This is an optimization exercise on Yosys and OpenROAD, whose aim is small area and a short achievable clock period, not a production implementation. Where RTL was checked, it was by simulation tests only, not by an equivalence proof against the original. Not every run is shown, and edits may drop behaviour that the tests do not exercise. No functional check of the RTL was part of runs 2 to 8. No driver is modelled on the clock port, so clocking that relies on it looks cheaper here than on a real chip.

### run.sh
#!/bin/bash
# synth_recipe.tcl (not shown) runs the flow's synth.tcl, then flattens the netlist and writes it again
# the make line also repeats each setting of config.mk as NAME=value (left out here)
make -C /OpenROAD-flow-scripts/flow DESIGN_CONFIG=/design/flow/config.mk WORK_HOME=/design/flow/orfs CLKGATE_MAP_FILE= SYNTH_SCRIPT=/design/flow/synth_recipe.tcl finish
### config.mk
export PLATFORM = sky130hd
export DESIGN_NAME = TopModule
export DESIGN_NICKNAME = TopModule
export VERILOG_FILES = /design/flow/design.v
export SDC_FILE = /design/flow/constraint.sdc
export NUM_CORES = 8
export LEC_CHECK = 0
export CAP_MARGIN = 30
export CORE_MARGIN = 2
export CORE_UTILIZATION = 40
export SETUP_SLACK_MARGIN = 0.5
export SLEW_MARGIN = 20
### constraint.sdc
create_clock -name core_clock -period 7.0 [get_ports {clk}]
set_input_delay 1.4000 -clock core_clock [delete_from_list [all_inputs] [get_ports {clk}]]
set_output_delay 1.4000 -clock core_clock [all_outputs]
set_load 0.01 [all_outputs]
### design.v
module SPI_RAM(din,clk,rst_n,rx_valid,dout);
input [9:0] din;
input clk,rst_n,rx_valid;
output reg [7:0] dout;
reg [2:0] ph;             
reg [7:0] wr_addr;
reg wz;                   
reg [7:0] rd_addr;
reg wp;                   
reg wpz;                  
reg [7:0] wdata;
reg [7:0] rs;             
wire [7:0] wt = wpz ? 8'd0 : wr_addr;
wire wnow = wp && (ph == wt[2:0]);
wire [7:0] tap [0:31];
genvar r;
generate
    for (r = 0; r < 32; r = r + 1) begin : ring
        reg [63:0] q;     
        wire we = wnow && (wt[7:3] == r);
        always @(posedge clk)
            q <= {q[55:0], we ? wdata : q[63:56]};
        assign tap[r] = q[7:0];
    end
endgenerate
wire deliver = rx_valid && rst_n;
always @(posedge clk)
    ph <= ph + 3'd1;
always @(posedge clk) begin
    if (deliver && din[9:8] == 2'b01) begin
        wp    <= 1'b1;
        wpz   <= wz;
        wdata <= din[7:0];
    end else if (wnow)
        wp <= 1'b0;
    if (rx_valid && din[9:8] == 2'b00)
        wr_addr <= din[7:0];
    if (!rst_n)
        wz <= 1'b1;
    else if (rx_valid && din[9:8] == 2'b00)
        wz <= 1'b0;
    if (!rst_n)
        rd_addr <= 8'd0;
    else if (rx_valid && din[9:8] == 2'b10)
        rd_addr <= din[7:0];
    if (ph - 3'd1 == rd_addr[2:0])
        rs <= tap[rd_addr[7:3]];
    if (deliver && din[9:8] == 2'b11)
        dout <= rs;
end
endmodule
module SPI_Slave(MOSI,clk,SS_n,tx_data,rst_n,MISO,rx_valid,rx_data);
    input MOSI,clk,SS_n,rst_n;
    input [7:0] tx_data;
    output reg MISO,rx_valid;
    output [9:0] rx_data;
localparam IDLE  = 3'd0;
localparam CHK   = 3'd1;
localparam WRITE = 3'd2;
localparam RDATA = 3'd3;
localparam RADD  = 3'd4;
reg [2:0] cs;
reg [3:0] bit_count;
reg read_ctrl;            
reg is_read_cmd;          
reg flag;                 
reg b0;                   
reg [9:0] sh;             
wire wpath = (cs == WRITE);
assign rx_data = {sh[9:1], wpath ? b0 : sh[0]};
wire cap = rx_valid & rx_data[9] & rx_data[8];
always @(posedge clk)
    sh <= {sh[8:0], MOSI};
always @(posedge clk) begin
    if (!rst_n) begin
        cs          <= IDLE;
        rx_valid    <= 1'b0;
        MISO        <= 1'b0;
        read_ctrl   <= 1'b0;
        is_read_cmd <= 1'b0;
        flag        <= 1'b0;
        b0          <= 1'b0;
    end else begin
        rx_valid <= 1'b0;
        if (rx_valid && wpath)
            b0 <= sh[0];
        if (cap)
            flag <= 1'b1;
        case (cs)
            IDLE: begin
                MISO <= 1'b0;
                if (!SS_n) cs <= CHK;
            end
            CHK: begin
                if (SS_n)
                    cs <= IDLE;
                else begin
                    is_read_cmd <= MOSI;
                    cs <= is_read_cmd ? (read_ctrl ? RDATA : RADD) : WRITE;
                end
            end
            WRITE, RADD: begin
                if (SS_n || bit_count == 4'd10)
                    cs <= IDLE;
                else if (bit_count == 4'd9) begin
                    rx_valid <= 1'b1;
                    if (cs == RADD) read_ctrl <= 1'b1;
                end
            end
            RDATA: begin
                if (SS_n || bit_count == 4'd10)
                    cs <= IDLE;
                else begin
                    MISO <= flag && !bit_count[3] && tx_data[~bit_count[2:0]];
                    if (bit_count == 4'd9) begin
                        read_ctrl <= 1'b0;
                        flag <= 1'b0;
                    end
                end
            end
            default: cs <= IDLE;
        endcase
    end
end
always @(posedge clk) begin
    if (cs == CHK)
        bit_count <= 4'd0;
    else
        bit_count <= bit_count + 4'd1;
end
endmodule
module TopModule(MOSI,clk,SS_n,rst_n,MISO);
    input MOSI,clk,SS_n,rst_n;
    output MISO;
    wire [9:0] rx_data;
    wire rx_valid;
    wire [7:0] tx_data;
    SPI_Slave spi_slave (MOSI,clk,SS_n,tx_data,rst_n,MISO,rx_valid,rx_data);
    SPI_RAM ram(rx_data,clk,rst_n,rx_valid,tx_data);
endmodule
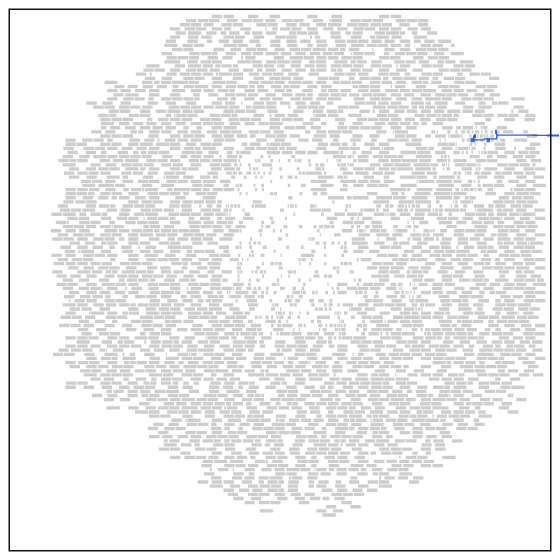
(run_1/port_nets.png)
- blue: SS_n (bits 1; direction input; edge right; end cells 4; buffers 1; wire 63.5 µm)
IO Pins: 5
IO buf count: 4

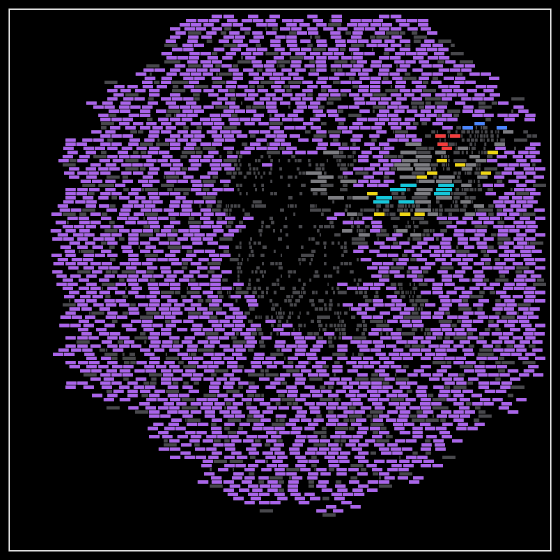
(run_1/registers.png)
Other sequential cells in the stronger gray, the rest of the logic in the fainter gray.
- red: spi_slave.bit_count (sequential cells 4; where top right)
- cyan: ram.wr_addr (sequential cells 8)
- purple: ram.ring.q (sequential cells 2048; where spread over the die)
- blue: spi_slave.cs (sequential cells 3)
- yellow: spi_slave.sh (sequential cells 10)
- not colored: 44
sequential cell area share: 73.8%

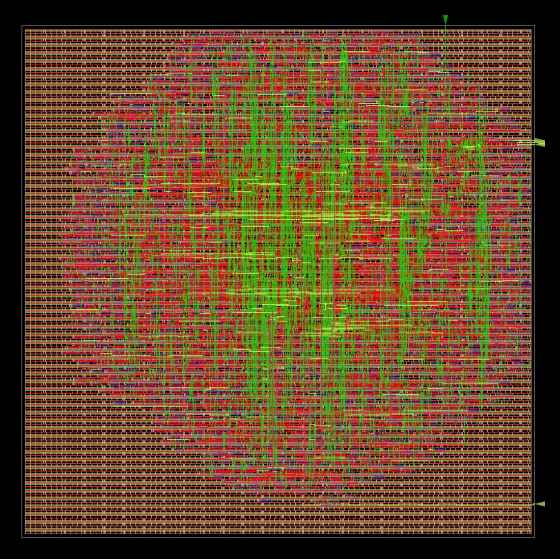
(run_1/final_routing.png)
highest routed layer: met4
wire per inst: 20.1 µm

==> results_dict.tcl, run 1 <==
set metrics [dict create \
    die_x_um 357 \
    wl_mm 98.5 \
    period_needed_ps 3300 \
    synth-edff-count 33 \
    finalSetupViolCount 0 \
    status "no timing/DRC/antenna violations" \
    synth_nets 2995 \
    n_all_buffers 32 \
    numCtsBuffers 187 \
    grt_setup_unrepaired "no" \
    synth_ff_type "dfxtp_1" \
    drv_slew 0 \
    start_kind "flip-flop" \
    wl_met2_mm 42.1 \
    area_delta_synth_final_pct 16.5 \
    relSlewSlack_pct 30.5 \
    final_common_cell "dfxtp_1" \
    design.core.area_mm2 0.123 \
    fin_crit_sh_pct 47.2 \
    nets 3129 \
    max-cap-violations 0 \
    rows 129 \
    yosysSeqAreaShare_pct 85.9 \
    yosysTopAreaCellShare_pct 83.9 \
    grt_use_met1_pct 22.6 \
    grt_pass1_wl_mm 142 \
    fill_cells 10500 \
    critPathRequiredTime_ps 7500 \
    fp.dieH_um 357 \
    layout.nonclk_buf_share_pct 0.458 \
    slowest_stage "a2111oi_0" \
    vias 21600 \
    register_area_mm2 0.0427 \
    multi_input_area_mm2 0.00656 \
    path_max_fanout 60 \
    clock-skew-final_ps 29.4 \
    wl_met3_mm 4.30 \
    synth_area_leader_cell "dfxtp_1" \
    critical_path_class "reg2reg" \
    grt_usage_pct 15.5 \
    grt_pass1_vias 20900 \
    hpwl_mm 63.9 \
    start_util_pct 40.3 \
    clkTransAtPathRegs_ps 60 \
    dp_cells 4568 \
    synth.area.top_cells "dfxtp_1 84%, mux2_2 5.9%, edfxtp_1 2.0%" \
    finalNonFillerCells 4906 \
    multi_input_gates 769 \
    drive_gt1_share_pct 19.6 \
    final_cell_mix "2081 x dfxtp_1, 262 x mux2_2, 191 x clkbuf_16, 61 x nand3_1, 54 x and3_1" \
    grt_start_max_net_pins 61 \
]
## run 1: flip-flops by register name, indices dropped and copies added, names as in the netlist
| name | flops |
|---|---|
| ram.dout | 8 |
| spi_slave.b0 | 1 |
| ram.wp | 1 |
| ram.wdata | 8 |
| ram.wpz | 1 |
| ram.rd_addr | 8 |
| ram.wr_addr | 8 |
| spi_slave.is_read_cmd | 1 |
| spi_slave.rx_valid | 1 |
| ram.wz | 1 |
| spi_slave.cs | 3 |
| spi_slave.flag | 1 |
| spi_slave.bit_count | 4 |
| ram.ph | 3 |
| ram.rs | 8 |
| spi_slave.sh | 10 |
| ram.ring.q | 2048 |
| spi_slave.read_ctrl | 1 |
| spi_slave.MISO | 1 |
## run 1: path summary, 6_finish.rpt
path	start	end	slack (ps)	cells after the start
worst min register to register	ram.ring[29].q[43]$_DFF_P_	ram.ring[29].q[51]$_DFF_P_	300	0
worst max register to register	ram.rd_addr[6]$_SDFFE_PN0P_	ram.rs[1]$_DFFE_PN_	3700	6
worst min-delay path	ram.ring[29].q[43]$_DFF_P_	ram.ring[29].q[51]$_DFF_P_	300	0
worst max-delay path	ram.rd_addr[6]$_SDFFE_PN0P_	ram.rs[1]$_DFFE_PN_	3700	6
## run 1: logic make-up (layout without fill, tap and decap cells)
| logic type | Yosys count | after routing | share of synthesized area, % |
|---|---|---|---|
| flops | 2117 | 2117 | 85.9 |
| simple gates | 334 | 334 | 4.22 |
| mux | 292 | 292 | 6.60 |
| compound gates | 129 | 129 | 1.99 |
| buf+inv | 100 | 381 | 0.992 |
| xor+xnor | 9 | 9 | 0.159 |
| fa+ha+maj | 5 | 5 | 0.126 |
| other cells | 0 | 2 | 0 |
## run 1: worst register-to-register path, stage by stage (launching register included)
cell,delay [ps]
dfxtp_2,310
buf_4,320
and3b_1,570
and2_1,330
a2111oi_0,920
nand4_1,270
o32a_1,350
## run 1: per-stage QoR
step / cell area, µm² / util, %
finish: 57900 / 46.9
global route: 57900 / 46.9
CTS: 57900 / 46.9
global placement: 51600 / 41.8
detailed placement: 51600 / 41.8
floorplan: 49700 / -
## Run 2: what changed since run 1
--- a/design.v
+++ b/design.v
@@ -3,5 +3,5 @@
 input clk,rst_n,rx_valid;
 output reg [7:0] dout;
-reg [2:0] ph;             
+reg [3:0] cnt;            
 reg [7:0] wr_addr;
 reg wz;                   
@@ -11,6 +11,8 @@
 reg [7:0] wdata;
 reg [7:0] rs;             
+reg wr, wr_n;             
 wire [7:0] wt = wpz ? 8'd0 : wr_addr;
-wire wnow = wp && (ph == wt[2:0]);
+wire [7:0] wd = wdata ^ {8{~cnt[3]}};
+wire [3:0] cntm1 = cnt - 4'd1;
 wire [7:0] tap [0:31];
 genvar r;
@@ -18,20 +20,27 @@
     for (r = 0; r < 32; r = r + 1) begin : ring
         reg [63:0] q;     
-        wire we = wnow && (wt[7:3] == r);
+        wire sel = (wt[7:3] == r);
+        wire a = sel & wr;
+        wire b = ~sel | wr_n;
         always @(posedge clk)
-            q <= {q[55:0], we ? wdata : q[63:56]};
+            q <= {q[55:0], ~((q[63:56] | {8{a}}) & (wd | {8{b}}))};
         assign tap[r] = q[7:0];
     end
 endgenerate
 wire deliver = rx_valid && rst_n;
+wire put = deliver && din[9:8] == 2'b01;
+wire wp_nx = put | (wp & ~wr);
+wire wpz_nx = put ? wz : wpz;
+wire [2:0] wt_nx = wpz_nx ? 3'd0 : wr_addr[2:0];
+wire wr_nx = wp_nx && (cnt[2:0] + 3'd1 == wt_nx);
 always @(posedge clk)
-    ph <= ph + 3'd1;
+    cnt <= cnt + 4'd1;
 always @(posedge clk) begin
-    if (deliver && din[9:8] == 2'b01) begin
-        wp    <= 1'b1;
-        wpz   <= wz;
+    wp   <= wp_nx;
+    wpz  <= wpz_nx;
+    wr   <= wr_nx;
+    wr_n <= ~wr_nx;
+    if (put)
         wdata <= din[7:0];
-    end else if (wnow)
-        wp <= 1'b0;
     if (rx_valid && din[9:8] == 2'b00)
         wr_addr <= din[7:0];
@@ -44,6 +53,6 @@
     else if (rx_valid && din[9:8] == 2'b10)
         rd_addr <= din[7:0];
-    if (ph - 3'd1 == rd_addr[2:0])
-        rs <= tap[rd_addr[7:3]];
+    if (cntm1[2:0] == rd_addr[2:0])
+        rs <= tap[rd_addr[7:3]] ^ {8{cntm1[3]}};
     if (deliver && din[9:8] == 2'b11)
         dout <= rs;
--- a/config.mk
+++ b/config.mk
@@ -9,4 +9,4 @@
 export CORE_MARGIN = 2
 export CORE_UTILIZATION = 40
-export SETUP_SLACK_MARGIN = 0.5
+export SETUP_SLACK_MARGIN = 4.5
 export SLEW_MARGIN = 20
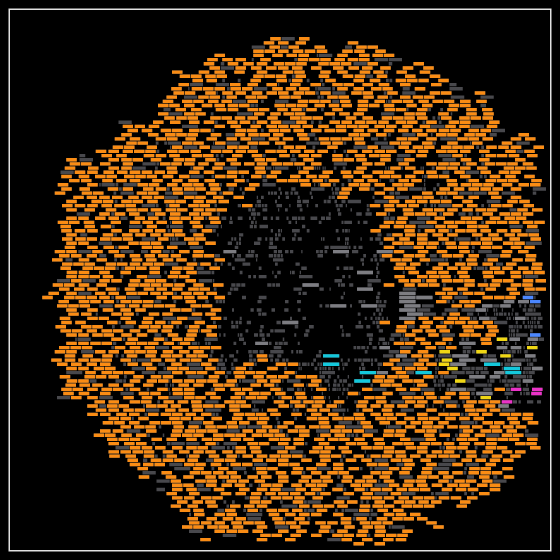
(run_2/registers.png)
Other sequential cells in the stronger gray, the rest of the logic in the fainter gray.
- cyan: ram.wr_addr (sequential cells 8)
- magenta: ram.cnt (sequential cells 4)
- orange: ram.ring.q (sequential cells 2048; where spread over the die)
- yellow: spi_slave.sh (sequential cells 10)
- blue: spi_slave.cs (sequential cells 3)
- not colored: 47
sequential cell area share: 74.6%
Seq. cell area: 0.0428 mm²
Post-Route Utilization: 47.8%

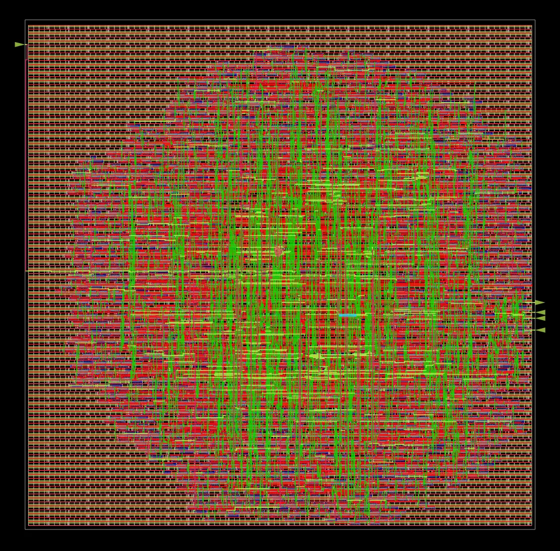
(run_2/final_routing.png)
met3 WL: 5.42 mm
final WL: 112 mm
wire per inst: 22.5 µm
routed vias: 22800

==> results_dict.tcl, run 2 <==
set metrics [dict create \
    status "no timing/DRC/antenna violations" \
    cp_num_cells 1 \
    synth-xor-area-share_pct 0.470 \
    finalNonFillerCells 4971 \
    grt_start_max_net_pins 45 \
    grt_pass1_wl_mm 158 \
    area_delta_synth_final_pct 18.5 \
    fp.dieH_um 352 \
    yosysSeqAreaShare_pct 88.3 \
    design.core.area_mm2 0.120 \
    synth_compound_area_share_pct 5.42 \
    synth_nets 3040 \
    top_regs "ram.ring.q (2048), spi_slave.sh (10)" \
    clock-skew-final_ps 41.2 \
    largest_reg_flops 2048 \
    clkTransAtPathRegs_ps 70 \
    die_x_um 352 \
    drv_slew 0 \
    regMostFlops "ram.ring.q" \
    period_needed_ps 2600 \
    start_kind "flip-flop" \
    final_area_mm2 0.0574 \
    numCtsBuffers 185 \
    path_max_fanout 2 \
    relSlewSlack_pct 29.1 \
    synth_fa_ha_area_share_pct 0.150 \
    hpwl_mm 73.6 \
    critPathRequiredTime_ps 5600 \
    dp_cells 4605 \
    placed_cell_area_mm2 0.0504 \
    final_cell_mix "2083 x dfxtp_1, 259 x o22ai_1, 191 x clkbuf_16, 83 x nor2_1, 64 x nand2_1" \
    synth.area.top_cells "dfxtp_1 86%, o22ai_1 3.4%, edfxtp_1 2.0%" \
    portBuffers 4 \
    grt_pass1_vias 21900 \
    final_common_cell "dfxtp_1" \
    critical_path_class "reg2out" \
    max-cap-violations 0 \
    synth-edff-count 32 \
    whs_path_depth 0 \
    grt_setup_unrepaired "yes" \
    fin_crit_sh_pct 37.2 \
    nets 3208 \
    slowest_stage "dfxtp_2" \
]
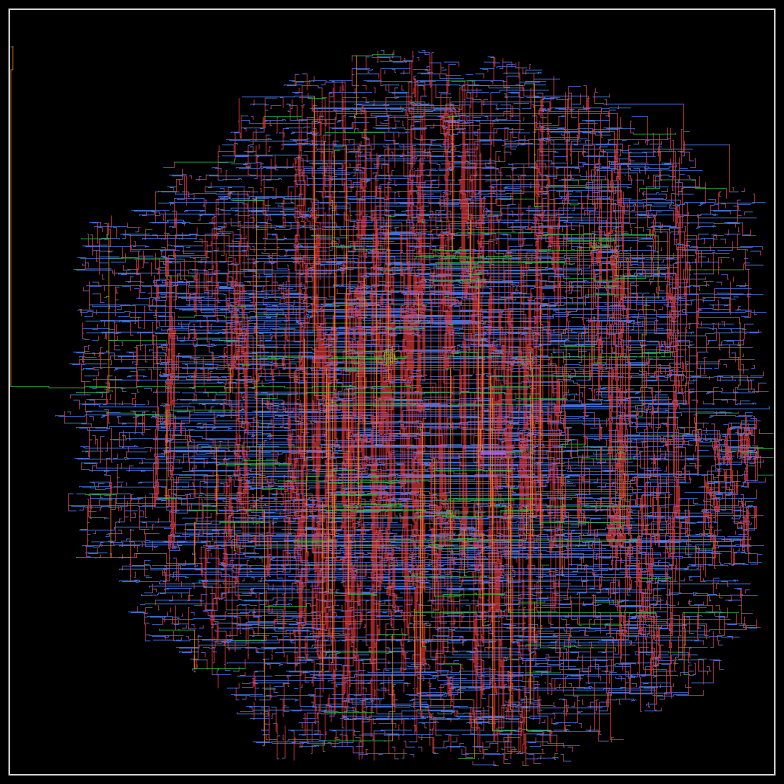
(run_2/metal_stack.png)
- blue: met1 (wire length 54.4 mm)
- purple: met5 (wire length 10.1 µm)
- orange: met4 (wire length 3970 µm)
- green: met3 (wire length 5420 µm)
- red: met2 (wire length 48.1 mm)
Total Routing Usage GR: 17.8%

==> run 2: cells by family (layout without fill, tap and decap cells) <==
logic type | count (synthesis) | in the layout
adders and majority gates | 6 | 6
AOI/OAI and AO/OA | 386 | 386
muxes | 34 | 34
xor gates and xnor gates | 26 | 26
other | 0 | 3
buffers and inverters | 89 | 414
and+or+nand+nor | 370 | 370
DFF | 2120 | 2120
==> run 2: worst register-to-register path, delay by kind of cell, from the launching register on <==
family / cells / cell delay, ps
xor+xnor: 1 / 100
flops: 1 / 350
buf+inv: 2 / 430
simple gates: 2 / 350
compound gates: 3 / 1040
==> run 2: through the flow <==
stage,setup slack (ps),util [%],hold slack [ps]
floorplan,4490,-,310
global placement,3660,42.0,309
detailed placement,3730,42.1,312
CTS,4350,47.7,295
global route,4350,47.8,307
finish,4400,47.8,300
==> run 2: layout make-up <==
type,instances,area (µm²)
inverters,15,56.3
flip-flops and latches,2120,42800
clock buffers,267,5560
diodes,3,7.51
well taps,1612,2020
clock inverters,77,960
multi-input cells,822,5470
fillers,10200,62600
repair buffers,55,536
==> run 2: per-layer routing <==
layer  global-route usage (%)  up-vias  routed length, µm
li1                         -    10700                  -
met1                     25.6    11300              54400
met2                     26.4      620              48100
met3                     3.27      186               5420
met4                     7.20        2               3970
met5                        0        -                 10
==> run 2: path summary, 6_finish.rpt <==
kind,end,from,slack (ps)
setup / recovery,MISO,spi_slave.MISO$_SDFFE_PN0P_,4400
hold / removal,ram.ring[15].q[39]$_DFF_P_,ram.ring[15].q[31]$_DFF_P_,300
setup reg to reg,ram.rs[3]$_DFFE_PN_,ram.rd_addr[7]$_SDFFE_PN0P_,4500
hold reg to reg,ram.ring[15].q[39]$_DFF_P_,ram.ring[15].q[31]$_DFF_P_,300
==> run 2: what timing repair did <==
| item | CTS | global route |
|---|---|---|
| setup endpoints to repair | 9 | 37 |
| cloned | 1 | 0 |
| pin swaps | 1 | 4 |
| gates resized for setup | 43 | 20 |
| setup buffers | 9 | 9 |
## Run 3: what changed since run 2
--- a/config.mk
+++ b/config.mk
@@ -9,4 +9,4 @@
 export CORE_MARGIN = 2
 export CORE_UTILIZATION = 40
-export SETUP_SLACK_MARGIN = 4.5
+export SETUP_SLACK_MARGIN = 0.5
 export SLEW_MARGIN = 20
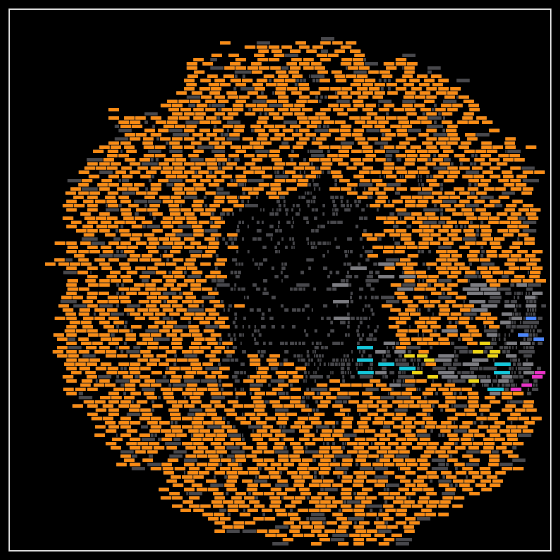
(run_3/registers.png)
Other sequential cells in the stronger gray, the rest of the logic in the fainter gray.
- magenta: ram.cnt (sequential cells 4)
- orange: ram.ring.q (sequential cells 2048; where spread over the die)
- blue: spi_slave.cs (sequential cells 3)
- cyan: ram.wr_addr (sequential cells 8)
- yellow: spi_slave.sh (sequential cells 10)
Seq. cell area: 0.0428 mm²
Post-Route Utilization: 47.4%

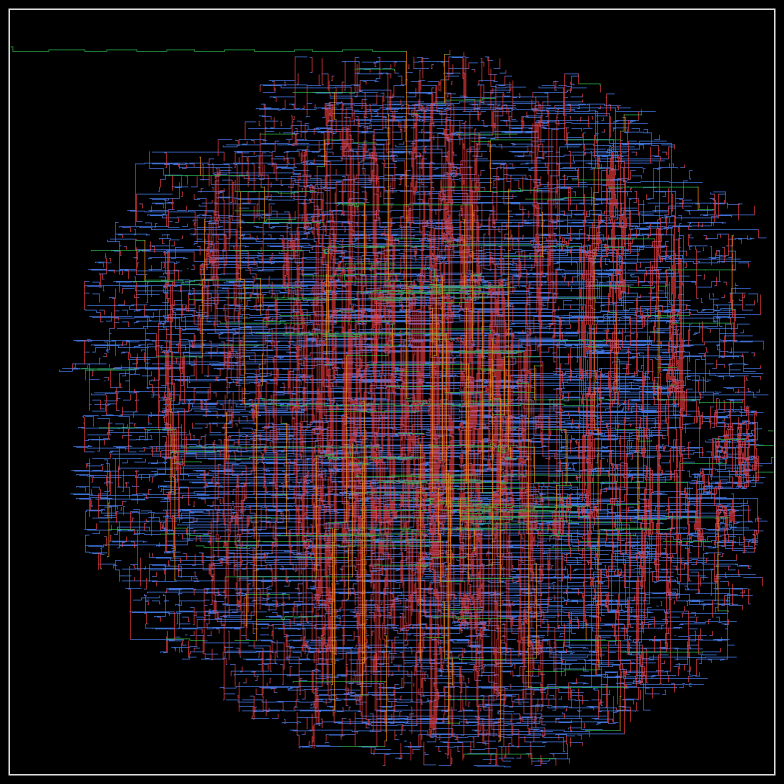
(run_3/metal_stack.png)
- green: met3 (wire length 5580 µm)
- orange: met4 (wire length 3820 µm)
- blue: met1 (wire length 53.3 mm)
- red: met2 (wire length 47.2 mm)
routed vias: 22700
final WL: 110 mm
wire per inst: 22.2 µm
Total Routing Usage GR: 17.4%

==> results_dict.tcl, run 3 <==
set metrics [dict create \
    die_x_um 352 \
    drive_gt1_share_pct 11.4 \
    nets 3186 \
    design.core.area_mm2 0.120 \
    r2r_slack_ps 3700 \
    drv_slew 0 \
    clock-skew-final_ps 41.1 \
    synth_ff_type "dfxtp_1" \
    area_delta_synth_final_pct 17.6 \
    fill_cells 10100 \
    final_common_cell "dfxtp_1" \
    path_max_fanout 42 \
    regMostFlops "ram.ring.q" \
    pre_cts_ws_ps 3660 \
    critPathRequiredTime_ps 7460 \
    start_kind "flip-flop" \
    max-cap-violations 0 \
    clkTransAtPathRegs_ps 60 \
    synth_area_leader_cell "dfxtp_1" \
    r2r_cells 7 \
    grt_pass1_wl_mm 154 \
    start_util_pct 40.4 \
    status "no timing/DRC/antenna violations" \
    critical_path_class "reg2reg" \
    yosysSeqAreaShare_pct 88.3 \
    synth.area.top_cells "dfxtp_1 86%, o22ai_1 3.4%, edfxtp_1 2.0%" \
    finalSetupViolCount 0 \
    cp_num_cells 7 \
    slowest_stage "nor3_1" \
    final_cell_mix "2084 x dfxtp_1, 260 x o22ai_1, 188 x clkbuf_16, 88 x nor2_1, 66 x nand2_1" \
    grt_start_max_net_pins 61 \
    fin_crit_sh_pct 47.1 \
    largest_reg_flops 2048 \
    synth_nets 3040 \
    rows 127 \
    multi_input_area_mm2 0.00530 \
    yosysTopAreaCellShare_pct 86.3 \
    fp.dieH_um 352 \
    cts-resized-gates 0 \
    portBuffers 4 \
]
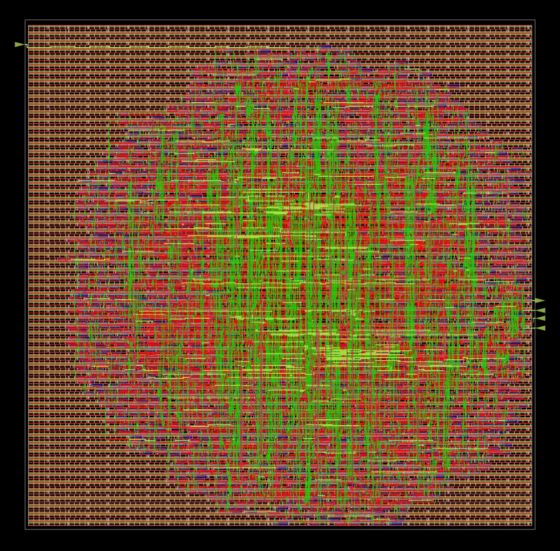
(run_3/final_routing.png)
met1 wire length: 53.3 mm
Detail Route met2 WL: 47.2 mm
met3 WL: 5.58 mm

-- run 3: cell types whose count changed in the layout (fill, tap and decap cells not counted), sizes merged --
cell / delta
bufbuf: -1
clkdlybuf4s50: +1
clkbuf: -14
clkinv: +3
buf: -21
bufinv: +11
diode: -2
clkinvlp: -6
-- run 3: per-layer routing --
| metal | global-route usage [%] | vias to the layer above | share of wire (%) |
|---|---|---|---|
| li1 | - | 10700 | - |
| met1 | 25.1 | 11300 | 48 |
| met2 | 25.8 | 590 | 43 |
| met3 | 3.36 | 187 | 5.1 |
| met4 | 7.09 | 0 | 3.5 |
| met5 | 0 | - | 0 |
-- run 3: path summary, 6_finish.rpt --
path	from	to
worst max register to register	ram.rd_addr[4]$_SDFFE_PN0P_	ram.rs[3]$_DFFE_PN_
worst max-delay path	ram.rd_addr[4]$_SDFFE_PN0P_	ram.rs[3]$_DFFE_PN_
worst min-delay path	ram.ring[15].q[40]$_DFF_P_	ram.ring[15].q[48]$_DFF_P_
worst min register to register	ram.ring[15].q[40]$_DFF_P_	ram.ring[15].q[48]$_DFF_P_
-- run 3: cell type report --
| cell class | instances | share of cell area, % |
|---|---|---|
| Sequential cell | 2120 | 75.1 |
| Multi-Input combinational cell | 822 | 9.31 |
| Clock buffer | 253 | 9.26 |
| Tap cell | 1612 | 3.54 |
| Clock inverter | 85 | 2.17 |
| Timing Repair Buffer | 34 | 0.475 |
| Inverter | 15 | 0.0989 |
| Antenna cell | 1 | 0.00440 |
-- run 3: cell families (layout without fill, tap and decap cells) --
family                     after synthesis  in the layout  share of synthesized area, %
xor gates and xnor gates                26             26                         0.470
muxes                                   34             34                         0.788
buffers and inverters                   89            387                         0.915
AOI/OAI and AO/OA                      386            386                          5.42
and+or+nand+nor                        370            370                          3.94
adders and majority gates                6              6                         0.150
DFF                                   2120           2120                          88.3
other                                    0              1                             0
-- run 3: through the flow --
stage / cell area [µm²] / instances / util, % / hold slack [ps]
floorplan: 48400 / 3031 / - / 310
detailed placement: 50400 / 4603 / 42.0 / 312
global placement: 50400 / 4600 / 42.0 / 309
global route: 56900 / 4941 / 47.4 / 295
finish: 56900 / 4942 / 47.4 / 301
CTS: 56900 / 4941 / 47.4 / 288
## Run 4: what changed since run 3
--- a/config.mk
+++ b/config.mk
@@ -8,5 +8,6 @@
 export CAP_MARGIN = 30
 export CORE_MARGIN = 2
-export CORE_UTILIZATION = 40
-export SETUP_SLACK_MARGIN = 0.5
+export CORE_UTILIZATION = 65
+export PLACE_DENSITY = 0.75
+export SETUP_SLACK_MARGIN = 4.5
 export SLEW_MARGIN = 20
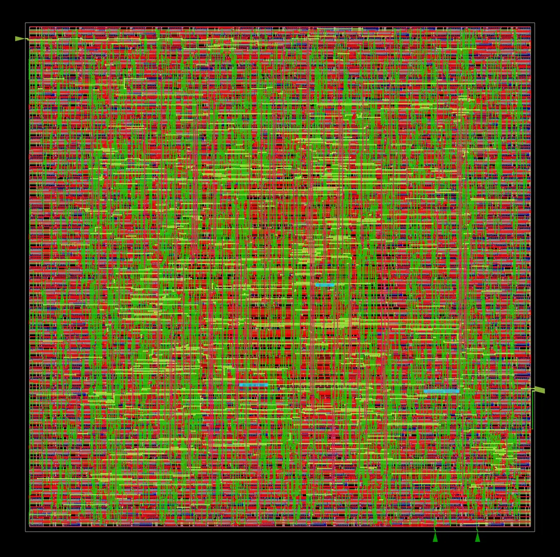
(run_4/final_routing.png)
routed vias: 24300
wire per inst: 30.4 µm
final WL: 131 mm

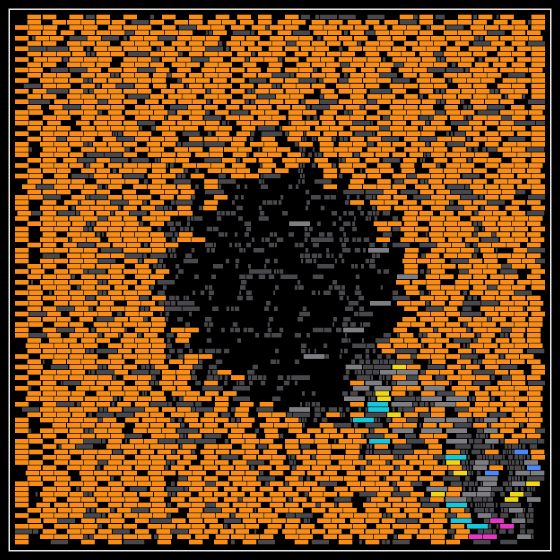
(run_4/registers.png)
Other sequential cells in the stronger gray, the rest of the logic in the fainter gray.
- orange: ram.ring.q (sequential cells 2048; where spread over the die)
- blue: spi_slave.cs (sequential cells 3)
- cyan: ram.wr_addr (sequential cells 8; where bottom right)
- yellow: spi_slave.sh (sequential cells 10; where bottom right)
- magenta: ram.cnt (sequential cells 4; where bottom right)
- not colored: 47
sequential cell area share: 75.8%
Seq. cell area: 0.0428 mm²

==> results_dict.tcl, run 4 <==
set metrics [dict create \
    status "no timing/DRC/antenna violations" \
    final_common_cell "dfxtp_1" \
    drive_gt1_share_pct 13.2 \
    final_cell_mix "2082 x dfxtp_1, 259 x o22ai_1, 177 x clkbuf_16, 66 x nor2_1, 64 x nand2_1" \
    numCtsBuffers 174 \
    wl_met3_mm 8.50 \
    synth_area_leader_cell "dfxtp_1" \
    wl_met2_mm 60.9 \
    cp_num_cells 1 \
    start_util_pct 65.4 \
    rows 100 \
    synth-edff-count 32 \
    critical_path_class "reg2out" \
    top_regs "ram.ring.q (2048), spi_slave.sh (10)" \
    grt_pass1_wl_mm 186 \
    hpwl_mm 77.6 \
    critPathRequiredTime_ps 5600 \
    yosysSeqAreaShare_pct 88.3 \
    grt_start_max_net_pins 41 \
    fin_crit_sh_pct 37.5 \
    grt_setup_unrepaired "yes" \
    nets 3197 \
    drv_slew 0 \
    final_area_mm2 0.0565 \
    grt_pass1_vias 25400 \
    top_layer "met5" \
    clkTransAtPathRegs_ps 60 \
    design.core.area_mm2 0.0741 \
    area_delta_synth_final_pct 16.6 \
]
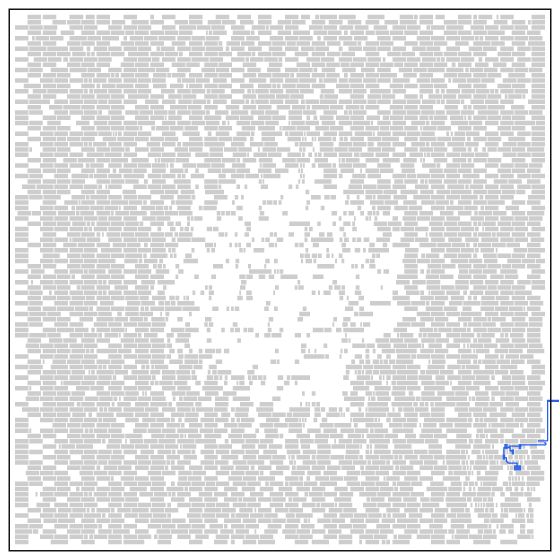
(run_4/port_nets.png)
- blue: SS_n (bits 1; direction input; edge right; end cells 5; buffers 1; wire 71.9 µm)

run 4: cell counts after synthesis:
No cell type changed its count.
run 4: what timing repair did:
item	CTS	global route
gates cloned	2	3
setup endpoints to repair	134	62
pin swaps	2	6
resized for setup	55	36
buffers inserted	9	4
hold endpoints to repair	0	0
run 4: path summary, 6_finish.rpt:
check	start	endpoint	slack [ps]
worst max-delay path	spi_slave.MISO$_SDFFE_PN0P_	MISO	4380
worst min-delay path	ram.ring[21].q[55]$_DFF_P_	ram.ring[21].q[63]$_DFF_P_	270
worst max register to register	ram.wpz$_DFF_P_	ram.ring[21].q[6]$_DFF_P_	4420
worst min register to register	ram.ring[21].q[55]$_DFF_P_	ram.ring[21].q[63]$_DFF_P_	270
run 4: area by class of cell:
cell class	instances	share of cell area, %
diodes	3	0.0133
clock buffers	251	9.08
clock inverters	68	2.03
inverters	15	0.0997
multi-input cells	824	9.86
flip-flops and latches	2120	75.8
well taps	969	2.15
repair buffers	53	1.01
run 4: logic make-up (layout without fill, tap and decap cells):
kind of cell / count (synthesis) / in the layout / share of synthesized area, %
flip-flops: 2120 / 2120 / 88.3
AO/OA/AOI/OAI: 386 / 386 / 5.42
AND/OR/NAND/NOR: 370 / 372 / 3.94
buffers and inverters: 89 / 387 / 0.915
multiplexers: 34 / 34 / 0.788
XOR/XNOR: 26 / 26 / 0.470
adder cells (fa/ha/maj): 6 / 6 / 0.150
other: 0 / 3 / 0
run 4: per-layer routing:
metal,vias up,GRT usage [%]
li1,10700,-
met1,12300,45.8
met2,999,54.7
met3,311,7.02
met4,6,15.7
met5,-,0
run 4: worst reg2reg max path, stage by stage, from the launching register on:
cell and delay, ps:
dfxtp_1 480, nor3b_2 720, nand2_1 340, nor2_1 600, o22ai_1 220
run 4: through the flow:
step / instances / hold WS [ps] / setup slack [ps]
after floorplan: 3031 / 310 / 4490
after global placement: 3959 / 310 / 3480
after detailed placement: 3962 / 312 / 3570
after CTS: 4292 / 259 / 4340
after global routing: 4300 / 262 / 4340
final: 4303 / 270 / 4380
## Run 5: what changed since run 4
--- a/config.mk
+++ b/config.mk
@@ -8,6 +8,7 @@
 export CAP_MARGIN = 30
 export CORE_MARGIN = 2
-export CORE_UTILIZATION = 65
-export PLACE_DENSITY = 0.75
+export CORE_UTILIZATION = 40
+export CTS_BUF_LIST = sky130_fd_sc_hd__clkbuf_8
+export CTS_CLUSTER_SIZE = 20
 export SETUP_SLACK_MARGIN = 4.5
 export SLEW_MARGIN = 20
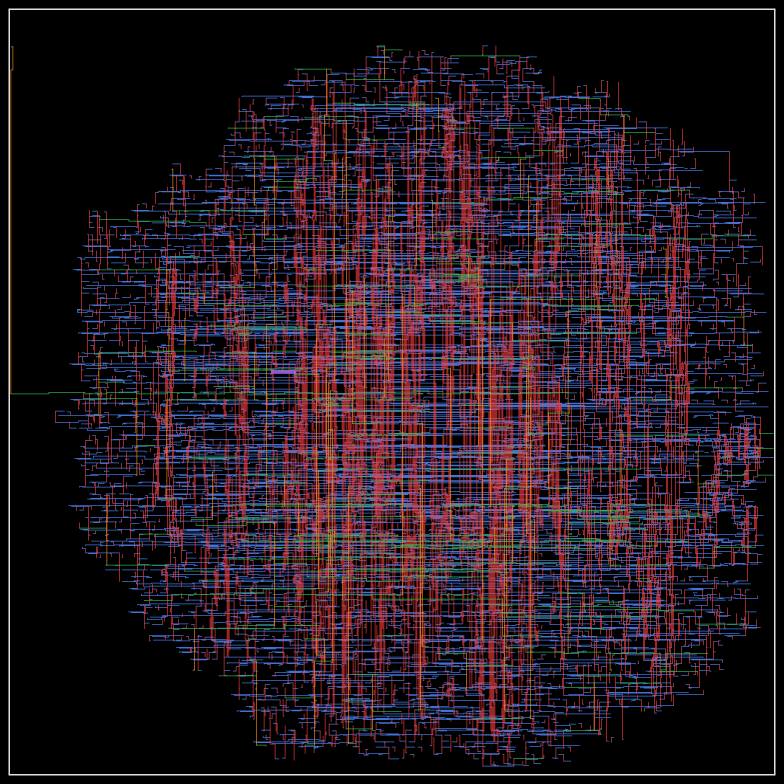
(run_5/metal_stack.png)
- purple: met5 (wire length 10.1 µm)
- orange: met4 (wire length 4110 µm)
- red: met2 (wire length 48.4 mm)
- green: met3 (wire length 6280 µm)
- blue: met1 (wire length 54.3 mm)
wire per inst: 21.9 µm
Total Routing Usage GR: 18.1%
final WL: 113 mm

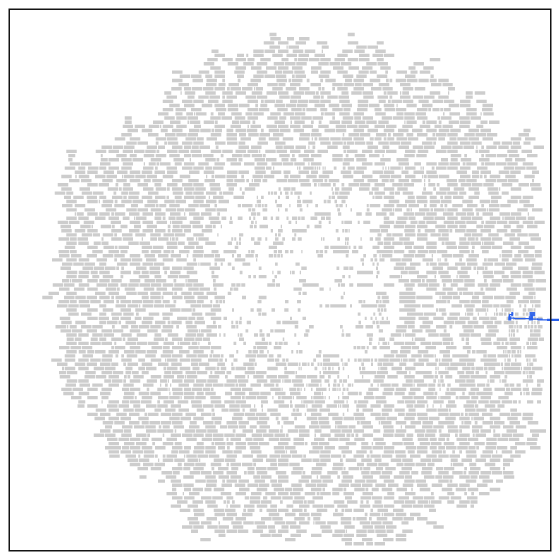
(run_5/port_nets.png)
- blue: SS_n (bits 1; direction input; edge right; end cells 5; buffers 1; wire 40.0 µm)

==> results_dict.tcl, run 5 <==
set metrics [dict create \
    r2r_cells 7 \
    async_flop_share_pct 0 \
    numClockSinks 2120 \
    critical_path_class "reg2out" \
    grt_setup_unrepaired "yes" \
    fp.dieH_um 352 \
    rr_endpoint "ram.rs[1]$_DFFE_PN_" \
    whs_path_depth 0 \
    ctsHoldBuffers 0 \
    synth_area_leader_cell "dfxtp_1" \
    largest_reg_flops 2048 \
    slowest_stage "dfxtp_2" \
    yosysSeqAreaShare_pct 88.3 \
    start_kind "flip-flop" \
    final_common_cell "dfxtp_1" \
    final_cell_mix "2083 x dfxtp_1, 406 x clkbuf_8, 259 x o22ai_1, 107 x inv_1, 80 x nor2_1" \
    path_max_fanout 2 \
    fin_crit_sh_pct 39.2 \
    worstHoldEndpoint "ram.ring[22].q[41]$_DFF_P_" \
    synth_nets 3040 \
    die_x_um 352 \
    clock-skew-final_ps 81.4 \
    finalSetupViolCount 0 \
    hpwl_mm 73.6 \
    vias 23500 \
    grt_start_max_net_pins 45 \
    grt_pass1_vias 23100 \
    regMostFlops "ram.ring.q" \
    status "no timing/DRC/antenna violations" \
    holdWs_ps 246 \
    pin_count 5 \
    grt_use_met1_pct 25.4 \
    numCtsBuffers 326 \
    area_delta_synth_final_pct 18.3 \
    portBuffers 4 \
    drv_slew 0 \
    start_util_pct 40.4 \
    relSlewSlack_pct 38.4 \
    grt-busiest-layer "met2" \
    cp_num_cells 1 \
    design.core.area_mm2 0.120 \
    drive_gt1_share_pct 16.5 \
    min_from "ram.ring[22].q[33]$_DFF_P_" \
    yosysTopAreaCellShare_pct 86.3 \
    period_needed_ps 2740 \
    top_regs "ram.ring.q (2048), spi_slave.sh (10)" \
    critPathRequiredTime_ps 5600 \
    synth.area.top_cells "dfxtp_1 86%, o22ai_1 3.4%, edfxtp_1 2.0%" \
    clkTransAtPathRegs_ps 60 \
    worstReg2RegStart "ram.rd_addr[5]$_SDFFE_PN0P_" \
    max-cap-violations 0 \
    synth_ff_type "dfxtp_1" \
    r2r_slack_ps 4460 \
    synth-edff-count 32 \
]
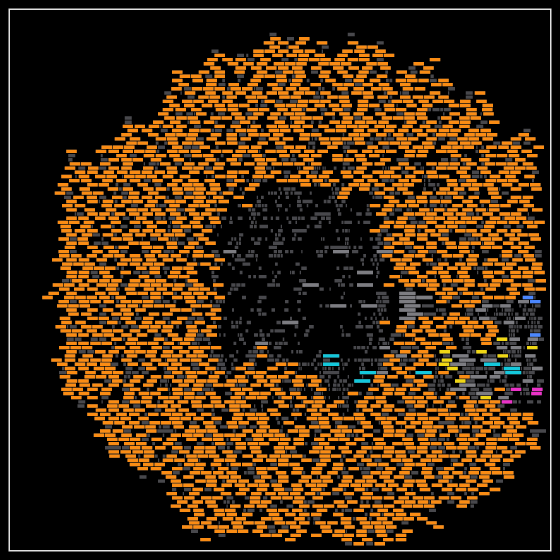
(run_5/registers.png)
Other sequential cells in the stronger gray, the rest of the logic in the fainter gray.
- magenta: ram.cnt (sequential cells 4)
- orange: ram.ring.q (sequential cells 2048; where spread over the die)
- cyan: ram.wr_addr (sequential cells 8)
- blue: spi_slave.cs (sequential cells 3)
- yellow: spi_slave.sh (sequential cells 10)
- not colored: 47
Post-Route Utilization: 47.7%
Seq. cell area: 0.0428 mm²
sequential cell area share: 74.7%

-- run 5: cell counts after synthesis --
No cell type changed its count.
-- run 5: cell families (layout without fill, tap and decap cells) --
group	Yosys count	after routing	synth area share, %
and+or+nand+nor	370	370	3.94
other	0	3	0
AOI/OAI and AO/OA	386	386	5.42
buffers and inverters	89	608	0.915
DFF	2120	2120	88.3
xor gates and xnor gates	26	26	0.470
adders and majority gates	6	6	0.150
muxes	34	34	0.788
-- run 5: timing repair --
action	in CTS	in global routing
gates cloned	1	0
resized for setup	45	32
pin swaps	2	5
setup endpoints to repair	10	34
setup buffers	7	4
-- run 5: worst max path at each step --
stage,from,to,slack (ps)
2_1_floorplan,rst_n,ram.wr$_DFF_P_,4490
3_3_place_gp,ram.rd_addr[7]$_SDFFE_PN0P_,ram.rs[5]$_DFFE_PN_,3660
3_5_place_dp,ram.rd_addr[6]$_SDFFE_PN0P_,ram.rs[5]$_DFFE_PN_,3730
4_1_cts,spi_slave.MISO$_SDFFE_PN0P_,MISO,4160
5_1_grt,spi_slave.MISO$_SDFFE_PN0P_,MISO,4180
6_report,spi_slave.MISO$_SDFFE_PN0P_,MISO,4260
-- run 5: layout make-up --
type | count | area (µm²)
fillers | 10200 | 62700
flip-flops and latches | 2120 | 42800
clock buffers | 406 | 5590
multi-input cells | 822 | 5530
well taps | 1612 | 2020
clock inverters | 139 | 801
repair buffers | 48 | 512
inverters | 15 | 56.3
diodes | 3 | 7.51
-- run 5: routing by layer --
layer / up-vias / routed length [µm]
li1: 11000 / -
met3: 219 / 6280
met5: - / 10
met4: 2 / 4110
met1: 11600 / 54300
met2: 728 / 48400
-- run 5: stage by stage --
stage / setup WS [ps] / cells / area (µm²)
5_1_grt: 4180 / 5163 / 57300
4_1_cts: 4160 / 5158 / 57100
3_5_place_dp: 3730 / 4605 / 50400
6_report: 4260 / 5165 / 57300
3_3_place_gp: 3660 / 4599 / 50400
2_1_floorplan: 4490 / 3031 / 48400
## Run 6: what changed since run 5
--- a/config.mk
+++ b/config.mk
@@ -9,6 +9,6 @@
 export CORE_MARGIN = 2
 export CORE_UTILIZATION = 40
-export CTS_BUF_LIST = sky130_fd_sc_hd__clkbuf_8
-export CTS_CLUSTER_SIZE = 20
+export CTS_CLUSTER_DIAMETER = 60
+export CTS_CLUSTER_SIZE = 25
 export SETUP_SLACK_MARGIN = 4.5
 export SLEW_MARGIN = 20
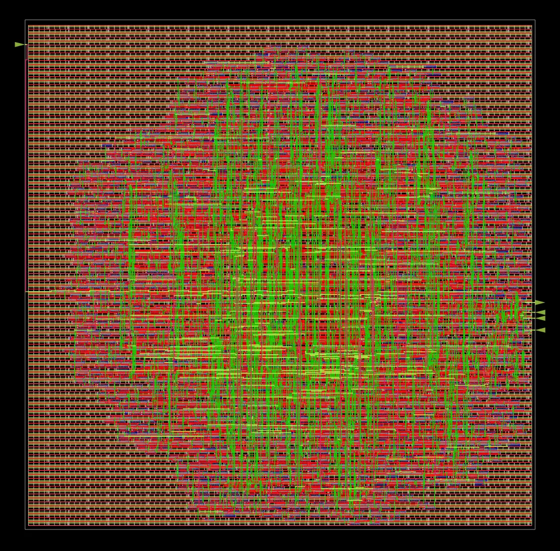
(run_6/final_routing.png)
met3 WL: 5.37 mm
final WL: 109 mm
Total Routing Usage GR: 17.3%

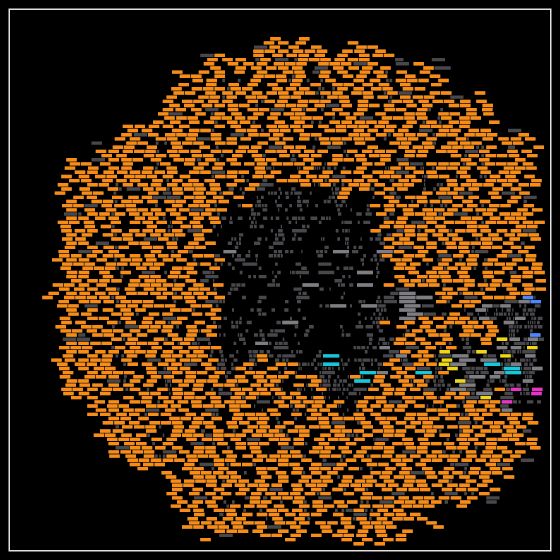
(run_6/registers.png)
Other sequential cells in the stronger gray, the rest of the logic in the fainter gray.
- yellow: spi_slave.sh (sequential cells 10)
- magenta: ram.cnt (sequential cells 4)
- orange: ram.ring.q (sequential cells 2048; where spread over the die)
- cyan: ram.wr_addr (sequential cells 8)
- blue: spi_slave.cs (sequential cells 3)
sequential cell area share: 78.9%
Post-Route Utilization: 45.2%

==> results_dict.tcl, run 6 <==
set metrics [dict create \
    status "no timing/DRC/antenna violations" \
    worstHoldEndpoint "ram.ring[26].q[58]$_DFF_P_" \
    synth.area.top_cells "dfxtp_1 86%, o22ai_1 3.4%, edfxtp_1 2.0%" \
    synth_ff_type "dfxtp_1" \
    synth-edff-count 32 \
    final_common_cell "dfxtp_1" \
    final_cell_mix "2083 x dfxtp_1, 259 x o22ai_1, 109 x clkbuf_16, 80 x nor2_1, 64 x nand2_1" \
    rows 127 \
    fin_ws_ps 4450 \
    period_needed_ps 2550 \
    area_delta_synth_final_pct 12.0 \
    register_area_mm2 0.0428 \
    r2r_slack_ps 4480 \
    design.core.area_mm2 0.120 \
    yosysTopAreaCellShare_pct 86.3 \
    whs_path_depth 0 \
    worstReg2RegStart "ram.rd_addr[4]$_SDFFE_PN0P_" \
    nets 3127 \
    relSlewSlack_pct 29.2 \
    finalSetupViolCount 0 \
    clkTransAtPathRegs_ps 90 \
    regMostFlops "ram.ring.q" \
    critical_path_class "reg2out" \
    path_max_fanout 2 \
    fill_cells 10500 \
    fin_crit_sh_pct 36.4 \
    overflow 0 \
    fp.dieH_um 352 \
    yosysSeqAreaShare_pct 88.3 \
    hpwl_mm 73.6 \
    critPathRequiredTime_ps 5600 \
    min_from "ram.ring[26].q[50]$_DFF_P_" \
    ctsHoldBuffers 0 \
    clock-skew-final_ps 40.2 \
    grt_pass1_wl_mm 153 \
    numCtsBuffers 108 \
    async_flop_share_pct 0 \
    multi_input_area_mm2 0.00555 \
    synth_area_leader_cell "dfxtp_1" \
    top_regs "ram.ring.q (2048), spi_slave.sh (10)" \
    grt_pass1_vias 20800 \
    drive_gt1_share_pct 9.24 \
    drv_slew 0 \
    die_x_um 352 \
    rr_endpoint "ram.rs[1]$_DFFE_PN_" \
    pre_cts_ws_ps 3730 \
    max-cap-violations 0 \
    slowest_stage "dfxtp_2" \
    grt_setup_unrepaired "yes" \
    grt_start_max_net_pins 45 \
    start_util_pct 40.4 \
]
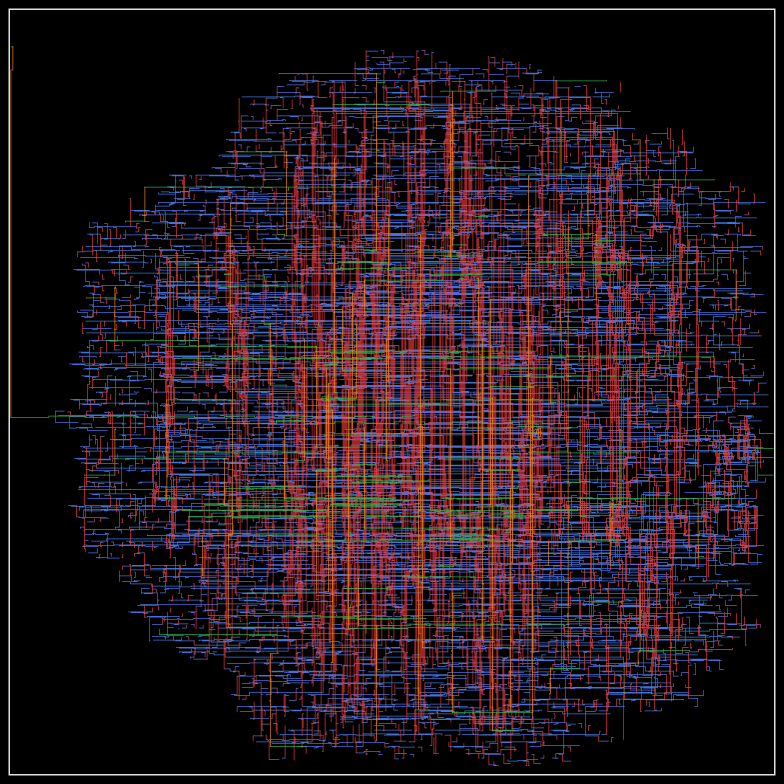
(run_6/metal_stack.png)
- red: met2 (wire length 46.7 mm)
- blue: met1 (wire length 53.2 mm)
- orange: met4 (wire length 3980 µm)
- green: met3 (wire length 5370 µm)
wire per inst: 22.8 µm
routed vias: 22000

run 6: cell counts after synthesis:
Identical to the previous run, type by type.
run 6: cells by family after synthesis:
group	count (synthesis)	share of synthesized area (%)
mux	34	0.788
simple gates	370	3.94
flops	2120	88.3
compound gates	386	5.42
xor+xnor	26	0.470
fa+ha+maj	6	0.150
buf+inv	89	0.915
run 6: per-layer routing:
| metal | GRT usage (%) | up-vias | wire, µm |
|---|---|---|---|
| li1 | - | 10400 | - |
| met1 | 25.2 | 10900 | 53200 |
| met2 | 25.8 | 494 | 46700 |
| met3 | 2.80 | 172 | 5370 |
| met4 | 6.66 | 0 | 3980 |
| met5 | 0 | - | 0 |
run 6: timing repair:
action	CTS	global route
cloned	0	1
gates resized for setup	50	30
pin swaps	2	4
buffers inserted	6	8
endpoints found under the hold margin	0	0
setup endpoints to repair	10	34
run 6: stage by stage:
step | cell area [µm²] | hold WS [ps] | cells | utilization [%]
detailed placement | 50400 | 312 | 4605 | 42.1
finish | 54200 | 308 | 4783 | 45.2
floorplan | 48400 | 310 | 3031 | -
CTS | 54000 | 306 | 4773 | 45.0
global placement | 50400 | 309 | 4599 | 42.0
global route | 54200 | 301 | 4782 | 45.2
run 6: area by class of cell:
cell class              count  share of cell area, %
flip-flops and latches   2120                   78.9
inverters                  15                  0.104
well taps                1612                   3.72
diodes                      1                0.00462
repair buffers             51                  0.948
clock inverters            41                  0.900
multi-input cells         822                   10.2
clock buffers             121                   5.20
run 6: how the worst max path moves through the flow:
stage                     slack, ps  depth (start not counted)                   to                        start
after floorplan                4490                          6       ram.wr$_DFF_P_                        rst_n
after global placement         3660                          7  ram.rs[5]$_DFFE_PN_  ram.rd_addr[7]$_SDFFE_PN0P_
after detailed placement       3730                          7  ram.rs[5]$_DFFE_PN_  ram.rd_addr[6]$_SDFFE_PN0P_
after CTS                      4390                          1                 MISO  spi_slave.MISO$_SDFFE_PN0P_
after global routing           4390                          1                 MISO  spi_slave.MISO$_SDFFE_PN0P_
final                          4450                          1                 MISO  spi_slave.MISO$_SDFFE_PN0P_
## Run 7: what changed since run 6
--- a/config.mk
+++ b/config.mk
@@ -9,6 +9,6 @@
 export CORE_MARGIN = 2
 export CORE_UTILIZATION = 40
-export CTS_CLUSTER_DIAMETER = 60
-export CTS_CLUSTER_SIZE = 25
+export CTS_CLUSTER_DIAMETER = 80
+export CTS_CLUSTER_SIZE = 30
 export SETUP_SLACK_MARGIN = 4.5
 export SLEW_MARGIN = 20
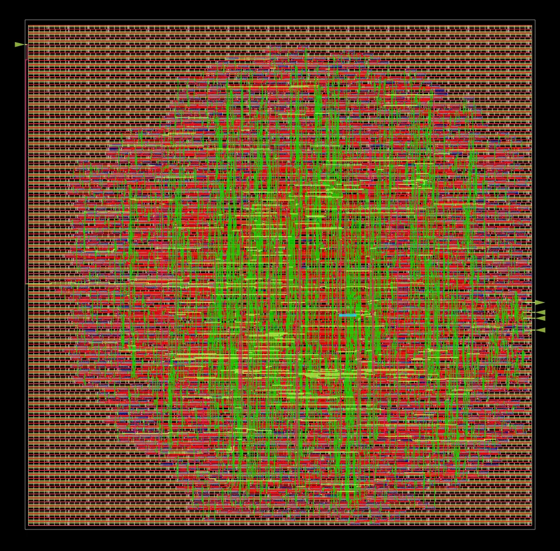
(run_7/final_routing.png)
highest routed layer: met5
met1 wire length: 54.4 mm
met3 WL: 4.78 mm
Detail Route met2 WL: 46.5 mm
wire per inst: 23.2 µm

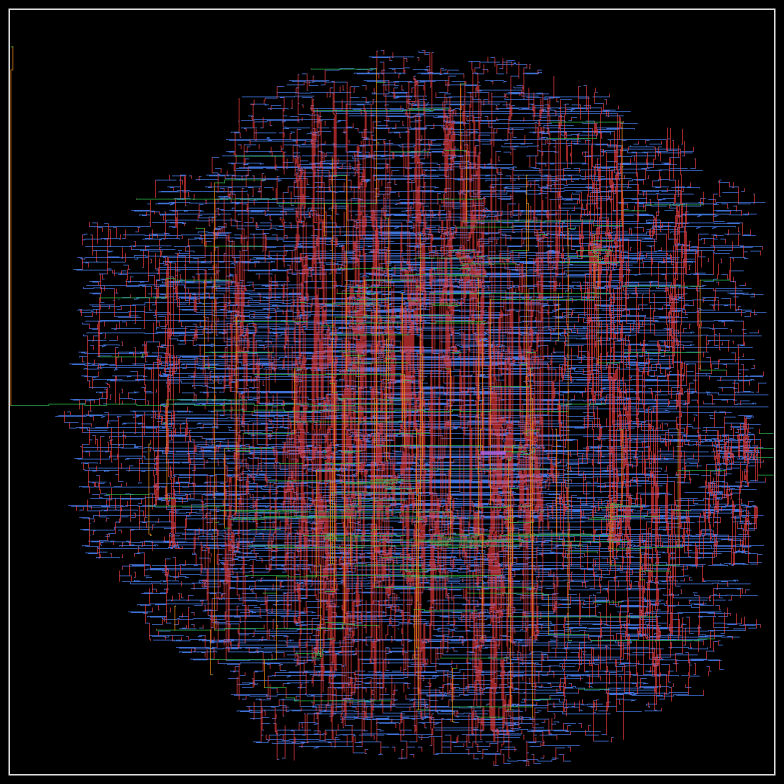
(run_7/metal_stack.png)
- red: met2 (wire length 46.5 mm)
- blue: met1 (wire length 54.4 mm)
- orange: met4 (wire length 3950 µm)
- purple: met5 (wire length 10.1 µm)
- green: met3 (wire length 4780 µm)
Total Routing Usage GR: 17.2%
final WL: 110 mm
routed vias: 21900

==> results_dict.tcl, run 7 <==
set metrics [dict create \
    die_x_um 352 \
    fp.dieH_um 352 \
    min_from "ram.ring[23].q[30]$_DFF_P_" \
    finalSetupViolCount 0 \
    grt_setup_unrepaired "yes" \
    grt_pass1_vias 20500 \
    nets 3104 \
    path_max_fanout 22 \
    design.core.area_mm2 0.120 \
    relSlewSlack_pct 26.2 \
    grt_start_max_net_pins 45 \
    yosysTopAreaCellShare_pct 86.3 \
    final_common_cell "dfxtp_1" \
    status "no timing/DRC/antenna violations" \
    async_flop_share_pct 0 \
    top_regs "ram.ring.q (2048), spi_slave.sh (10)" \
    final_cell_mix "2082 x dfxtp_1, 259 x o22ai_1, 90 x clkbuf_16, 80 x nor2_1, 64 x nand2_1" \
    whs_path_depth 0 \
    clock-skew-final_ps 28.3 \
    dp_cells 4605 \
    period_needed_ps 2560 \
    fin_crit_sh_pct 36.6 \
    r2r_cells 8 \
    synth_area_leader_cell "dfxtp_1" \
    regMostFlops "ram.ring.q" \
    synth_nets 3040 \
    yosysSeqAreaShare_pct 88.3 \
    placed_cell_area_mm2 0.0504 \
    overflow 0 \
    rr_endpoint "ram.rs[6]$_DFFE_PN_" \
    grt_pass1_wl_mm 152 \
    portBuffers 4 \
    drv_slew 0 \
    r2r_slack_ps 4440 \
    start_kind "flip-flop" \
]
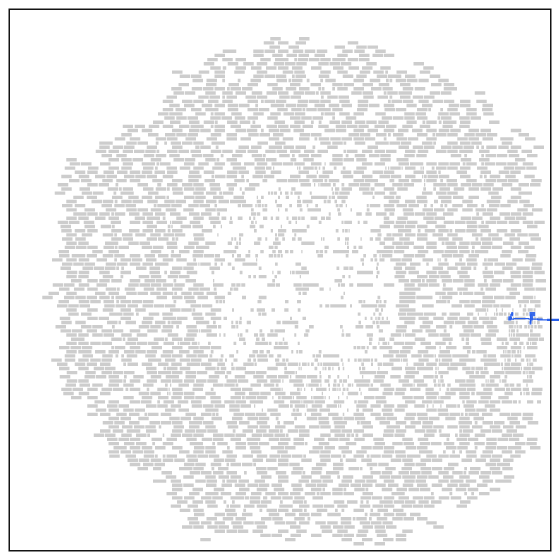
(run_7/port_nets.png)
- blue: SS_n (bits 1; direction input; edge right; end cells 5; buffers 1; wire 42.6 µm)

==> run 7: how the worst max path moves through the flow <==
stage                     depth (start not counted)                  end
after CTS                                         1                 MISO
after detailed placement                          7  ram.rs[5]$_DFFE_PN_
after floorplan                                   6       ram.wr$_DFF_P_
after global routing                              1                 MISO
after global placement                            7  ram.rs[5]$_DFFE_PN_
final                                             8  ram.rs[6]$_DFFE_PN_
==> run 7: kinds of logic (layout without fill, tap and decap cells) <==
| family | after synthesis | in the layout | synth area share, % |
|---|---|---|---|
| buffers and inverters | 89 | 174 | 0.915 |
| AO/OA/AOI/OAI | 386 | 386 | 5.42 |
| AND/OR/NAND/NOR | 370 | 370 | 3.94 |
| adder cells (fa/ha/maj) | 6 | 6 | 0.150 |
| multiplexers | 34 | 34 | 0.788 |
| XOR/XNOR | 26 | 26 | 0.470 |
| other | 0 | 2 | 0 |
| flip-flops | 2120 | 2120 | 88.3 |
==> run 7: per-stage QoR <==
| stage | hold WS, ps | util [%] | setup slack [ps] |
|---|---|---|---|
| after floorplan | 310 | - | 4490 |
| after global placement | 309 | 42.0 | 3660 |
| after detailed placement | 312 | 42.1 | 3730 |
| after global routing | 313 | 44.5 | 4420 |
| after CTS | 314 | 44.4 | 4420 |
| final | 311 | 44.5 | 4440 |
==> run 7: routing by layer <==
layer / GRT usage, % / wire length [µm]
met2: 25.8 / 46500
met4: 6.22 / 3950
met3: 2.64 / 4780
met5: 0 / 10
met1: 25.2 / 54400
==> run 7: what timing repair did <==
action / 4_1_cts / 5_1_grt
hold endpoints to repair: 0 / 0
pin swaps: 3 / 4
hold buffers: 0 / 0
cloned: 0 / 2
buffers inserted: 12 / 1
gates resized for setup: 52 / 30
endpoints found under the setup margin: 12 / 39
==> run 7: worst max-delay path: stages (launching register included) <==
cell	delay [ps]
dfxtp_2	480
buf_12	230
nor3b_2	130
buf_6	170
and3_1	190
a2111oi_2	370
nand4_1	310
o31ai_2	280
xor2_1	100
==> run 7: area by class of cell <==
type | instances | area [µm²]
fill | 10600 | 66600
tap | 1612 | 2020
antenna | 2 | 5.00
sequential | 2120 | 42800
multi-input combinational | 822 | 5560
clock buffer | 93 | 2220
inverter | 15 | 56.3
timing repair buffer | 51 | 527
clock inverter | 15 | 258
## Run 8: what changed since run 7
--- a/config.mk
+++ b/config.mk
@@ -9,5 +9,5 @@
 export CORE_MARGIN = 2
 export CORE_UTILIZATION = 40
-export CTS_CLUSTER_DIAMETER = 80
+export CTS_BUF_LIST = sky130_fd_sc_hd__clkbuf_16 sky130_fd_sc_hd__clkbuf_8 sky130_fd_sc_hd__clkbuf_4
 export CTS_CLUSTER_SIZE = 30
 export SETUP_SLACK_MARGIN = 4.5
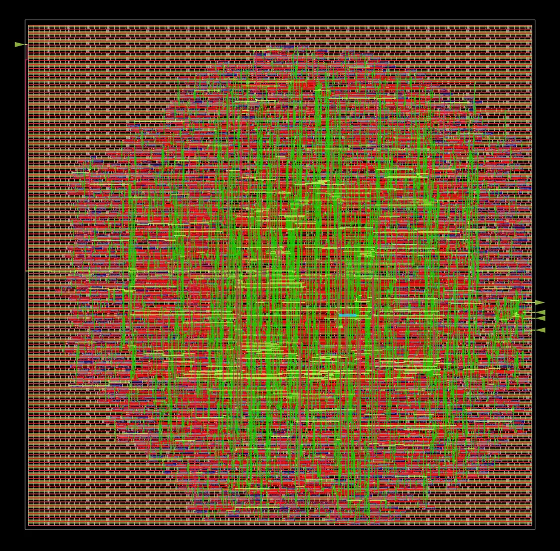
(run_8/final_routing.png)
wire per inst: 22.5 µm
met3 WL: 5.60 mm

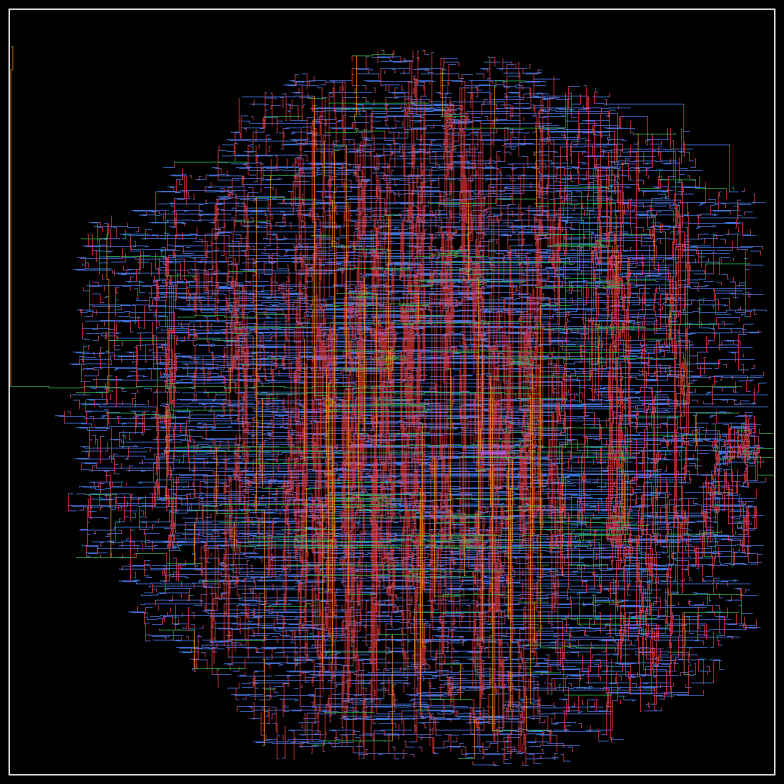
(run_8/metal_stack.png)
- purple: met5 (wire length 10.1 µm)
- green: met3 (wire length 5600 µm)
- red: met2 (wire length 48.0 mm)
- orange: met4 (wire length 3920 µm)
- blue: met1 (wire length 54.4 mm)
final WL: 112 mm
routed vias: 22700
Total Routing Usage GR: 17.8%

==> results_dict.tcl, run 8 <==
set metrics [dict create \
    largest_reg_flops 2048 \
    whs_path_depth 0 \
    start_kind "flip-flop" \
    r2r_slack_ps 4480 \
    portBuffers 4 \
    regMostFlops "ram.ring.q" \
    slowest_stage "dfxtp_2" \
    status "no timing/DRC/antenna violations" \
    pin_count 5 \
    fin_crit_sh_pct 37.1 \
    numClockSinks 2120 \
    path_cells "buf_6" \
    cpPeakStageDelay_ps 320 \
    finalSetupViolCount 0 \
    critical_path_class "reg2out" \
    synth-edff-count 32 \
    grt_pass1_vias 21900 \
    period_needed_ps 2600 \
    area_delta_synth_final_pct 18.7 \
    fin_ws_ps 4400 \
    relSlewSlack_pct 30.2 \
    max-cap-violations 0 \
    final_cell_mix "2083 x dfxtp_1, 259 x o22ai_1, 191 x clkbuf_16, 83 x nor2_1, 64 x nand2_1" \
    yosysSeqAreaShare_pct 88.3 \
    top_regs "ram.ring.q (2048), spi_slave.sh (10)" \
    die_x_um 352 \
    design.core.area_mm2 0.120 \
    cp_top_family "flip-flops" \
    clock-skew-final_ps 37.3 \
    worstReg2RegStart "ram.rd_addr[4]$_SDFFE_PN0P_" \
    clkTransAtPathRegs_ps 60 \
    start_util_pct 40.4 \
    synth.area.top_cells "dfxtp_1 86%, o22ai_1 3.4%, edfxtp_1 2.0%" \
    fp.dieH_um 352 \
    synth_ff_type "dfxtp_1" \
    crit_start "spi_slave.MISO$_SDFFE_PN0P_" \
    final_common_cell "dfxtp_1" \
    overflow 0 \
    grt_start_max_net_pins 45 \
    synth_nets 3040 \
    drv_slew 0 \
    r2r_cells 7 \
    path_max_fanout 2 \
    grt_pass1_wl_mm 158 \
]
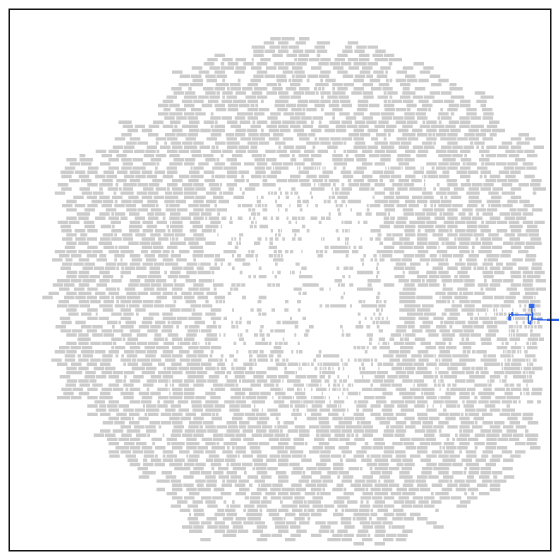
(run_8/port_nets.png)
- blue: SS_n (bits 1; direction input; edge right; end cells 5; buffers 1; wire 50.6 µm)

## run 8: changes by cell type in the layout (fill, tap and decap cells not counted), moves of 5 or more
cell,before,now
clkbuf_16,90,191
clkinv_16,2,8
buf_4,31,38
clkinvlp_4,1,11
bufinv_16,1,11
clkbuf_4,0,27
clkinv_2,0,32
clkbuf_1,5,0
clkbuf_8,0,49
## run 8: cells by family after synthesis
group	Yosys count	synth area share [%]
mux	34	0.788
compound gates	386	5.42
buf+inv	89	0.915
fa+ha+maj	6	0.150
simple gates	370	3.94
xor+xnor	26	0.470
flops	2120	88.3
## run 8: worst min path at each step
stage | end | start | slack [ps]
6_report | ram.ring[16].q[60]$_DFF_P_ | ram.ring[16].q[52]$_DFF_P_ | 300
5_1_grt | ram.ring[22].q[41]$_DFF_P_ | ram.ring[22].q[33]$_DFF_P_ | 310
4_1_cts | ram.ring[19].q[58]$_DFF_P_ | ram.ring[19].q[50]$_DFF_P_ | 300
3_5_place_dp | ram.ring[31].q[16]$_DFF_P_ | ram.ring[31].q[8]$_DFF_P_ | 310
3_3_place_gp | ram.ring[19].q[51]$_DFF_P_ | ram.ring[19].q[43]$_DFF_P_ | 310
2_1_floorplan | ram.ring[0].q[16]$_DFF_P_ | ram.ring[0].q[8]$_DFF_P_ | 310
## run 8: timing repair
action / 4_1_cts / 5_1_grt
endpoints found under the setup margin: 9 / 37
gates resized for setup: 43 / 20
pin swaps: 1 / 4
buffers inserted: 9 / 9
cloned: 1 / 0
## run 8: layer usage
layer | wire [µm] | global-route usage [%] | up-vias
li1 | - | - | 10700
met1 | 54400 | 25.6 | 11200
met2 | 48000 | 26.5 | 616
met3 | 5600 | 3.40 | 183
met4 | 3920 | 7.05 | 2
met5 | 10 | 0 | -
## run 8: layout make-up
type                    instances  area [µm²]
multi-input cells             822        5470
clock inverters                77         960
inverters                      15        56.3
well taps                    1612        2020
fillers                     10100       62500
flip-flops and latches       2120       42800
diodes                          2        5.00
repair buffers                 55         536
clock buffers                 267        5660
## run 8: through the flow
stage | instances | cell area, µm² | hold slack [ps]
3_3_place_gp | 4599 | 50400 | 309
6_report | 4970 | 57500 | 302
4_1_cts | 4959 | 57300 | 295
2_1_floorplan | 3031 | 48400 | 310
3_5_place_dp | 4605 | 50400 | 312
5_1_grt | 4968 | 57500 | 307
## Run 9: what changed since run 8
--- a/design.v
+++ b/design.v
@@ -8,11 +8,10 @@
 reg [7:0] rd_addr;
 reg wp;                   
-reg wpz;                  
 reg [7:0] wdata;
+reg [7:0] rm;             
 reg [7:0] rs;             
 reg wr, wr_n;             
-wire [7:0] wt = wpz ? 8'd0 : wr_addr;
 wire [7:0] wd = wdata ^ {8{~cnt[3]}};
-wire [3:0] cntm1 = cnt - 4'd1;
+wire [3:0] cntm2 = cnt - 4'd2;
 wire [7:0] tap [0:31];
 genvar r;
@@ -20,5 +19,5 @@
     for (r = 0; r < 32; r = r + 1) begin : ring
         reg [63:0] q;     
-        wire sel = (wt[7:3] == r);
+        wire sel = (wr_addr[7:3] == r);
         wire a = sel & wr;
         wire b = ~sel | wr_n;
@@ -31,12 +30,9 @@
 wire put = deliver && din[9:8] == 2'b01;
 wire wp_nx = put | (wp & ~wr);
-wire wpz_nx = put ? wz : wpz;
-wire [2:0] wt_nx = wpz_nx ? 3'd0 : wr_addr[2:0];
-wire wr_nx = wp_nx && (cnt[2:0] + 3'd1 == wt_nx);
+wire wr_nx = wp_nx && (cnt[2:0] + 3'd1 == wr_addr[2:0]);
 always @(posedge clk)
     cnt <= cnt + 4'd1;
 always @(posedge clk) begin
     wp   <= wp_nx;
-    wpz  <= wpz_nx;
     wr   <= wr_nx;
     wr_n <= ~wr_nx;
@@ -45,4 +41,6 @@
     if (rx_valid && din[9:8] == 2'b00)
         wr_addr <= din[7:0];
+    else if (wz && !wp)
+        wr_addr <= 8'd0;
     if (!rst_n)
         wz <= 1'b1;
@@ -53,6 +51,7 @@
     else if (rx_valid && din[9:8] == 2'b10)
         rd_addr <= din[7:0];
-    if (cntm1[2:0] == rd_addr[2:0])
-        rs <= tap[rd_addr[7:3]] ^ {8{cntm1[3]}};
+    rm <= tap[rd_addr[7:3]];
+    if (cntm2[2:0] == rd_addr[2:0])
+        rs <= rm ^ {8{cntm2[3]}};
     if (deliver && din[9:8] == 2'b11)
         dout <= rs;
--- a/config.mk
+++ b/config.mk
@@ -9,6 +9,6 @@
 export CORE_MARGIN = 2
 export CORE_UTILIZATION = 40
-export CTS_BUF_LIST = sky130_fd_sc_hd__clkbuf_16 sky130_fd_sc_hd__clkbuf_8 sky130_fd_sc_hd__clkbuf_4
-export CTS_CLUSTER_SIZE = 30
+export CTS_CLUSTER_DIAMETER = 60
+export CTS_CLUSTER_SIZE = 25
 export SETUP_SLACK_MARGIN = 4.5
 export SLEW_MARGIN = 20
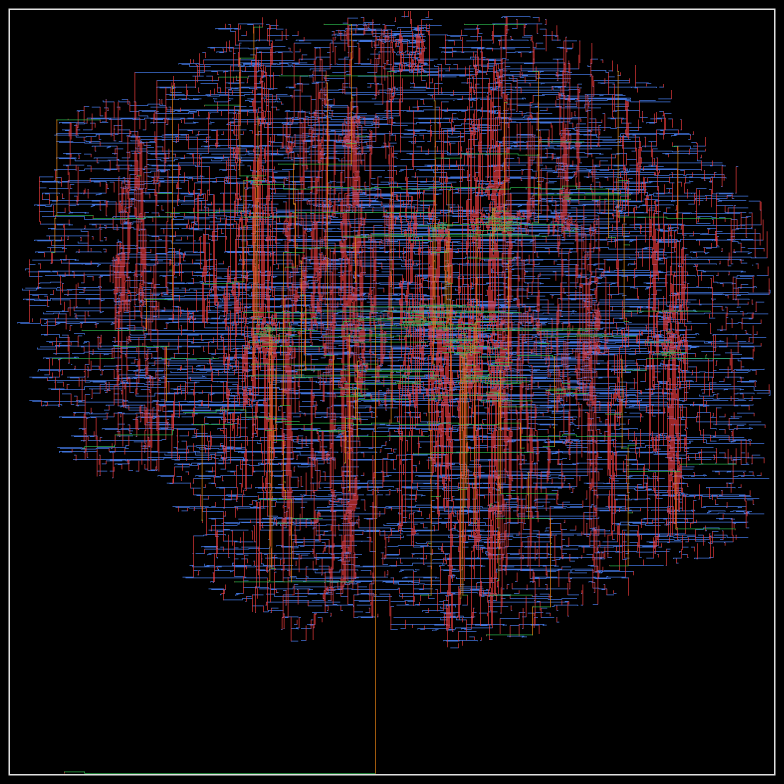
(run_9/metal_stack.png)
- green: met3 (wire length 4170 µm)
- orange: met4 (wire length 3530 µm)
- red: met2 (wire length 38.3 mm)
- blue: met1 (wire length 43.7 mm)
Total Routing Usage GR: 14.1%
final WL: 89.7 mm

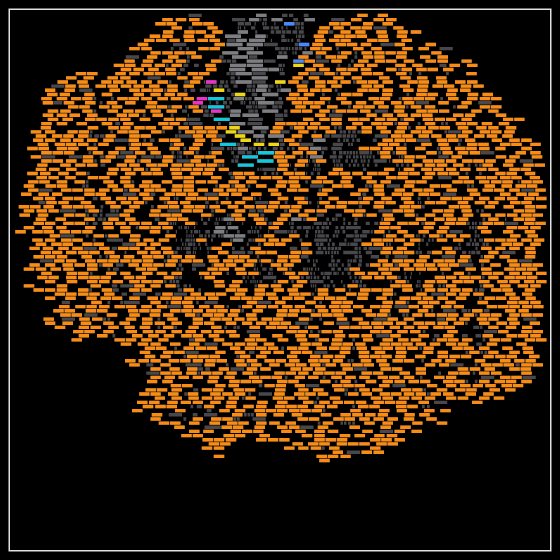
(run_9/registers.png)
Other sequential cells in the stronger gray, the rest of the logic in the fainter gray.
- orange: ram.ring.q (sequential cells 2048)
- magenta: ram.cnt (sequential cells 4)
- yellow: spi_slave.sh (sequential cells 10; where top middle)
- blue: spi_slave.cs (sequential cells 3)
- cyan: ram.wr_addr (sequential cells 8; where top middle)
- not colored: 54
sequential cell area share: 79.3%
Post-Route Utilization: 44.6%

==> results_dict.tcl, run 9 <==
set metrics [dict create \
    nets 3124 \
    rows 128 \
    timing.critical_path.buf_inv 1 \
    ctsHoldBuffers 0 \
    fin_crit_sh_pct 36.4 \
    avgRoutedWirePerCell_um 18.7 \
    relSlewSlack_pct 36.1 \
    overflow 0 \
    insertedDiodeCount 0 \
    cpPeakStageDelay_ps 330 \
    fin_ws_ps 4450 \
    async_flop_share_pct 0 \
    synth_area_leader_cell "dfxtp_1" \
    area_delta_synth_final_pct 11.0 \
    synth_ff_type "dfxtp_1" \
    clock-skew-final_ps 33.1 \
    max-cap-violations 0 \
    critPathRequiredTime_ps 5600 \
    finalSetupViolCount 0 \
    status "no timing/DRC/antenna violations" \
    grt_pass1_vias 20400 \
    final_cell_mix "2090 x dfxtp_1, 264 x o22ai_1, 104 x clkbuf_16, 76 x nand3_1, 64 x nand2_1" \
    portBuffers 4 \
    grt_start_max_net_pins 54 \
    hpwl_mm 57.2 \
    fill_cells 10700 \
    start_kind "flip-flop" \
    critical_path_class "reg2out" \
    drive_gt1_share_pct 7.85 \
    largest_reg_flops 2048 \
    yosysTopAreaCellShare_pct 86.1 \
    grt_pass1_wl_mm 131 \
    design.core.area_mm2 0.121 \
    start_util_pct 40.1 \
    final_common_cell "dfxtp_1" \
    die_x_um 353 \
    synth.area.top_cells "dfxtp_1 86%, o22ai_1 3.4%, edfxtp_1 2.0%" \
    pin_count 5 \
    synth-edff-count 32 \
    top_regs "ram.ring.q (2048), spi_slave.sh (10)" \
    fp.dieH_um 353 \
    synth_nets 3062 \
    path_cells "buf_6" \
    clkTransAtPathRegs_ps 90 \
    path_max_fanout 2 \
]
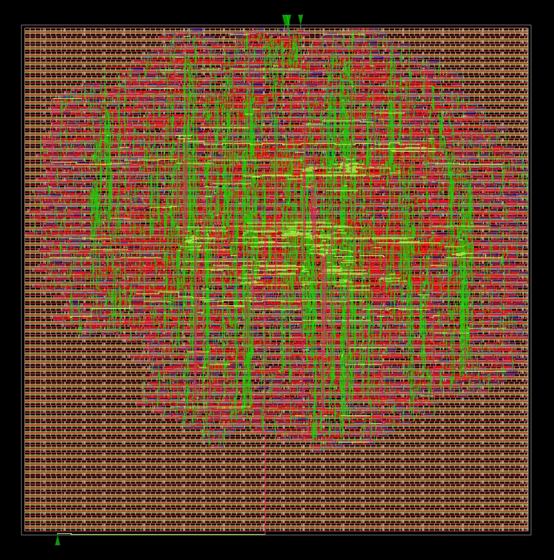
(run_9/final_routing.png)
met1 wire length: 43.7 mm
met3 WL: 4.17 mm
Detail Route met2 WL: 38.3 mm
highest routed layer: met4
routed vias: 21400

## run 9: changes by cell type after synthesis, sizes merged, moves of 13 or more
cell,before,now
nand3,52,76
o21ai,14,35
mux2i,22,40
and3,32,15
mux2,10,26
nor3,28,13
a22o,14,0
nor3b,10,23
## run 9: logic make-up (layout without fill, tap and decap cells)
kind of cell	Yosys count	in the layout	share of synthesized area (%)
compound gates	370	370	4.88
xor+xnor	28	28	0.503
fa+ha+maj	6	6	0.154
buf+inv	97	206	0.991
flops	2127	2127	88.0
mux	68	68	1.58
simple gates	356	356	3.86
## run 9: routing by layer
layer | GRT usage (%) | part of all wire (%)
met1 | 20.1 | 49
met2 | 21.3 | 43
met3 | 2.55 | 4.6
met4 | 5.60 | 3.9
met5 | 0 | 0
## run 9: layout make-up
type	instances	area, µm²	share of cell area (%)
inverters	12	45.0	0.0833
well taps	1625	2030	3.76
clock inverters	35	464	0.858
clock buffers	117	2690	4.98
repair buffers	42	390	0.722
multi-input cells	828	5550	10.3
flip-flops and latches	2127	42900	79.3
## run 9: repair_timing
item / in CTS / in global routing
resized for setup: 30 / 17
endpoints found under the setup margin: 59 / 50
pin swaps: 0 / 0
buffers inserted: 0 / 7
## run 9: final timing paths
| kind | start | endpoint | cells after the start | slack (ps) |
|---|---|---|---|---|
| worst min-delay path | ram.ring[17].q[31]$_DFF_P_ | ram.ring[17].q[39]$_DFF_P_ | 0 | 300 |
| worst min register to register | ram.ring[17].q[31]$_DFF_P_ | ram.ring[17].q[39]$_DFF_P_ | 0 | 300 |
| worst max-delay path | spi_slave.MISO$_SDFFE_PN0P_ | MISO | 1 | 4450 |
| worst max register to register | ram.rd_addr[3]$_SDFFE_PN0P_ | ram.rm[6]$_DFF_P_ | 8 | 4460 |
## run 9: metrics by stage
stage	instances	instance area (µm²)	hold WS, ps
2_1_floorplan	3052	48700	310
3_3_place_gp	4618	50600	309
3_5_place_dp	4622	50600	312
4_1_cts	4774	53900	317
5_1_grt	4786	54100	319
6_report	4786	54100	304
## Run 10: what changed since run 9
--- a/config.mk
+++ b/config.mk
@@ -11,4 +11,4 @@
 export CTS_CLUSTER_DIAMETER = 60
 export CTS_CLUSTER_SIZE = 25
-export SETUP_SLACK_MARGIN = 4.5
+export SETUP_SLACK_MARGIN = 5.0
 export SLEW_MARGIN = 20
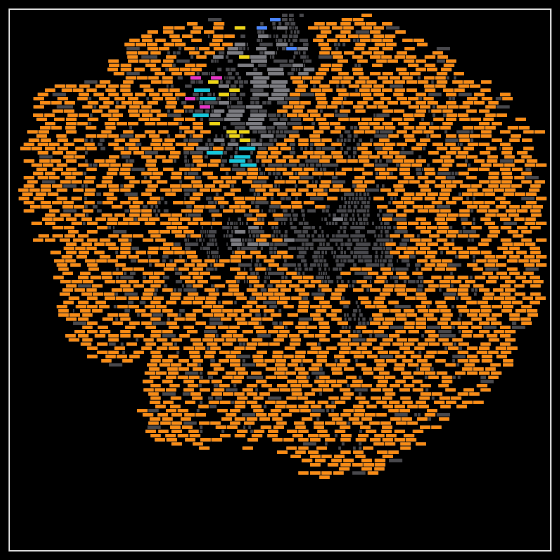
(run_10/registers.png)
Other sequential cells in the stronger gray, the rest of the logic in the fainter gray.
- yellow: spi_slave.sh (sequential cells 10; where top middle)
- orange: ram.ring.q (sequential cells 2048)
- magenta: ram.cnt (sequential cells 4)
- cyan: ram.wr_addr (sequential cells 8; where top middle)
- blue: spi_slave.cs (sequential cells 3)
- not colored: 54
sequential cell area share: 77.1%
Post-Route Utilization: 45.9%
Seq. cell area: 0.0429 mm²

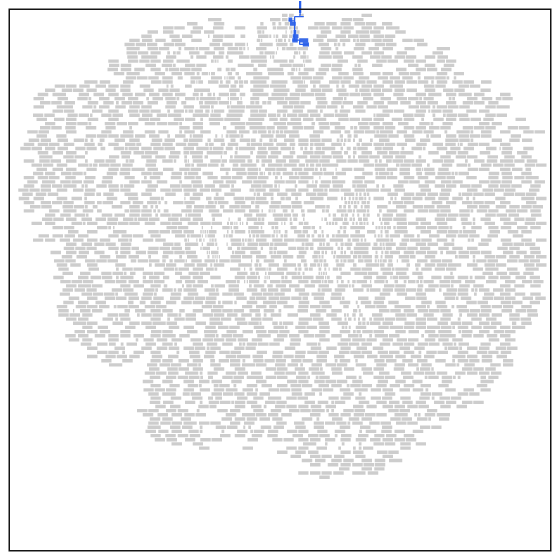
(run_10/port_nets.png)
- blue: SS_n (bits 1; direction input; edge top; end cells 7; buffers 1; wire 42.4 µm)

==> results_dict.tcl, run 10 <==
set metrics [dict create \
    start_kind "flip-flop" \
    timing.critical_path.buf_inv 1 \
    clkTransAtPathRegs_ps 90 \
    numClockSinks 2127 \
    overflow 0 \
    yosysSeqAreaShare_pct 88.0 \
    rows 128 \
    drv_slew 0 \
    fin_ws_ps 4450 \
    portBuffers 4 \
    grt_setup_unrepaired "yes" \
    cp_top_family "flip-flops" \
    status "no timing/DRC/antenna violations" \
    synth_nets 3062 \
    yosysTopAreaCellShare_pct 86.1 \
    pin_count 5 \
    top_layer "met4" \
    async_flop_share_pct 0 \
]
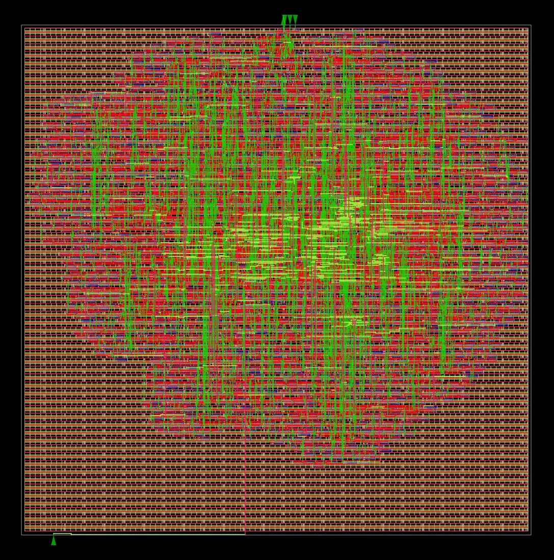
(run_10/final_routing.png)
met3 WL: 4.87 mm
wire per inst: 19.9 µm

## run 10: cell types whose count changed in the layout (fill, tap and decap cells not counted), sizes merged
| cell | delta |
|---|---|
| buf | +38 |
| clkbuf | +9 |
| clkinv | +7 |
| bufinv | +4 |
| inv | -4 |
| clkdlybuf4s15 | +1 |
| clkdlybuf4s50 | -1 |
| clkinvlp | -1 |
## run 10: per-stage QoR
step	cell area, µm²	std cells	hold slack [ps]
floorplan	48800	3052	310
global placement	50600	4613	309
detailed placement	50700	4621	312
CTS	54900	4807	300
global route	55700	4839	316
finish	55700	4839	303
## run 10: kinds of logic (layout without fill, tap and decap cells)
| kind of cell | Yosys count | after routing | share of synthesized area [%] |
|---|---|---|---|
| simple gates | 356 | 356 | 3.86 |
| mux | 68 | 68 | 1.58 |
| xor+xnor | 28 | 28 | 0.503 |
| compound gates | 370 | 370 | 4.88 |
| buf+inv | 97 | 259 | 0.991 |
| flops | 2127 | 2127 | 88.0 |
| fa+ha+maj | 6 | 6 | 0.154 |
## run 10: timing repair
item / in CTS / in global routing
cloned: 1 / 10
setup endpoints to repair: 300 / 204
buffers inserted: 27 / 21
pin swaps: 7 / 34
gates resized for setup: 155 / 83
## run 10: layout make-up
class | count | area, µm² | area share [%]
repair buffers | 89 | 1110 | 2.00
multi-input cells | 828 | 6200 | 11.1
flip-flops and latches | 2127 | 42900 | 77.1
clock inverters | 41 | 653 | 1.17
inverters | 12 | 45.0 | 0.0809
well taps | 1625 | 2030 | 3.65
clock buffers | 117 | 2730 | 4.91
## run 10: how the worst min path moves through the flow
stage,depth (start not counted),end,slack (ps),start
finish,0,ram.ring[8].q[28]$_DFF_P_,300,ram.ring[8].q[20]$_DFF_P_
global route,0,ram.ring[8].q[28]$_DFF_P_,320,ram.ring[8].q[20]$_DFF_P_
CTS,0,ram.ring[8].q[28]$_DFF_P_,300,ram.ring[8].q[20]$_DFF_P_
detailed placement,0,ram.ring[13].q[62]$_DFF_P_,310,ram.ring[13].q[54]$_DFF_P_
global placement,0,ram.ring[21].q[41]$_DFF_P_,310,ram.ring[21].q[33]$_DFF_P_
floorplan,0,ram.ring[0].q[16]$_DFF_P_,310,ram.ring[0].q[8]$_DFF_P_
## Run 11: what changed since run 10
==> flow/run.sh (new file) <==
#!/bin/bash
# The standard layout (standard.sh), with the clock tree built from smaller
# sink clusters and without dummy loads. make's output goes to make.log; each
# ORFS step keeps its own log under orfs/logs/.
set -euo pipefail
export CTS_ARGS="-sink_clustering_enable -repair_clock_nets -dont_use_dummy_load -buf_list {sky130_fd_sc_hd__clkbuf_16 sky130_fd_sc_hd__clkbuf_8 sky130_fd_sc_hd__clkbuf_4} -root_buf sky130_fd_sc_hd__clkbuf_16 -sink_clustering_buffer sky130_fd_sc_hd__clkbuf_16 -sink_buffer_max_cap_derate 1.0 -sink_clustering_size 30 -sink_clustering_max_diameter 80"
bash standard.sh finish > make.log 2>&1
==> standard.sh (new file) <==
#!/bin/bash
# synth_recipe.tcl (not shown) runs the flow's synth.tcl, then flattens the netlist and writes it again
# the make line also repeats each setting of config.mk as NAME=value (left out here)
make -C /OpenROAD-flow-scripts/flow DESIGN_CONFIG=/design/flow/config.mk WORK_HOME=/design/flow/orfs CLKGATE_MAP_FILE= SYNTH_SCRIPT=/design/flow/synth_recipe.tcl "${@:-finish}"
--- a/config.mk
+++ b/config.mk
@@ -9,6 +9,4 @@
 export CORE_MARGIN = 2
 export CORE_UTILIZATION = 40
-export CTS_CLUSTER_DIAMETER = 60
-export CTS_CLUSTER_SIZE = 25
-export SETUP_SLACK_MARGIN = 5.0
+export SETUP_SLACK_MARGIN = 4.5
 export SLEW_MARGIN = 20
removed: run.sh
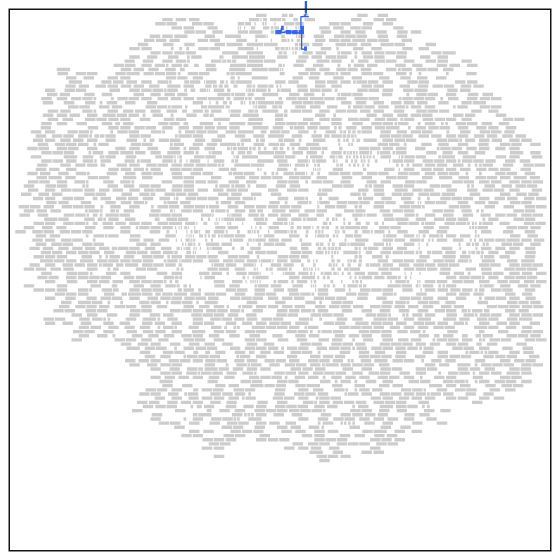
(run_11/port_nets.png)
- blue: SS_n (bits 1; direction input; edge top; end cells 7; buffers 1; wire 52.0 µm)

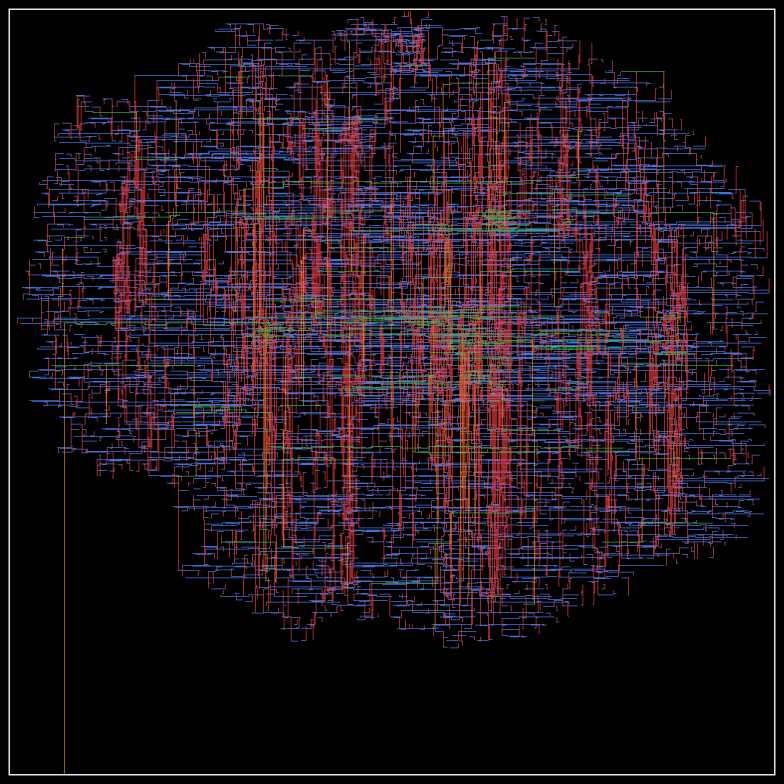
(run_11/metal_stack.png)
- red: met2 (wire length 38.2 mm)
- green: met3 (wire length 3820 µm)
- orange: met4 (wire length 3290 µm)
- blue: met1 (wire length 43.8 mm)
routed vias: 21300
Total Routing Usage GR: 14.0%
final WL: 89.1 mm

==> results_dict.tcl, run 11 <==
set metrics [dict create \
    grt_pass1_wl_mm 130 \
    grt_pass1_vias 20100 \
    numClockSinks 2127 \
    portBuffers 4 \
    hpwl_mm 57.2 \
    slowest_stage "dfxtp_4" \
    nets 3101 \
    synth_ff_type "dfxtp_1" \
    fin_crit_sh_pct 36.8 \
    min_from "ram.ring[4].q[17]$_DFF_P_" \
    synth-xor-area-share_pct 0.503 \
    rr_endpoint "ram.rm[6]$_DFF_P_" \
    whs_path_depth 0 \
    worstReg2RegStart "ram.rd_addr[7]$_SDFFE_PN0P_" \
    synth_top_family_by_area "compound AO/OA/AOI/OAI gates" \
    yosysSeqAreaShare_pct 88.0 \
    period_needed_ps 2570 \
    fp.dieH_um 353 \
    synth_compound_area_share_pct 4.88 \
    largest_reg_flops 2048 \
    insertedDiodeCount 0 \
    max-cap-violations 0 \
    final_common_cell "dfxtp_1" \
    status "no timing/DRC/antenna violations" \
    grt_setup_unrepaired "yes" \
    r2r_slack_ps 4430 \
    clkTransAtPathRegs_ps 110 \
    design.core.area_mm2 0.121 \
]
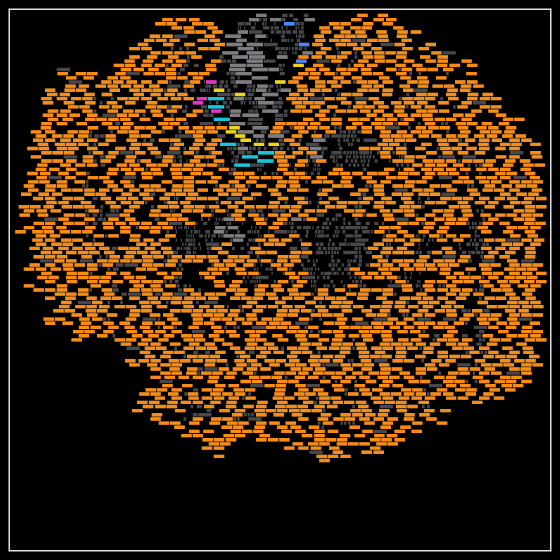
(run_11/registers.png)
Other sequential cells in the stronger gray, the rest of the logic in the fainter gray.
- blue: spi_slave.cs (sequential cells 3)
- cyan: ram.wr_addr (sequential cells 8; where top middle)
- magenta: ram.cnt (sequential cells 4)
- orange: ram.ring.q (sequential cells 2048)
- yellow: spi_slave.sh (sequential cells 10; where top middle)
- not colored: 54
Seq. cell area: 0.0429 mm²
Post-Route Utilization: 43.6%
sequential cell area share: 81.0%

-- run 11: kinds of logic after synthesis --
kind of cell,count (synthesis)
AOI/OAI and AO/OA,370
xor gates and xnor gates,28
buffers and inverters,97
muxes,68
adders and majority gates,6
and+or+nand+nor,356
DFF,2127
-- run 11: routing by layer --
layer	wire, µm	part of all wire, %
met4	3290	3.7
met1	43800	49
met5	0	0
met3	3820	4.3
met2	38200	43
-- run 11: worst max path at each step --
stage / startpoint / to / slack [ps]
floorplan: rst_n / ram.wdata[0]$_DFFE_PP_ / 4480
global placement: rst_n / ram.wdata[5]$_DFFE_PP_ / 3550
detailed placement: rst_n / ram.wdata[7]$_DFFE_PP_ / 3470
CTS: ram.rd_addr[7]$_SDFFE_PN0P_ / ram.rm[6]$_DFF_P_ / 4370
global route: ram.rd_addr[7]$_SDFFE_PN0P_ / ram.rm[6]$_DFF_P_ / 4380
finish: ram.rd_addr[7]$_SDFFE_PN0P_ / ram.rm[6]$_DFF_P_ / 4430
-- run 11: final cells by class --
cell class | instances | area [µm²]
well taps | 1625 | 2030
repair buffers | 40 | 364
flip-flops and latches | 2127 | 42900
clock buffers | 82 | 2050
fillers | 10800 | 68400
inverters | 12 | 45.0
multi-input cells | 828 | 5560
-- run 11: per-stage QoR --
| stage | hold WS (ps) | setup slack, ps |
|---|---|---|
| final | 247 | 4430 |
| after global routing | 246 | 4380 |
| after CTS | 247 | 4370 |
| after detailed placement | 312 | 3470 |
| after global placement | 309 | 3550 |
| after floorplan | 310 | 4480 |
-- run 11: timing repair --
item                       CTS  global route
resized for setup           28            20
setup endpoints to repair   69            57
pin swaps                    0             0
gates cloned                 0             0
setup buffers                1             4
hold endpoints to repair     0             0
## Run 12: what changed since run 11
--- a/config.mk
+++ b/config.mk
@@ -9,4 +9,4 @@
 export CORE_MARGIN = 2
 export CORE_UTILIZATION = 40
-export SETUP_SLACK_MARGIN = 4.5
+export SETUP_SLACK_MARGIN = 5.0
 export SLEW_MARGIN = 20
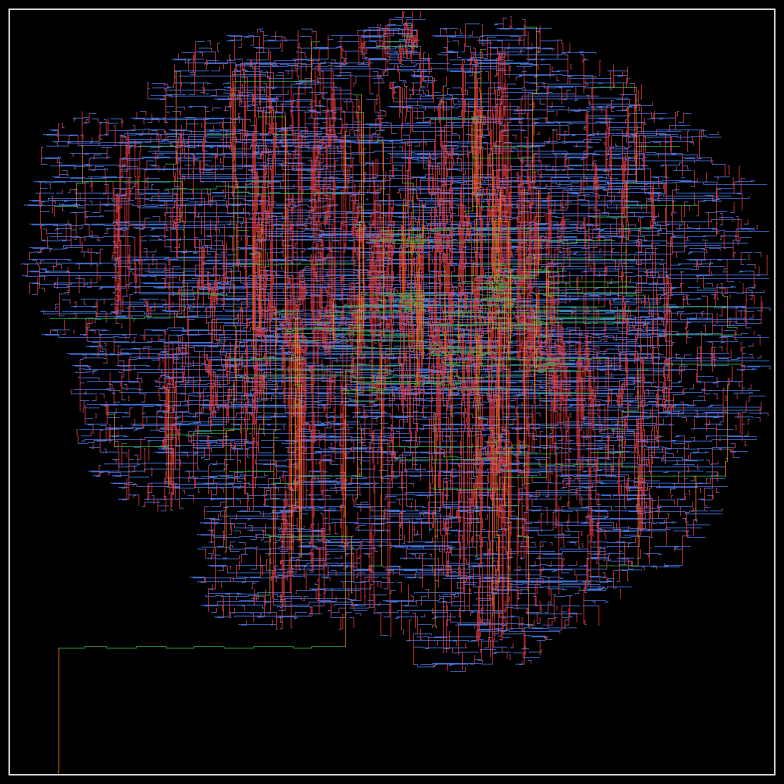
(run_12/metal_stack.png)
- orange: met4 (wire length 4350 µm)
- blue: met1 (wire length 46.4 mm)
- green: met3 (wire length 4250 µm)
- red: met2 (wire length 40.0 mm)
wire per inst: 20.0 µm
final WL: 95.0 mm
routed vias: 21700
Total Routing Usage GR: 14.6%

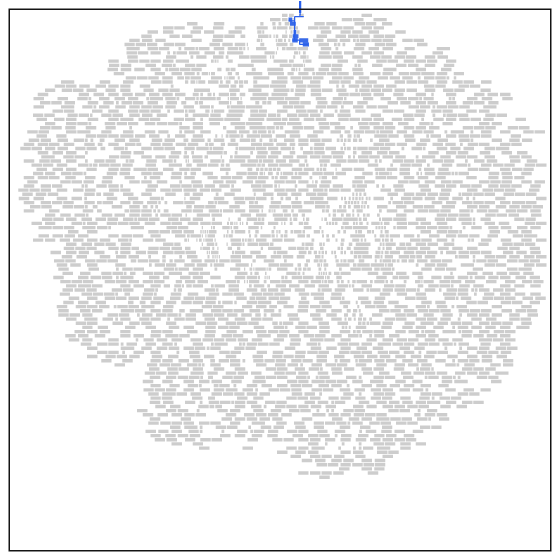
(run_12/port_nets.png)
- blue: SS_n (bits 1; direction input; edge top; end cells 7; buffers 1; wire 42.4 µm)

==> results_dict.tcl, run 12 <==
set metrics [dict create \
    path_cells "buf_6" \
    cp_num_cells 1 \
    area_delta_synth_final_pct 11.1 \
    grt_pass1_vias 20500 \
    finalNonFillerCells 4755 \
    hpwl_mm 59.6 \
    multi_input_area_mm2 0.00617 \
    status "no timing/DRC/antenna violations" \
    drive_gt1_share_pct 10.4 \
    top_regs "ram.ring.q (2048), spi_slave.sh (10)" \
    regMostFlops "ram.ring.q" \
    fill_cells 10700 \
    placed_cell_area_mm2 0.0507 \
    critPathRequiredTime_ps 5600 \
    synth.area.top_cells "dfxtp_1 86%, o22ai_1 3.4%, edfxtp_1 2.0%" \
    final_common_cell "dfxtp_1" \
    synth_area_leader_cell "dfxtp_1" \
    overflow 0 \
    clkTransAtPathRegs_ps 100 \
    synth_nets 3062 \
    dp_cells 4621 \
    design.core.area_mm2 0.121 \
    crit_end "MISO" \
    grt_start_max_net_pins 56 \
    final_cell_mix "2088 x dfxtp_1, 263 x o22ai_1, 88 x clkbuf_16, 72 x nand3_1, 47 x nand2_1" \
]
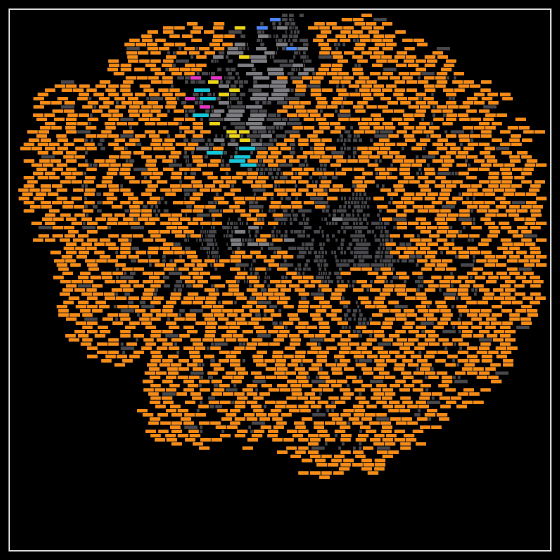
(run_12/registers.png)
Other sequential cells in the stronger gray, the rest of the logic in the fainter gray.
- blue: spi_slave.cs (sequential cells 3)
- magenta: ram.cnt (sequential cells 4)
- orange: ram.ring.q (sequential cells 2048)
- yellow: spi_slave.sh (sequential cells 10; where top middle)
- cyan: ram.wr_addr (sequential cells 8; where top middle)
Seq. cell area: 0.0429 mm²
Post-Route Utilization: 44.6%
sequential cell area share: 79.2%

[run 12: repair_timing]
| item | CTS | global route |
|---|---|---|
| gates resized for setup | 142 | 76 |
| setup endpoints to repair | 303 | 156 |
| pin swaps | 5 | 36 |
| cloned | 2 | 7 |
| buffers inserted | 26 | 15 |
[run 12: how the worst min path moves through the flow]
stage                                       endpoint  cells past startpoint
after floorplan            ram.ring[0].q[16]$_DFF_P_                      0
after global placement    ram.ring[21].q[41]$_DFF_P_                      0
after detailed placement  ram.ring[13].q[62]$_DFF_P_                      0
after CTS                 ram.ring[23].q[24]$_DFF_P_                      0
after global routing      ram.ring[23].q[24]$_DFF_P_                      0
final                     ram.ring[23].q[24]$_DFF_P_                      0
[run 12: layer usage]
metal | part of all wire [%] | track usage (%)
met5 | 0 | 0
met4 | 4.6 | 6.03
met3 | 4.5 | 1.95
met2 | 42 | 22.0
met1 | 49 | 21.3
[run 12: cells by family (layout without fill, tap and decap cells)]
| logic type | count (synthesis) | after routing | share of synthesized area (%) |
|---|---|---|---|
| AO/OA/AOI/OAI | 370 | 370 | 4.88 |
| XOR/XNOR | 28 | 28 | 0.503 |
| flip-flops | 2127 | 2127 | 88.0 |
| buffers and inverters | 97 | 174 | 0.991 |
| multiplexers | 68 | 68 | 1.58 |
| adder cells (fa/ha/maj) | 6 | 6 | 0.154 |
| AND/OR/NAND/NOR | 356 | 357 | 3.86 |
[run 12: cell type report]
type	instances	area share, %
Inverter	12	0.0832
Sequential cell	2127	79.2
Timing Repair Buffer	79	1.71
Clock buffer	83	3.83
Tap cell	1625	3.75
Multi-Input combinational cell	829	11.4
## Run 13: what changed since run 12
==> flow/run.sh (replaced) <==
#!/bin/bash
# The standard layout (standard.sh) with two changes:
#  - synthesis maps the logic with an area-oriented ABC script (abc.script
#    here, in place of ORFS's abc_speed.script); every other synthesis step,
#    and so every register, is the standard synthesis's;
#  - the clock tree is built from larger sink clusters, without dummy loads.
# Each make run writes its output to a log here; each ORFS step keeps its
# own log under orfs/logs/.
set -euo pipefail
here=$(pwd)
rm -rf "$here/scripts_abc"
cp -r "$FLOW_HOME/scripts" "$here/scripts_abc"
cp "$here/flow/abc.script" "$here/scripts_abc/abc_speed.script"
bash standard.sh "SCRIPTS_DIR=$here/scripts_abc" synth > synth.log 2>&1
export CTS_ARGS="-sink_clustering_enable -repair_clock_nets -dont_use_dummy_load -buf_list {sky130_fd_sc_hd__clkbuf_16 sky130_fd_sc_hd__clkbuf_8 sky130_fd_sc_hd__clkbuf_4} -root_buf sky130_fd_sc_hd__clkbuf_16 -sink_clustering_buffer sky130_fd_sc_hd__clkbuf_16 -sink_buffer_max_cap_derate 1.0 -sink_clustering_size 30 -sink_clustering_max_diameter 80"
bash standard.sh finish > make.log 2>&1
==> flow/abc.script (new file) <==
&get -n
&st
&syn2
&dch -f
&nf -a -R 100
&st
&syn2
&dch -f
&nf -a -R 100
&put
buffer -c
topo
stime -c
upsize -c
dnsize -c
--- a/config.mk
+++ b/config.mk
@@ -9,4 +9,4 @@
 export CORE_MARGIN = 2
 export CORE_UTILIZATION = 40
-export SETUP_SLACK_MARGIN = 5.0
+export SETUP_SLACK_MARGIN = 4.8
 export SLEW_MARGIN = 20
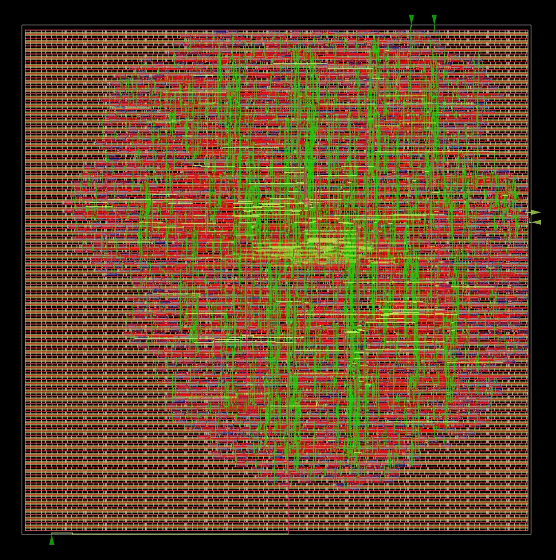
(run_13/final_routing.png)
wire per inst: 18.9 µm
routed vias: 20200
met3 WL: 4.05 mm
Total Routing Usage GR: 13.7%

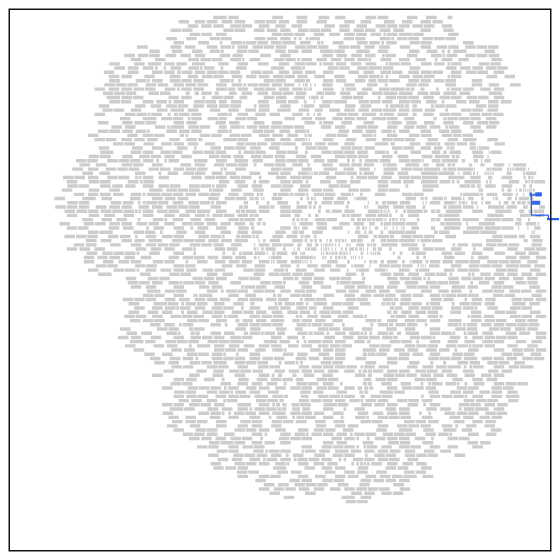
(run_13/port_nets.png)
- blue: SS_n (bits 1; direction input; edge right; end cells 3; buffers 1; wire 36.8 µm)

==> results_dict.tcl, run 13 <==
set metrics [dict create \
    path_max_fanout 2 \
    top_regs "ram.ring.q (2048), spi_slave.sh (10)" \
    rows 126 \
    grt_start_max_net_pins 33 \
    rr_endpoint "ram.ring[16].q[4]$_DFF_P_" \
    final_area_mm2 0.0522 \
    finalSetupViolCount 0 \
    wirelength_met1_mm 43.9 \
    worstReg2RegStart "ram.wr$_DFF_P_" \
    numCtsBuffers 83 \
    fp.dieH_um 349 \
    synth_nets 2895 \
    cp_top_family "flip-flops" \
    min_from "ram.ring[25].q[44]$_DFF_P_" \
    numClockSinks 2127 \
    grt_pass1_vias 18900 \
    max-cap-violations 0 \
    dp_cells 4398 \
    yosysTopAreaCellShare_pct 88.1 \
    drive_gt1_share_pct 7.68 \
    start_util_pct 40.3 \
    period_needed_ps 2470 \
    synth.area.top_cells "dfxtp_1 88%, o22ai_1 3.4%, edfxtp_1 2.0%" \
    path_cells "buf_6" \
    yosysSeqAreaShare_pct 90.1 \
    relSlewSlack_pct 30.0 \
    drv_slew 0 \
    final_common_cell "dfxtp_1" \
    clock-skew-final_ps 78.1 \
    area_delta_synth_final_pct 9.64 \
    final_cell_mix "2088 x dfxtp_1, 257 x o22ai_1, 83 x clkbuf_16, 65 x nand2_1" \
    ctsHoldBuffers 0 \
    finalNonFillerCells 4490 \
    insertedDiodeCount 0 \
    nets 2966 \
    portBuffers 4 \
    wl_met2_mm 34.7 \
    start_kind "flip-flop" \
    critPathRequiredTime_ps 5600 \
    status "no timing/DRC/antenna violations" \
    overflow 0 \
    whs_path_depth 0 \
    async_flop_share_pct 0 \
    grt_setup_unrepaired "yes" \
    top_layer "met4" \
    synth-edff-count 32 \
    r2r_cells 3 \
    fin_crit_sh_pct 35.2 \
    design.core.area_mm2 0.118 \
    die_x_um 349 \
    regMostFlops "ram.ring.q" \
    synth_ff_type "dfxtp_1" \
]
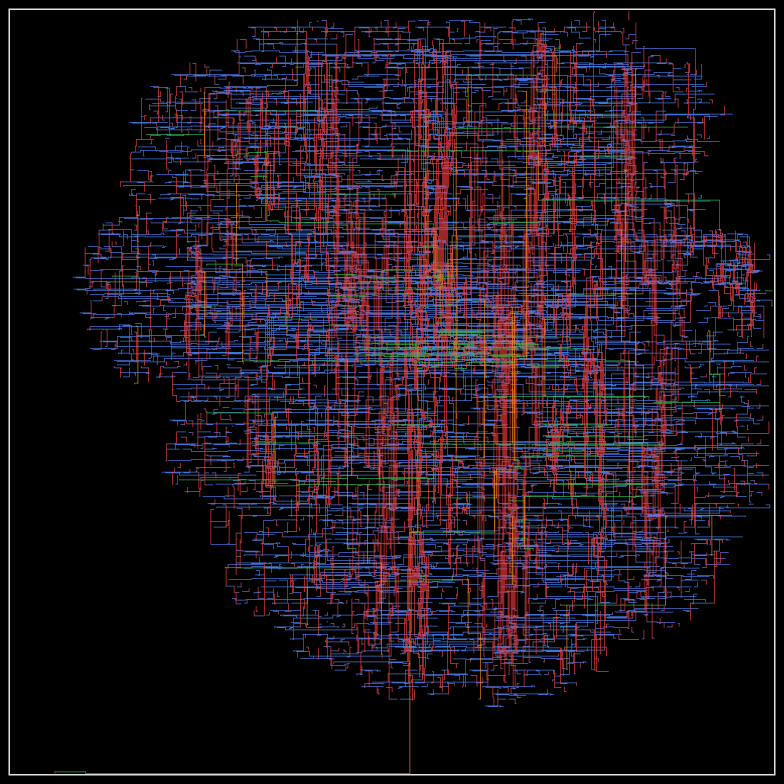
(run_13/metal_stack.png)
- red: met2 (wire length 34.7 mm)
- blue: met1 (wire length 43.9 mm)
- green: met3 (wire length 4050 µm)
- orange: met4 (wire length 2140 µm)
final WL: 84.8 mm

## run 13: cells by family after synthesis
logic type / share of synthesized area [%]
DFF: 90.1
AOI/OAI and AO/OA: 6.04
and+or+nand+nor: 2.52
buffers and inverters: 0.510
xor gates and xnor gates: 0.515
adders and majority gates: 0.158
muxes: 0.137
## run 13: what timing repair did
action / CTS / global route
gates resized for setup: 71 / 38
setup endpoints to repair: 91 / 95
setup buffers: 3 / 4
endpoints found under the hold margin: 0 / 0
pin swaps: 1 / 0
## run 13: how the worst max path moves through the flow
stage,startpoint,slack (ps),depth (start not counted),end
floorplan,SS_n,4740,4,spi_slave.MISO$_SDFFE_PN0P_
global placement,rst_n,3830,5,spi_slave.flag$_SDFF_PN0_
detailed placement,rst_n,3830,5,spi_slave.flag$_SDFF_PN0_
CTS,spi_slave.MISO$_SDFFE_PN0P_,4490,1,MISO
global route,spi_slave.MISO$_SDFFE_PN0P_,4500,1,MISO
finish,spi_slave.MISO$_SDFFE_PN0P_,4530,1,MISO
## run 13: metrics by stage
stage	hold slack (ps)	utilization [%]	worst slack (ps)
after global routing	247	44.2	4500
after global placement	310	42.0	3830
final	237	44.2	4530
after floorplan	310	-	4740
after detailed placement	312	42.0	3830
after CTS	236	44.0	4490
## run 13: area by class of cell
cell class | instances | area, µm²
Clock buffer | 83 | 2080
Fill cell | 10300 | 65900
Inverter | 10 | 37.5
Multi-Input combinational cell | 702 | 4990
Sequential cell | 2127 | 42900
Tap cell | 1536 | 1920
Timing Repair Buffer | 32 | 258
## run 13: metal layers
metal	up-vias	GRT usage, %
met5	-	0
met4	0	4.53
met3	137	2.58
met2	394	19.5
met1	9899	20.9
li1	9817	-
## Run 14: what changed since run 13
--- a/config.mk
+++ b/config.mk
@@ -9,4 +9,4 @@
 export CORE_MARGIN = 2
 export CORE_UTILIZATION = 40
-export SETUP_SLACK_MARGIN = 4.8
+export SETUP_SLACK_MARGIN = 4.6
 export SLEW_MARGIN = 20
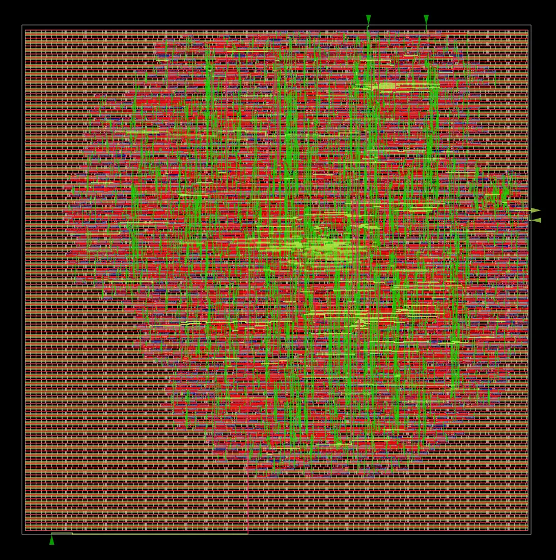
(run_14/final_routing.png)
met1 wire length: 43.4 mm
final WL: 83.6 mm

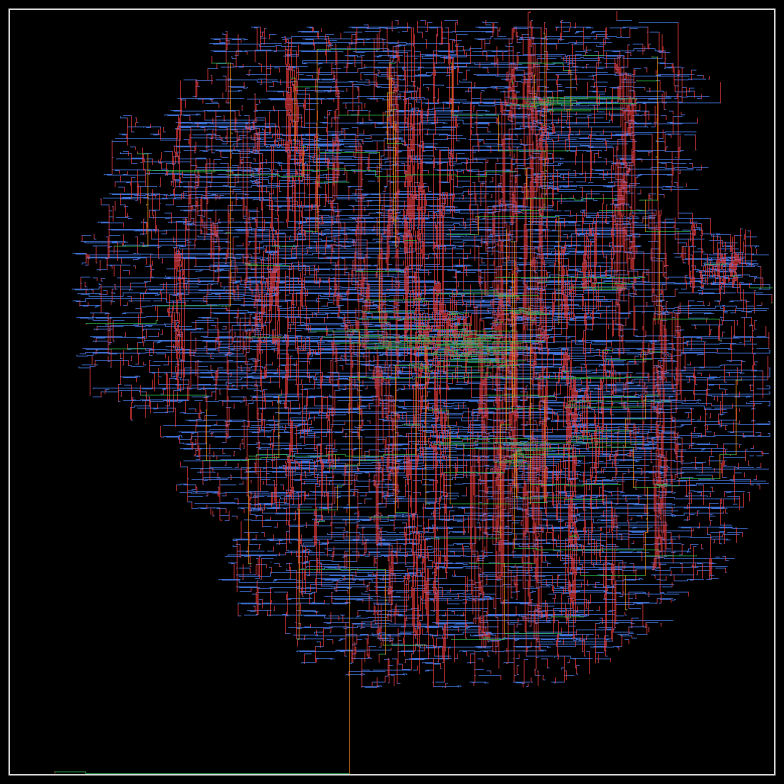
(run_14/metal_stack.png)
- blue: met1 (wire length 43.4 mm)
- orange: met4 (wire length 2240 µm)
- red: met2 (wire length 34.0 mm)
- green: met3 (wire length 3950 µm)
Total Routing Usage GR: 13.5%
routed vias: 20300
wire per inst: 18.7 µm

==> results_dict.tcl, run 14 <==
set metrics [dict create \
    status "no timing/DRC/antenna violations" \
    start_util_pct 40.3 \
    period_needed_ps 2470 \
    overflow 0 \
    critical_path_class "reg2out" \
    cp_top_family "flip-flops" \
    r2r_cells 6 \
    hpwl_mm 55.2 \
    multi_input_area_mm2 0.00476 \
    start_kind "flip-flop" \
    rr_endpoint "ram.rm[2]$_DFF_P_" \
    yosysSeqAreaShare_pct 90.1 \
    numCtsBuffers 81 \
    synth_area_leader_cell "dfxtp_1" \
    finalNonFillerCells 4477 \
    whs_path_depth 0 \
    fp.dieH_um 349 \
    die_x_um 349 \
    synth.area.top_cells "dfxtp_1 88%, o22ai_1 3.4%, edfxtp_1 2.0%" \
    dp_cells 4392 \
    final_cell_mix "2094 x dfxtp_1, 257 x o22ai_1, 82 x nor2_1, 81 x clkbuf_16, 67 x nand2_1" \
    min_from "ram.ring[1].q[52]$_DFF_P_" \
    synth_ff_type "dfxtp_1" \
    top_regs "ram.ring.q (2048), spi_slave.sh (10)" \
    yosysTopAreaCellShare_pct 88.1 \
    drv_slew 0 \
    max-cap-violations 0 \
    grt_pass1_wl_mm 122 \
    hold_class "reg2reg" \
    finalSetupViolCount 0 \
    synth-edff-count 32 \
    critPathRequiredTime_ps 5600 \
    clkTransAtPathRegs_ps 100 \
    insertedDiodeCount 0 \
    fin_crit_sh_pct 35.3 \
    grt_setup_unrepaired "yes" \
    pin_count 5 \
    slowest_stage "dfxtp_2" \
    path_cells "buf_6" \
    clock-skew-final_ps 68.1 \
    drive_gt1_share_pct 5.95 \
    path_max_fanout 2 \
    register_area_mm2 0.0429 \
    nets 2953 \
    area_delta_synth_final_pct 8.84 \
    fin_ws_ps 4530 \
    grt_start_max_net_pins 33 \
    timing.critical_path.buf_inv 1 \
    portBuffers 4 \
    holdWs_ps 288 \
    cpPeakStageDelay_ps 330 \
    synth_nets 2895 \
    pre_cts_ws_ps 3640 \
    relSlewSlack_pct 28.9 \
    largest_reg_flops 2048 \
    worstReg2RegStart "ram.rd_addr[4]$_SDFFE_PN0P_" \
    numClockSinks 2127 \
]
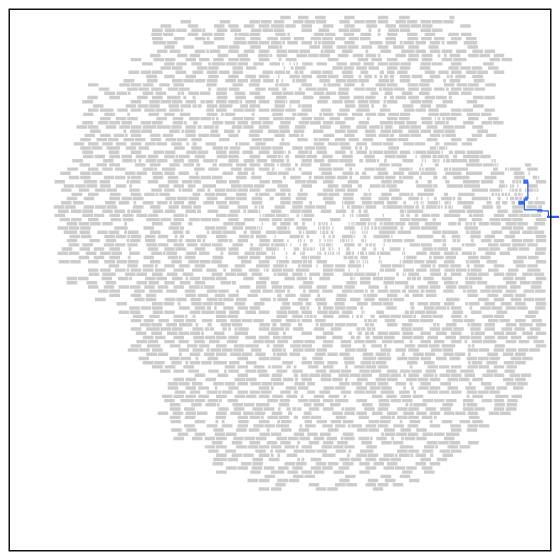
(run_14/port_nets.png)
- blue: SS_n (bits 1; direction input; edge right; end cells 3; buffers 1; wire 43.3 µm)

[run 14: cell counts after synthesis]
No cell type changed its count.
[run 14: layer usage]
layer	vias to the layer above	GRT usage [%]	share of wire [%]
met4	0	4.18	2.7
met5	-	0	0
met3	130	2.53	4.7
met2	428	19.2	41
met1	9926	20.7	52
li1	9802	-	-
[run 14: logic make-up (layout without fill, tap and decap cells)]
kind of cell / Yosys count / count (layout) / synth area share, %
xor+xnor: 28 / 28 / 0.515
fa+ha+maj: 6 / 6 / 0.158
mux: 4 / 4 / 0.137
flops: 2127 / 2127 / 90.1
compound gates: 411 / 411 / 6.04
simple gates: 253 / 253 / 2.52
buf+inv: 56 / 112 / 0.510
[run 14: per-stage QoR]
stage	utilization, %	instance area (µm²)
2_1_floorplan	-	47600
3_3_place_gp	41.9	49500
3_5_place_dp	41.9	49500
4_1_cts	43.8	51700
5_1_grt	43.9	51800
6_report	43.9	51800
[run 14: final cells by class]
cell class / count / area share [%]
inverter: 10 / 0.0724
clock buffer: 81 / 3.91
timing repair buffer: 21 / 0.319
sequential: 2127 / 82.8
multi-input combinational: 702 / 9.18
tap: 1536 / 3.71
[run 14: how the worst max path moves through the flow]
stage | start | end | slack (ps) | cells after the start
floorplan | SS_n | spi_slave.MISO$_SDFFE_PN0P_ | 4610 | 4
detailed placement | rst_n | spi_slave.flag$_SDFF_PN0_ | 3640 | 5
finish | spi_slave.MISO$_SDFFE_PN0P_ | MISO | 4530 | 1
CTS | spi_slave.MISO$_SDFFE_PN0P_ | MISO | 4490 | 1
global placement | rst_n | spi_slave.flag$_SDFF_PN0_ | 3600 | 5
global route | spi_slave.MISO$_SDFFE_PN0P_ | MISO | 4480 | 1
[run 14: timing repair]
action / 4_1_cts / 5_1_grt
resized for setup: 33 / 22
pin swaps: 1 / 1
endpoints found under the setup margin: 25 / 28
hold buffers: 0 / 0
setup buffers: 0 / 1

separate check: timing with driven ports:
No port has a modelled driver above. Below, the same layouts with a new extraction and two added sets of constraints. Step 1, drivers: a clkbuf_16 drives clk and a buf_2 each remaining input, both assumed. Step 2 also shifts input and output timing later by t, the mid clock arrival at the registers, as if the neighbouring blocks saw the same clock. Slacks: ideal / step 1 / step 2; pairs: ideal / step 1.
run	shift t [ns]	setup slack, ns	worst setup path after step 2	pins driven straight from the clock port
run 1	0.829	3.698 / 3.698 / 3.698	register to register	1
run 2	0.828	4.398 / 4.330 / 3.779	input to register	1
run 3	0.830	3.701 / 3.701 / 3.638	input to register	1
run 4	0.835	4.378 / 4.305 / 3.753	input to register	1
run 5	0.971	4.258 / 4.192 / 3.729	input to register	1
run 6	0.772	4.449 / 4.376 / 3.829	input to register	1
run 7	0.750	4.436 / 4.403 / 3.889	input to register	1
run 8	0.829	4.401 / 4.333 / 3.784	input to register	1
run 9	0.763	4.455 / 4.387 / 3.925	input to register	1
run 10	0.778	4.450 / 4.382 / 4.366	input to register	1
run 11	0.722	4.425 / 4.390 / 3.917	input to register	1
run 12	0.709	4.488 / 4.416 / 4.401	input to register	1
run 13	0.709	4.534 / 4.461 / 4.428	input to register	1
run 14	0.708	4.532 / 4.464 / 4.057	input to register	1
After both steps setup and hold are still met in every run listed. The setup slack of run 4, which loses most, moves by -0.073 ns with the drivers and by -0.625 ns with both steps.
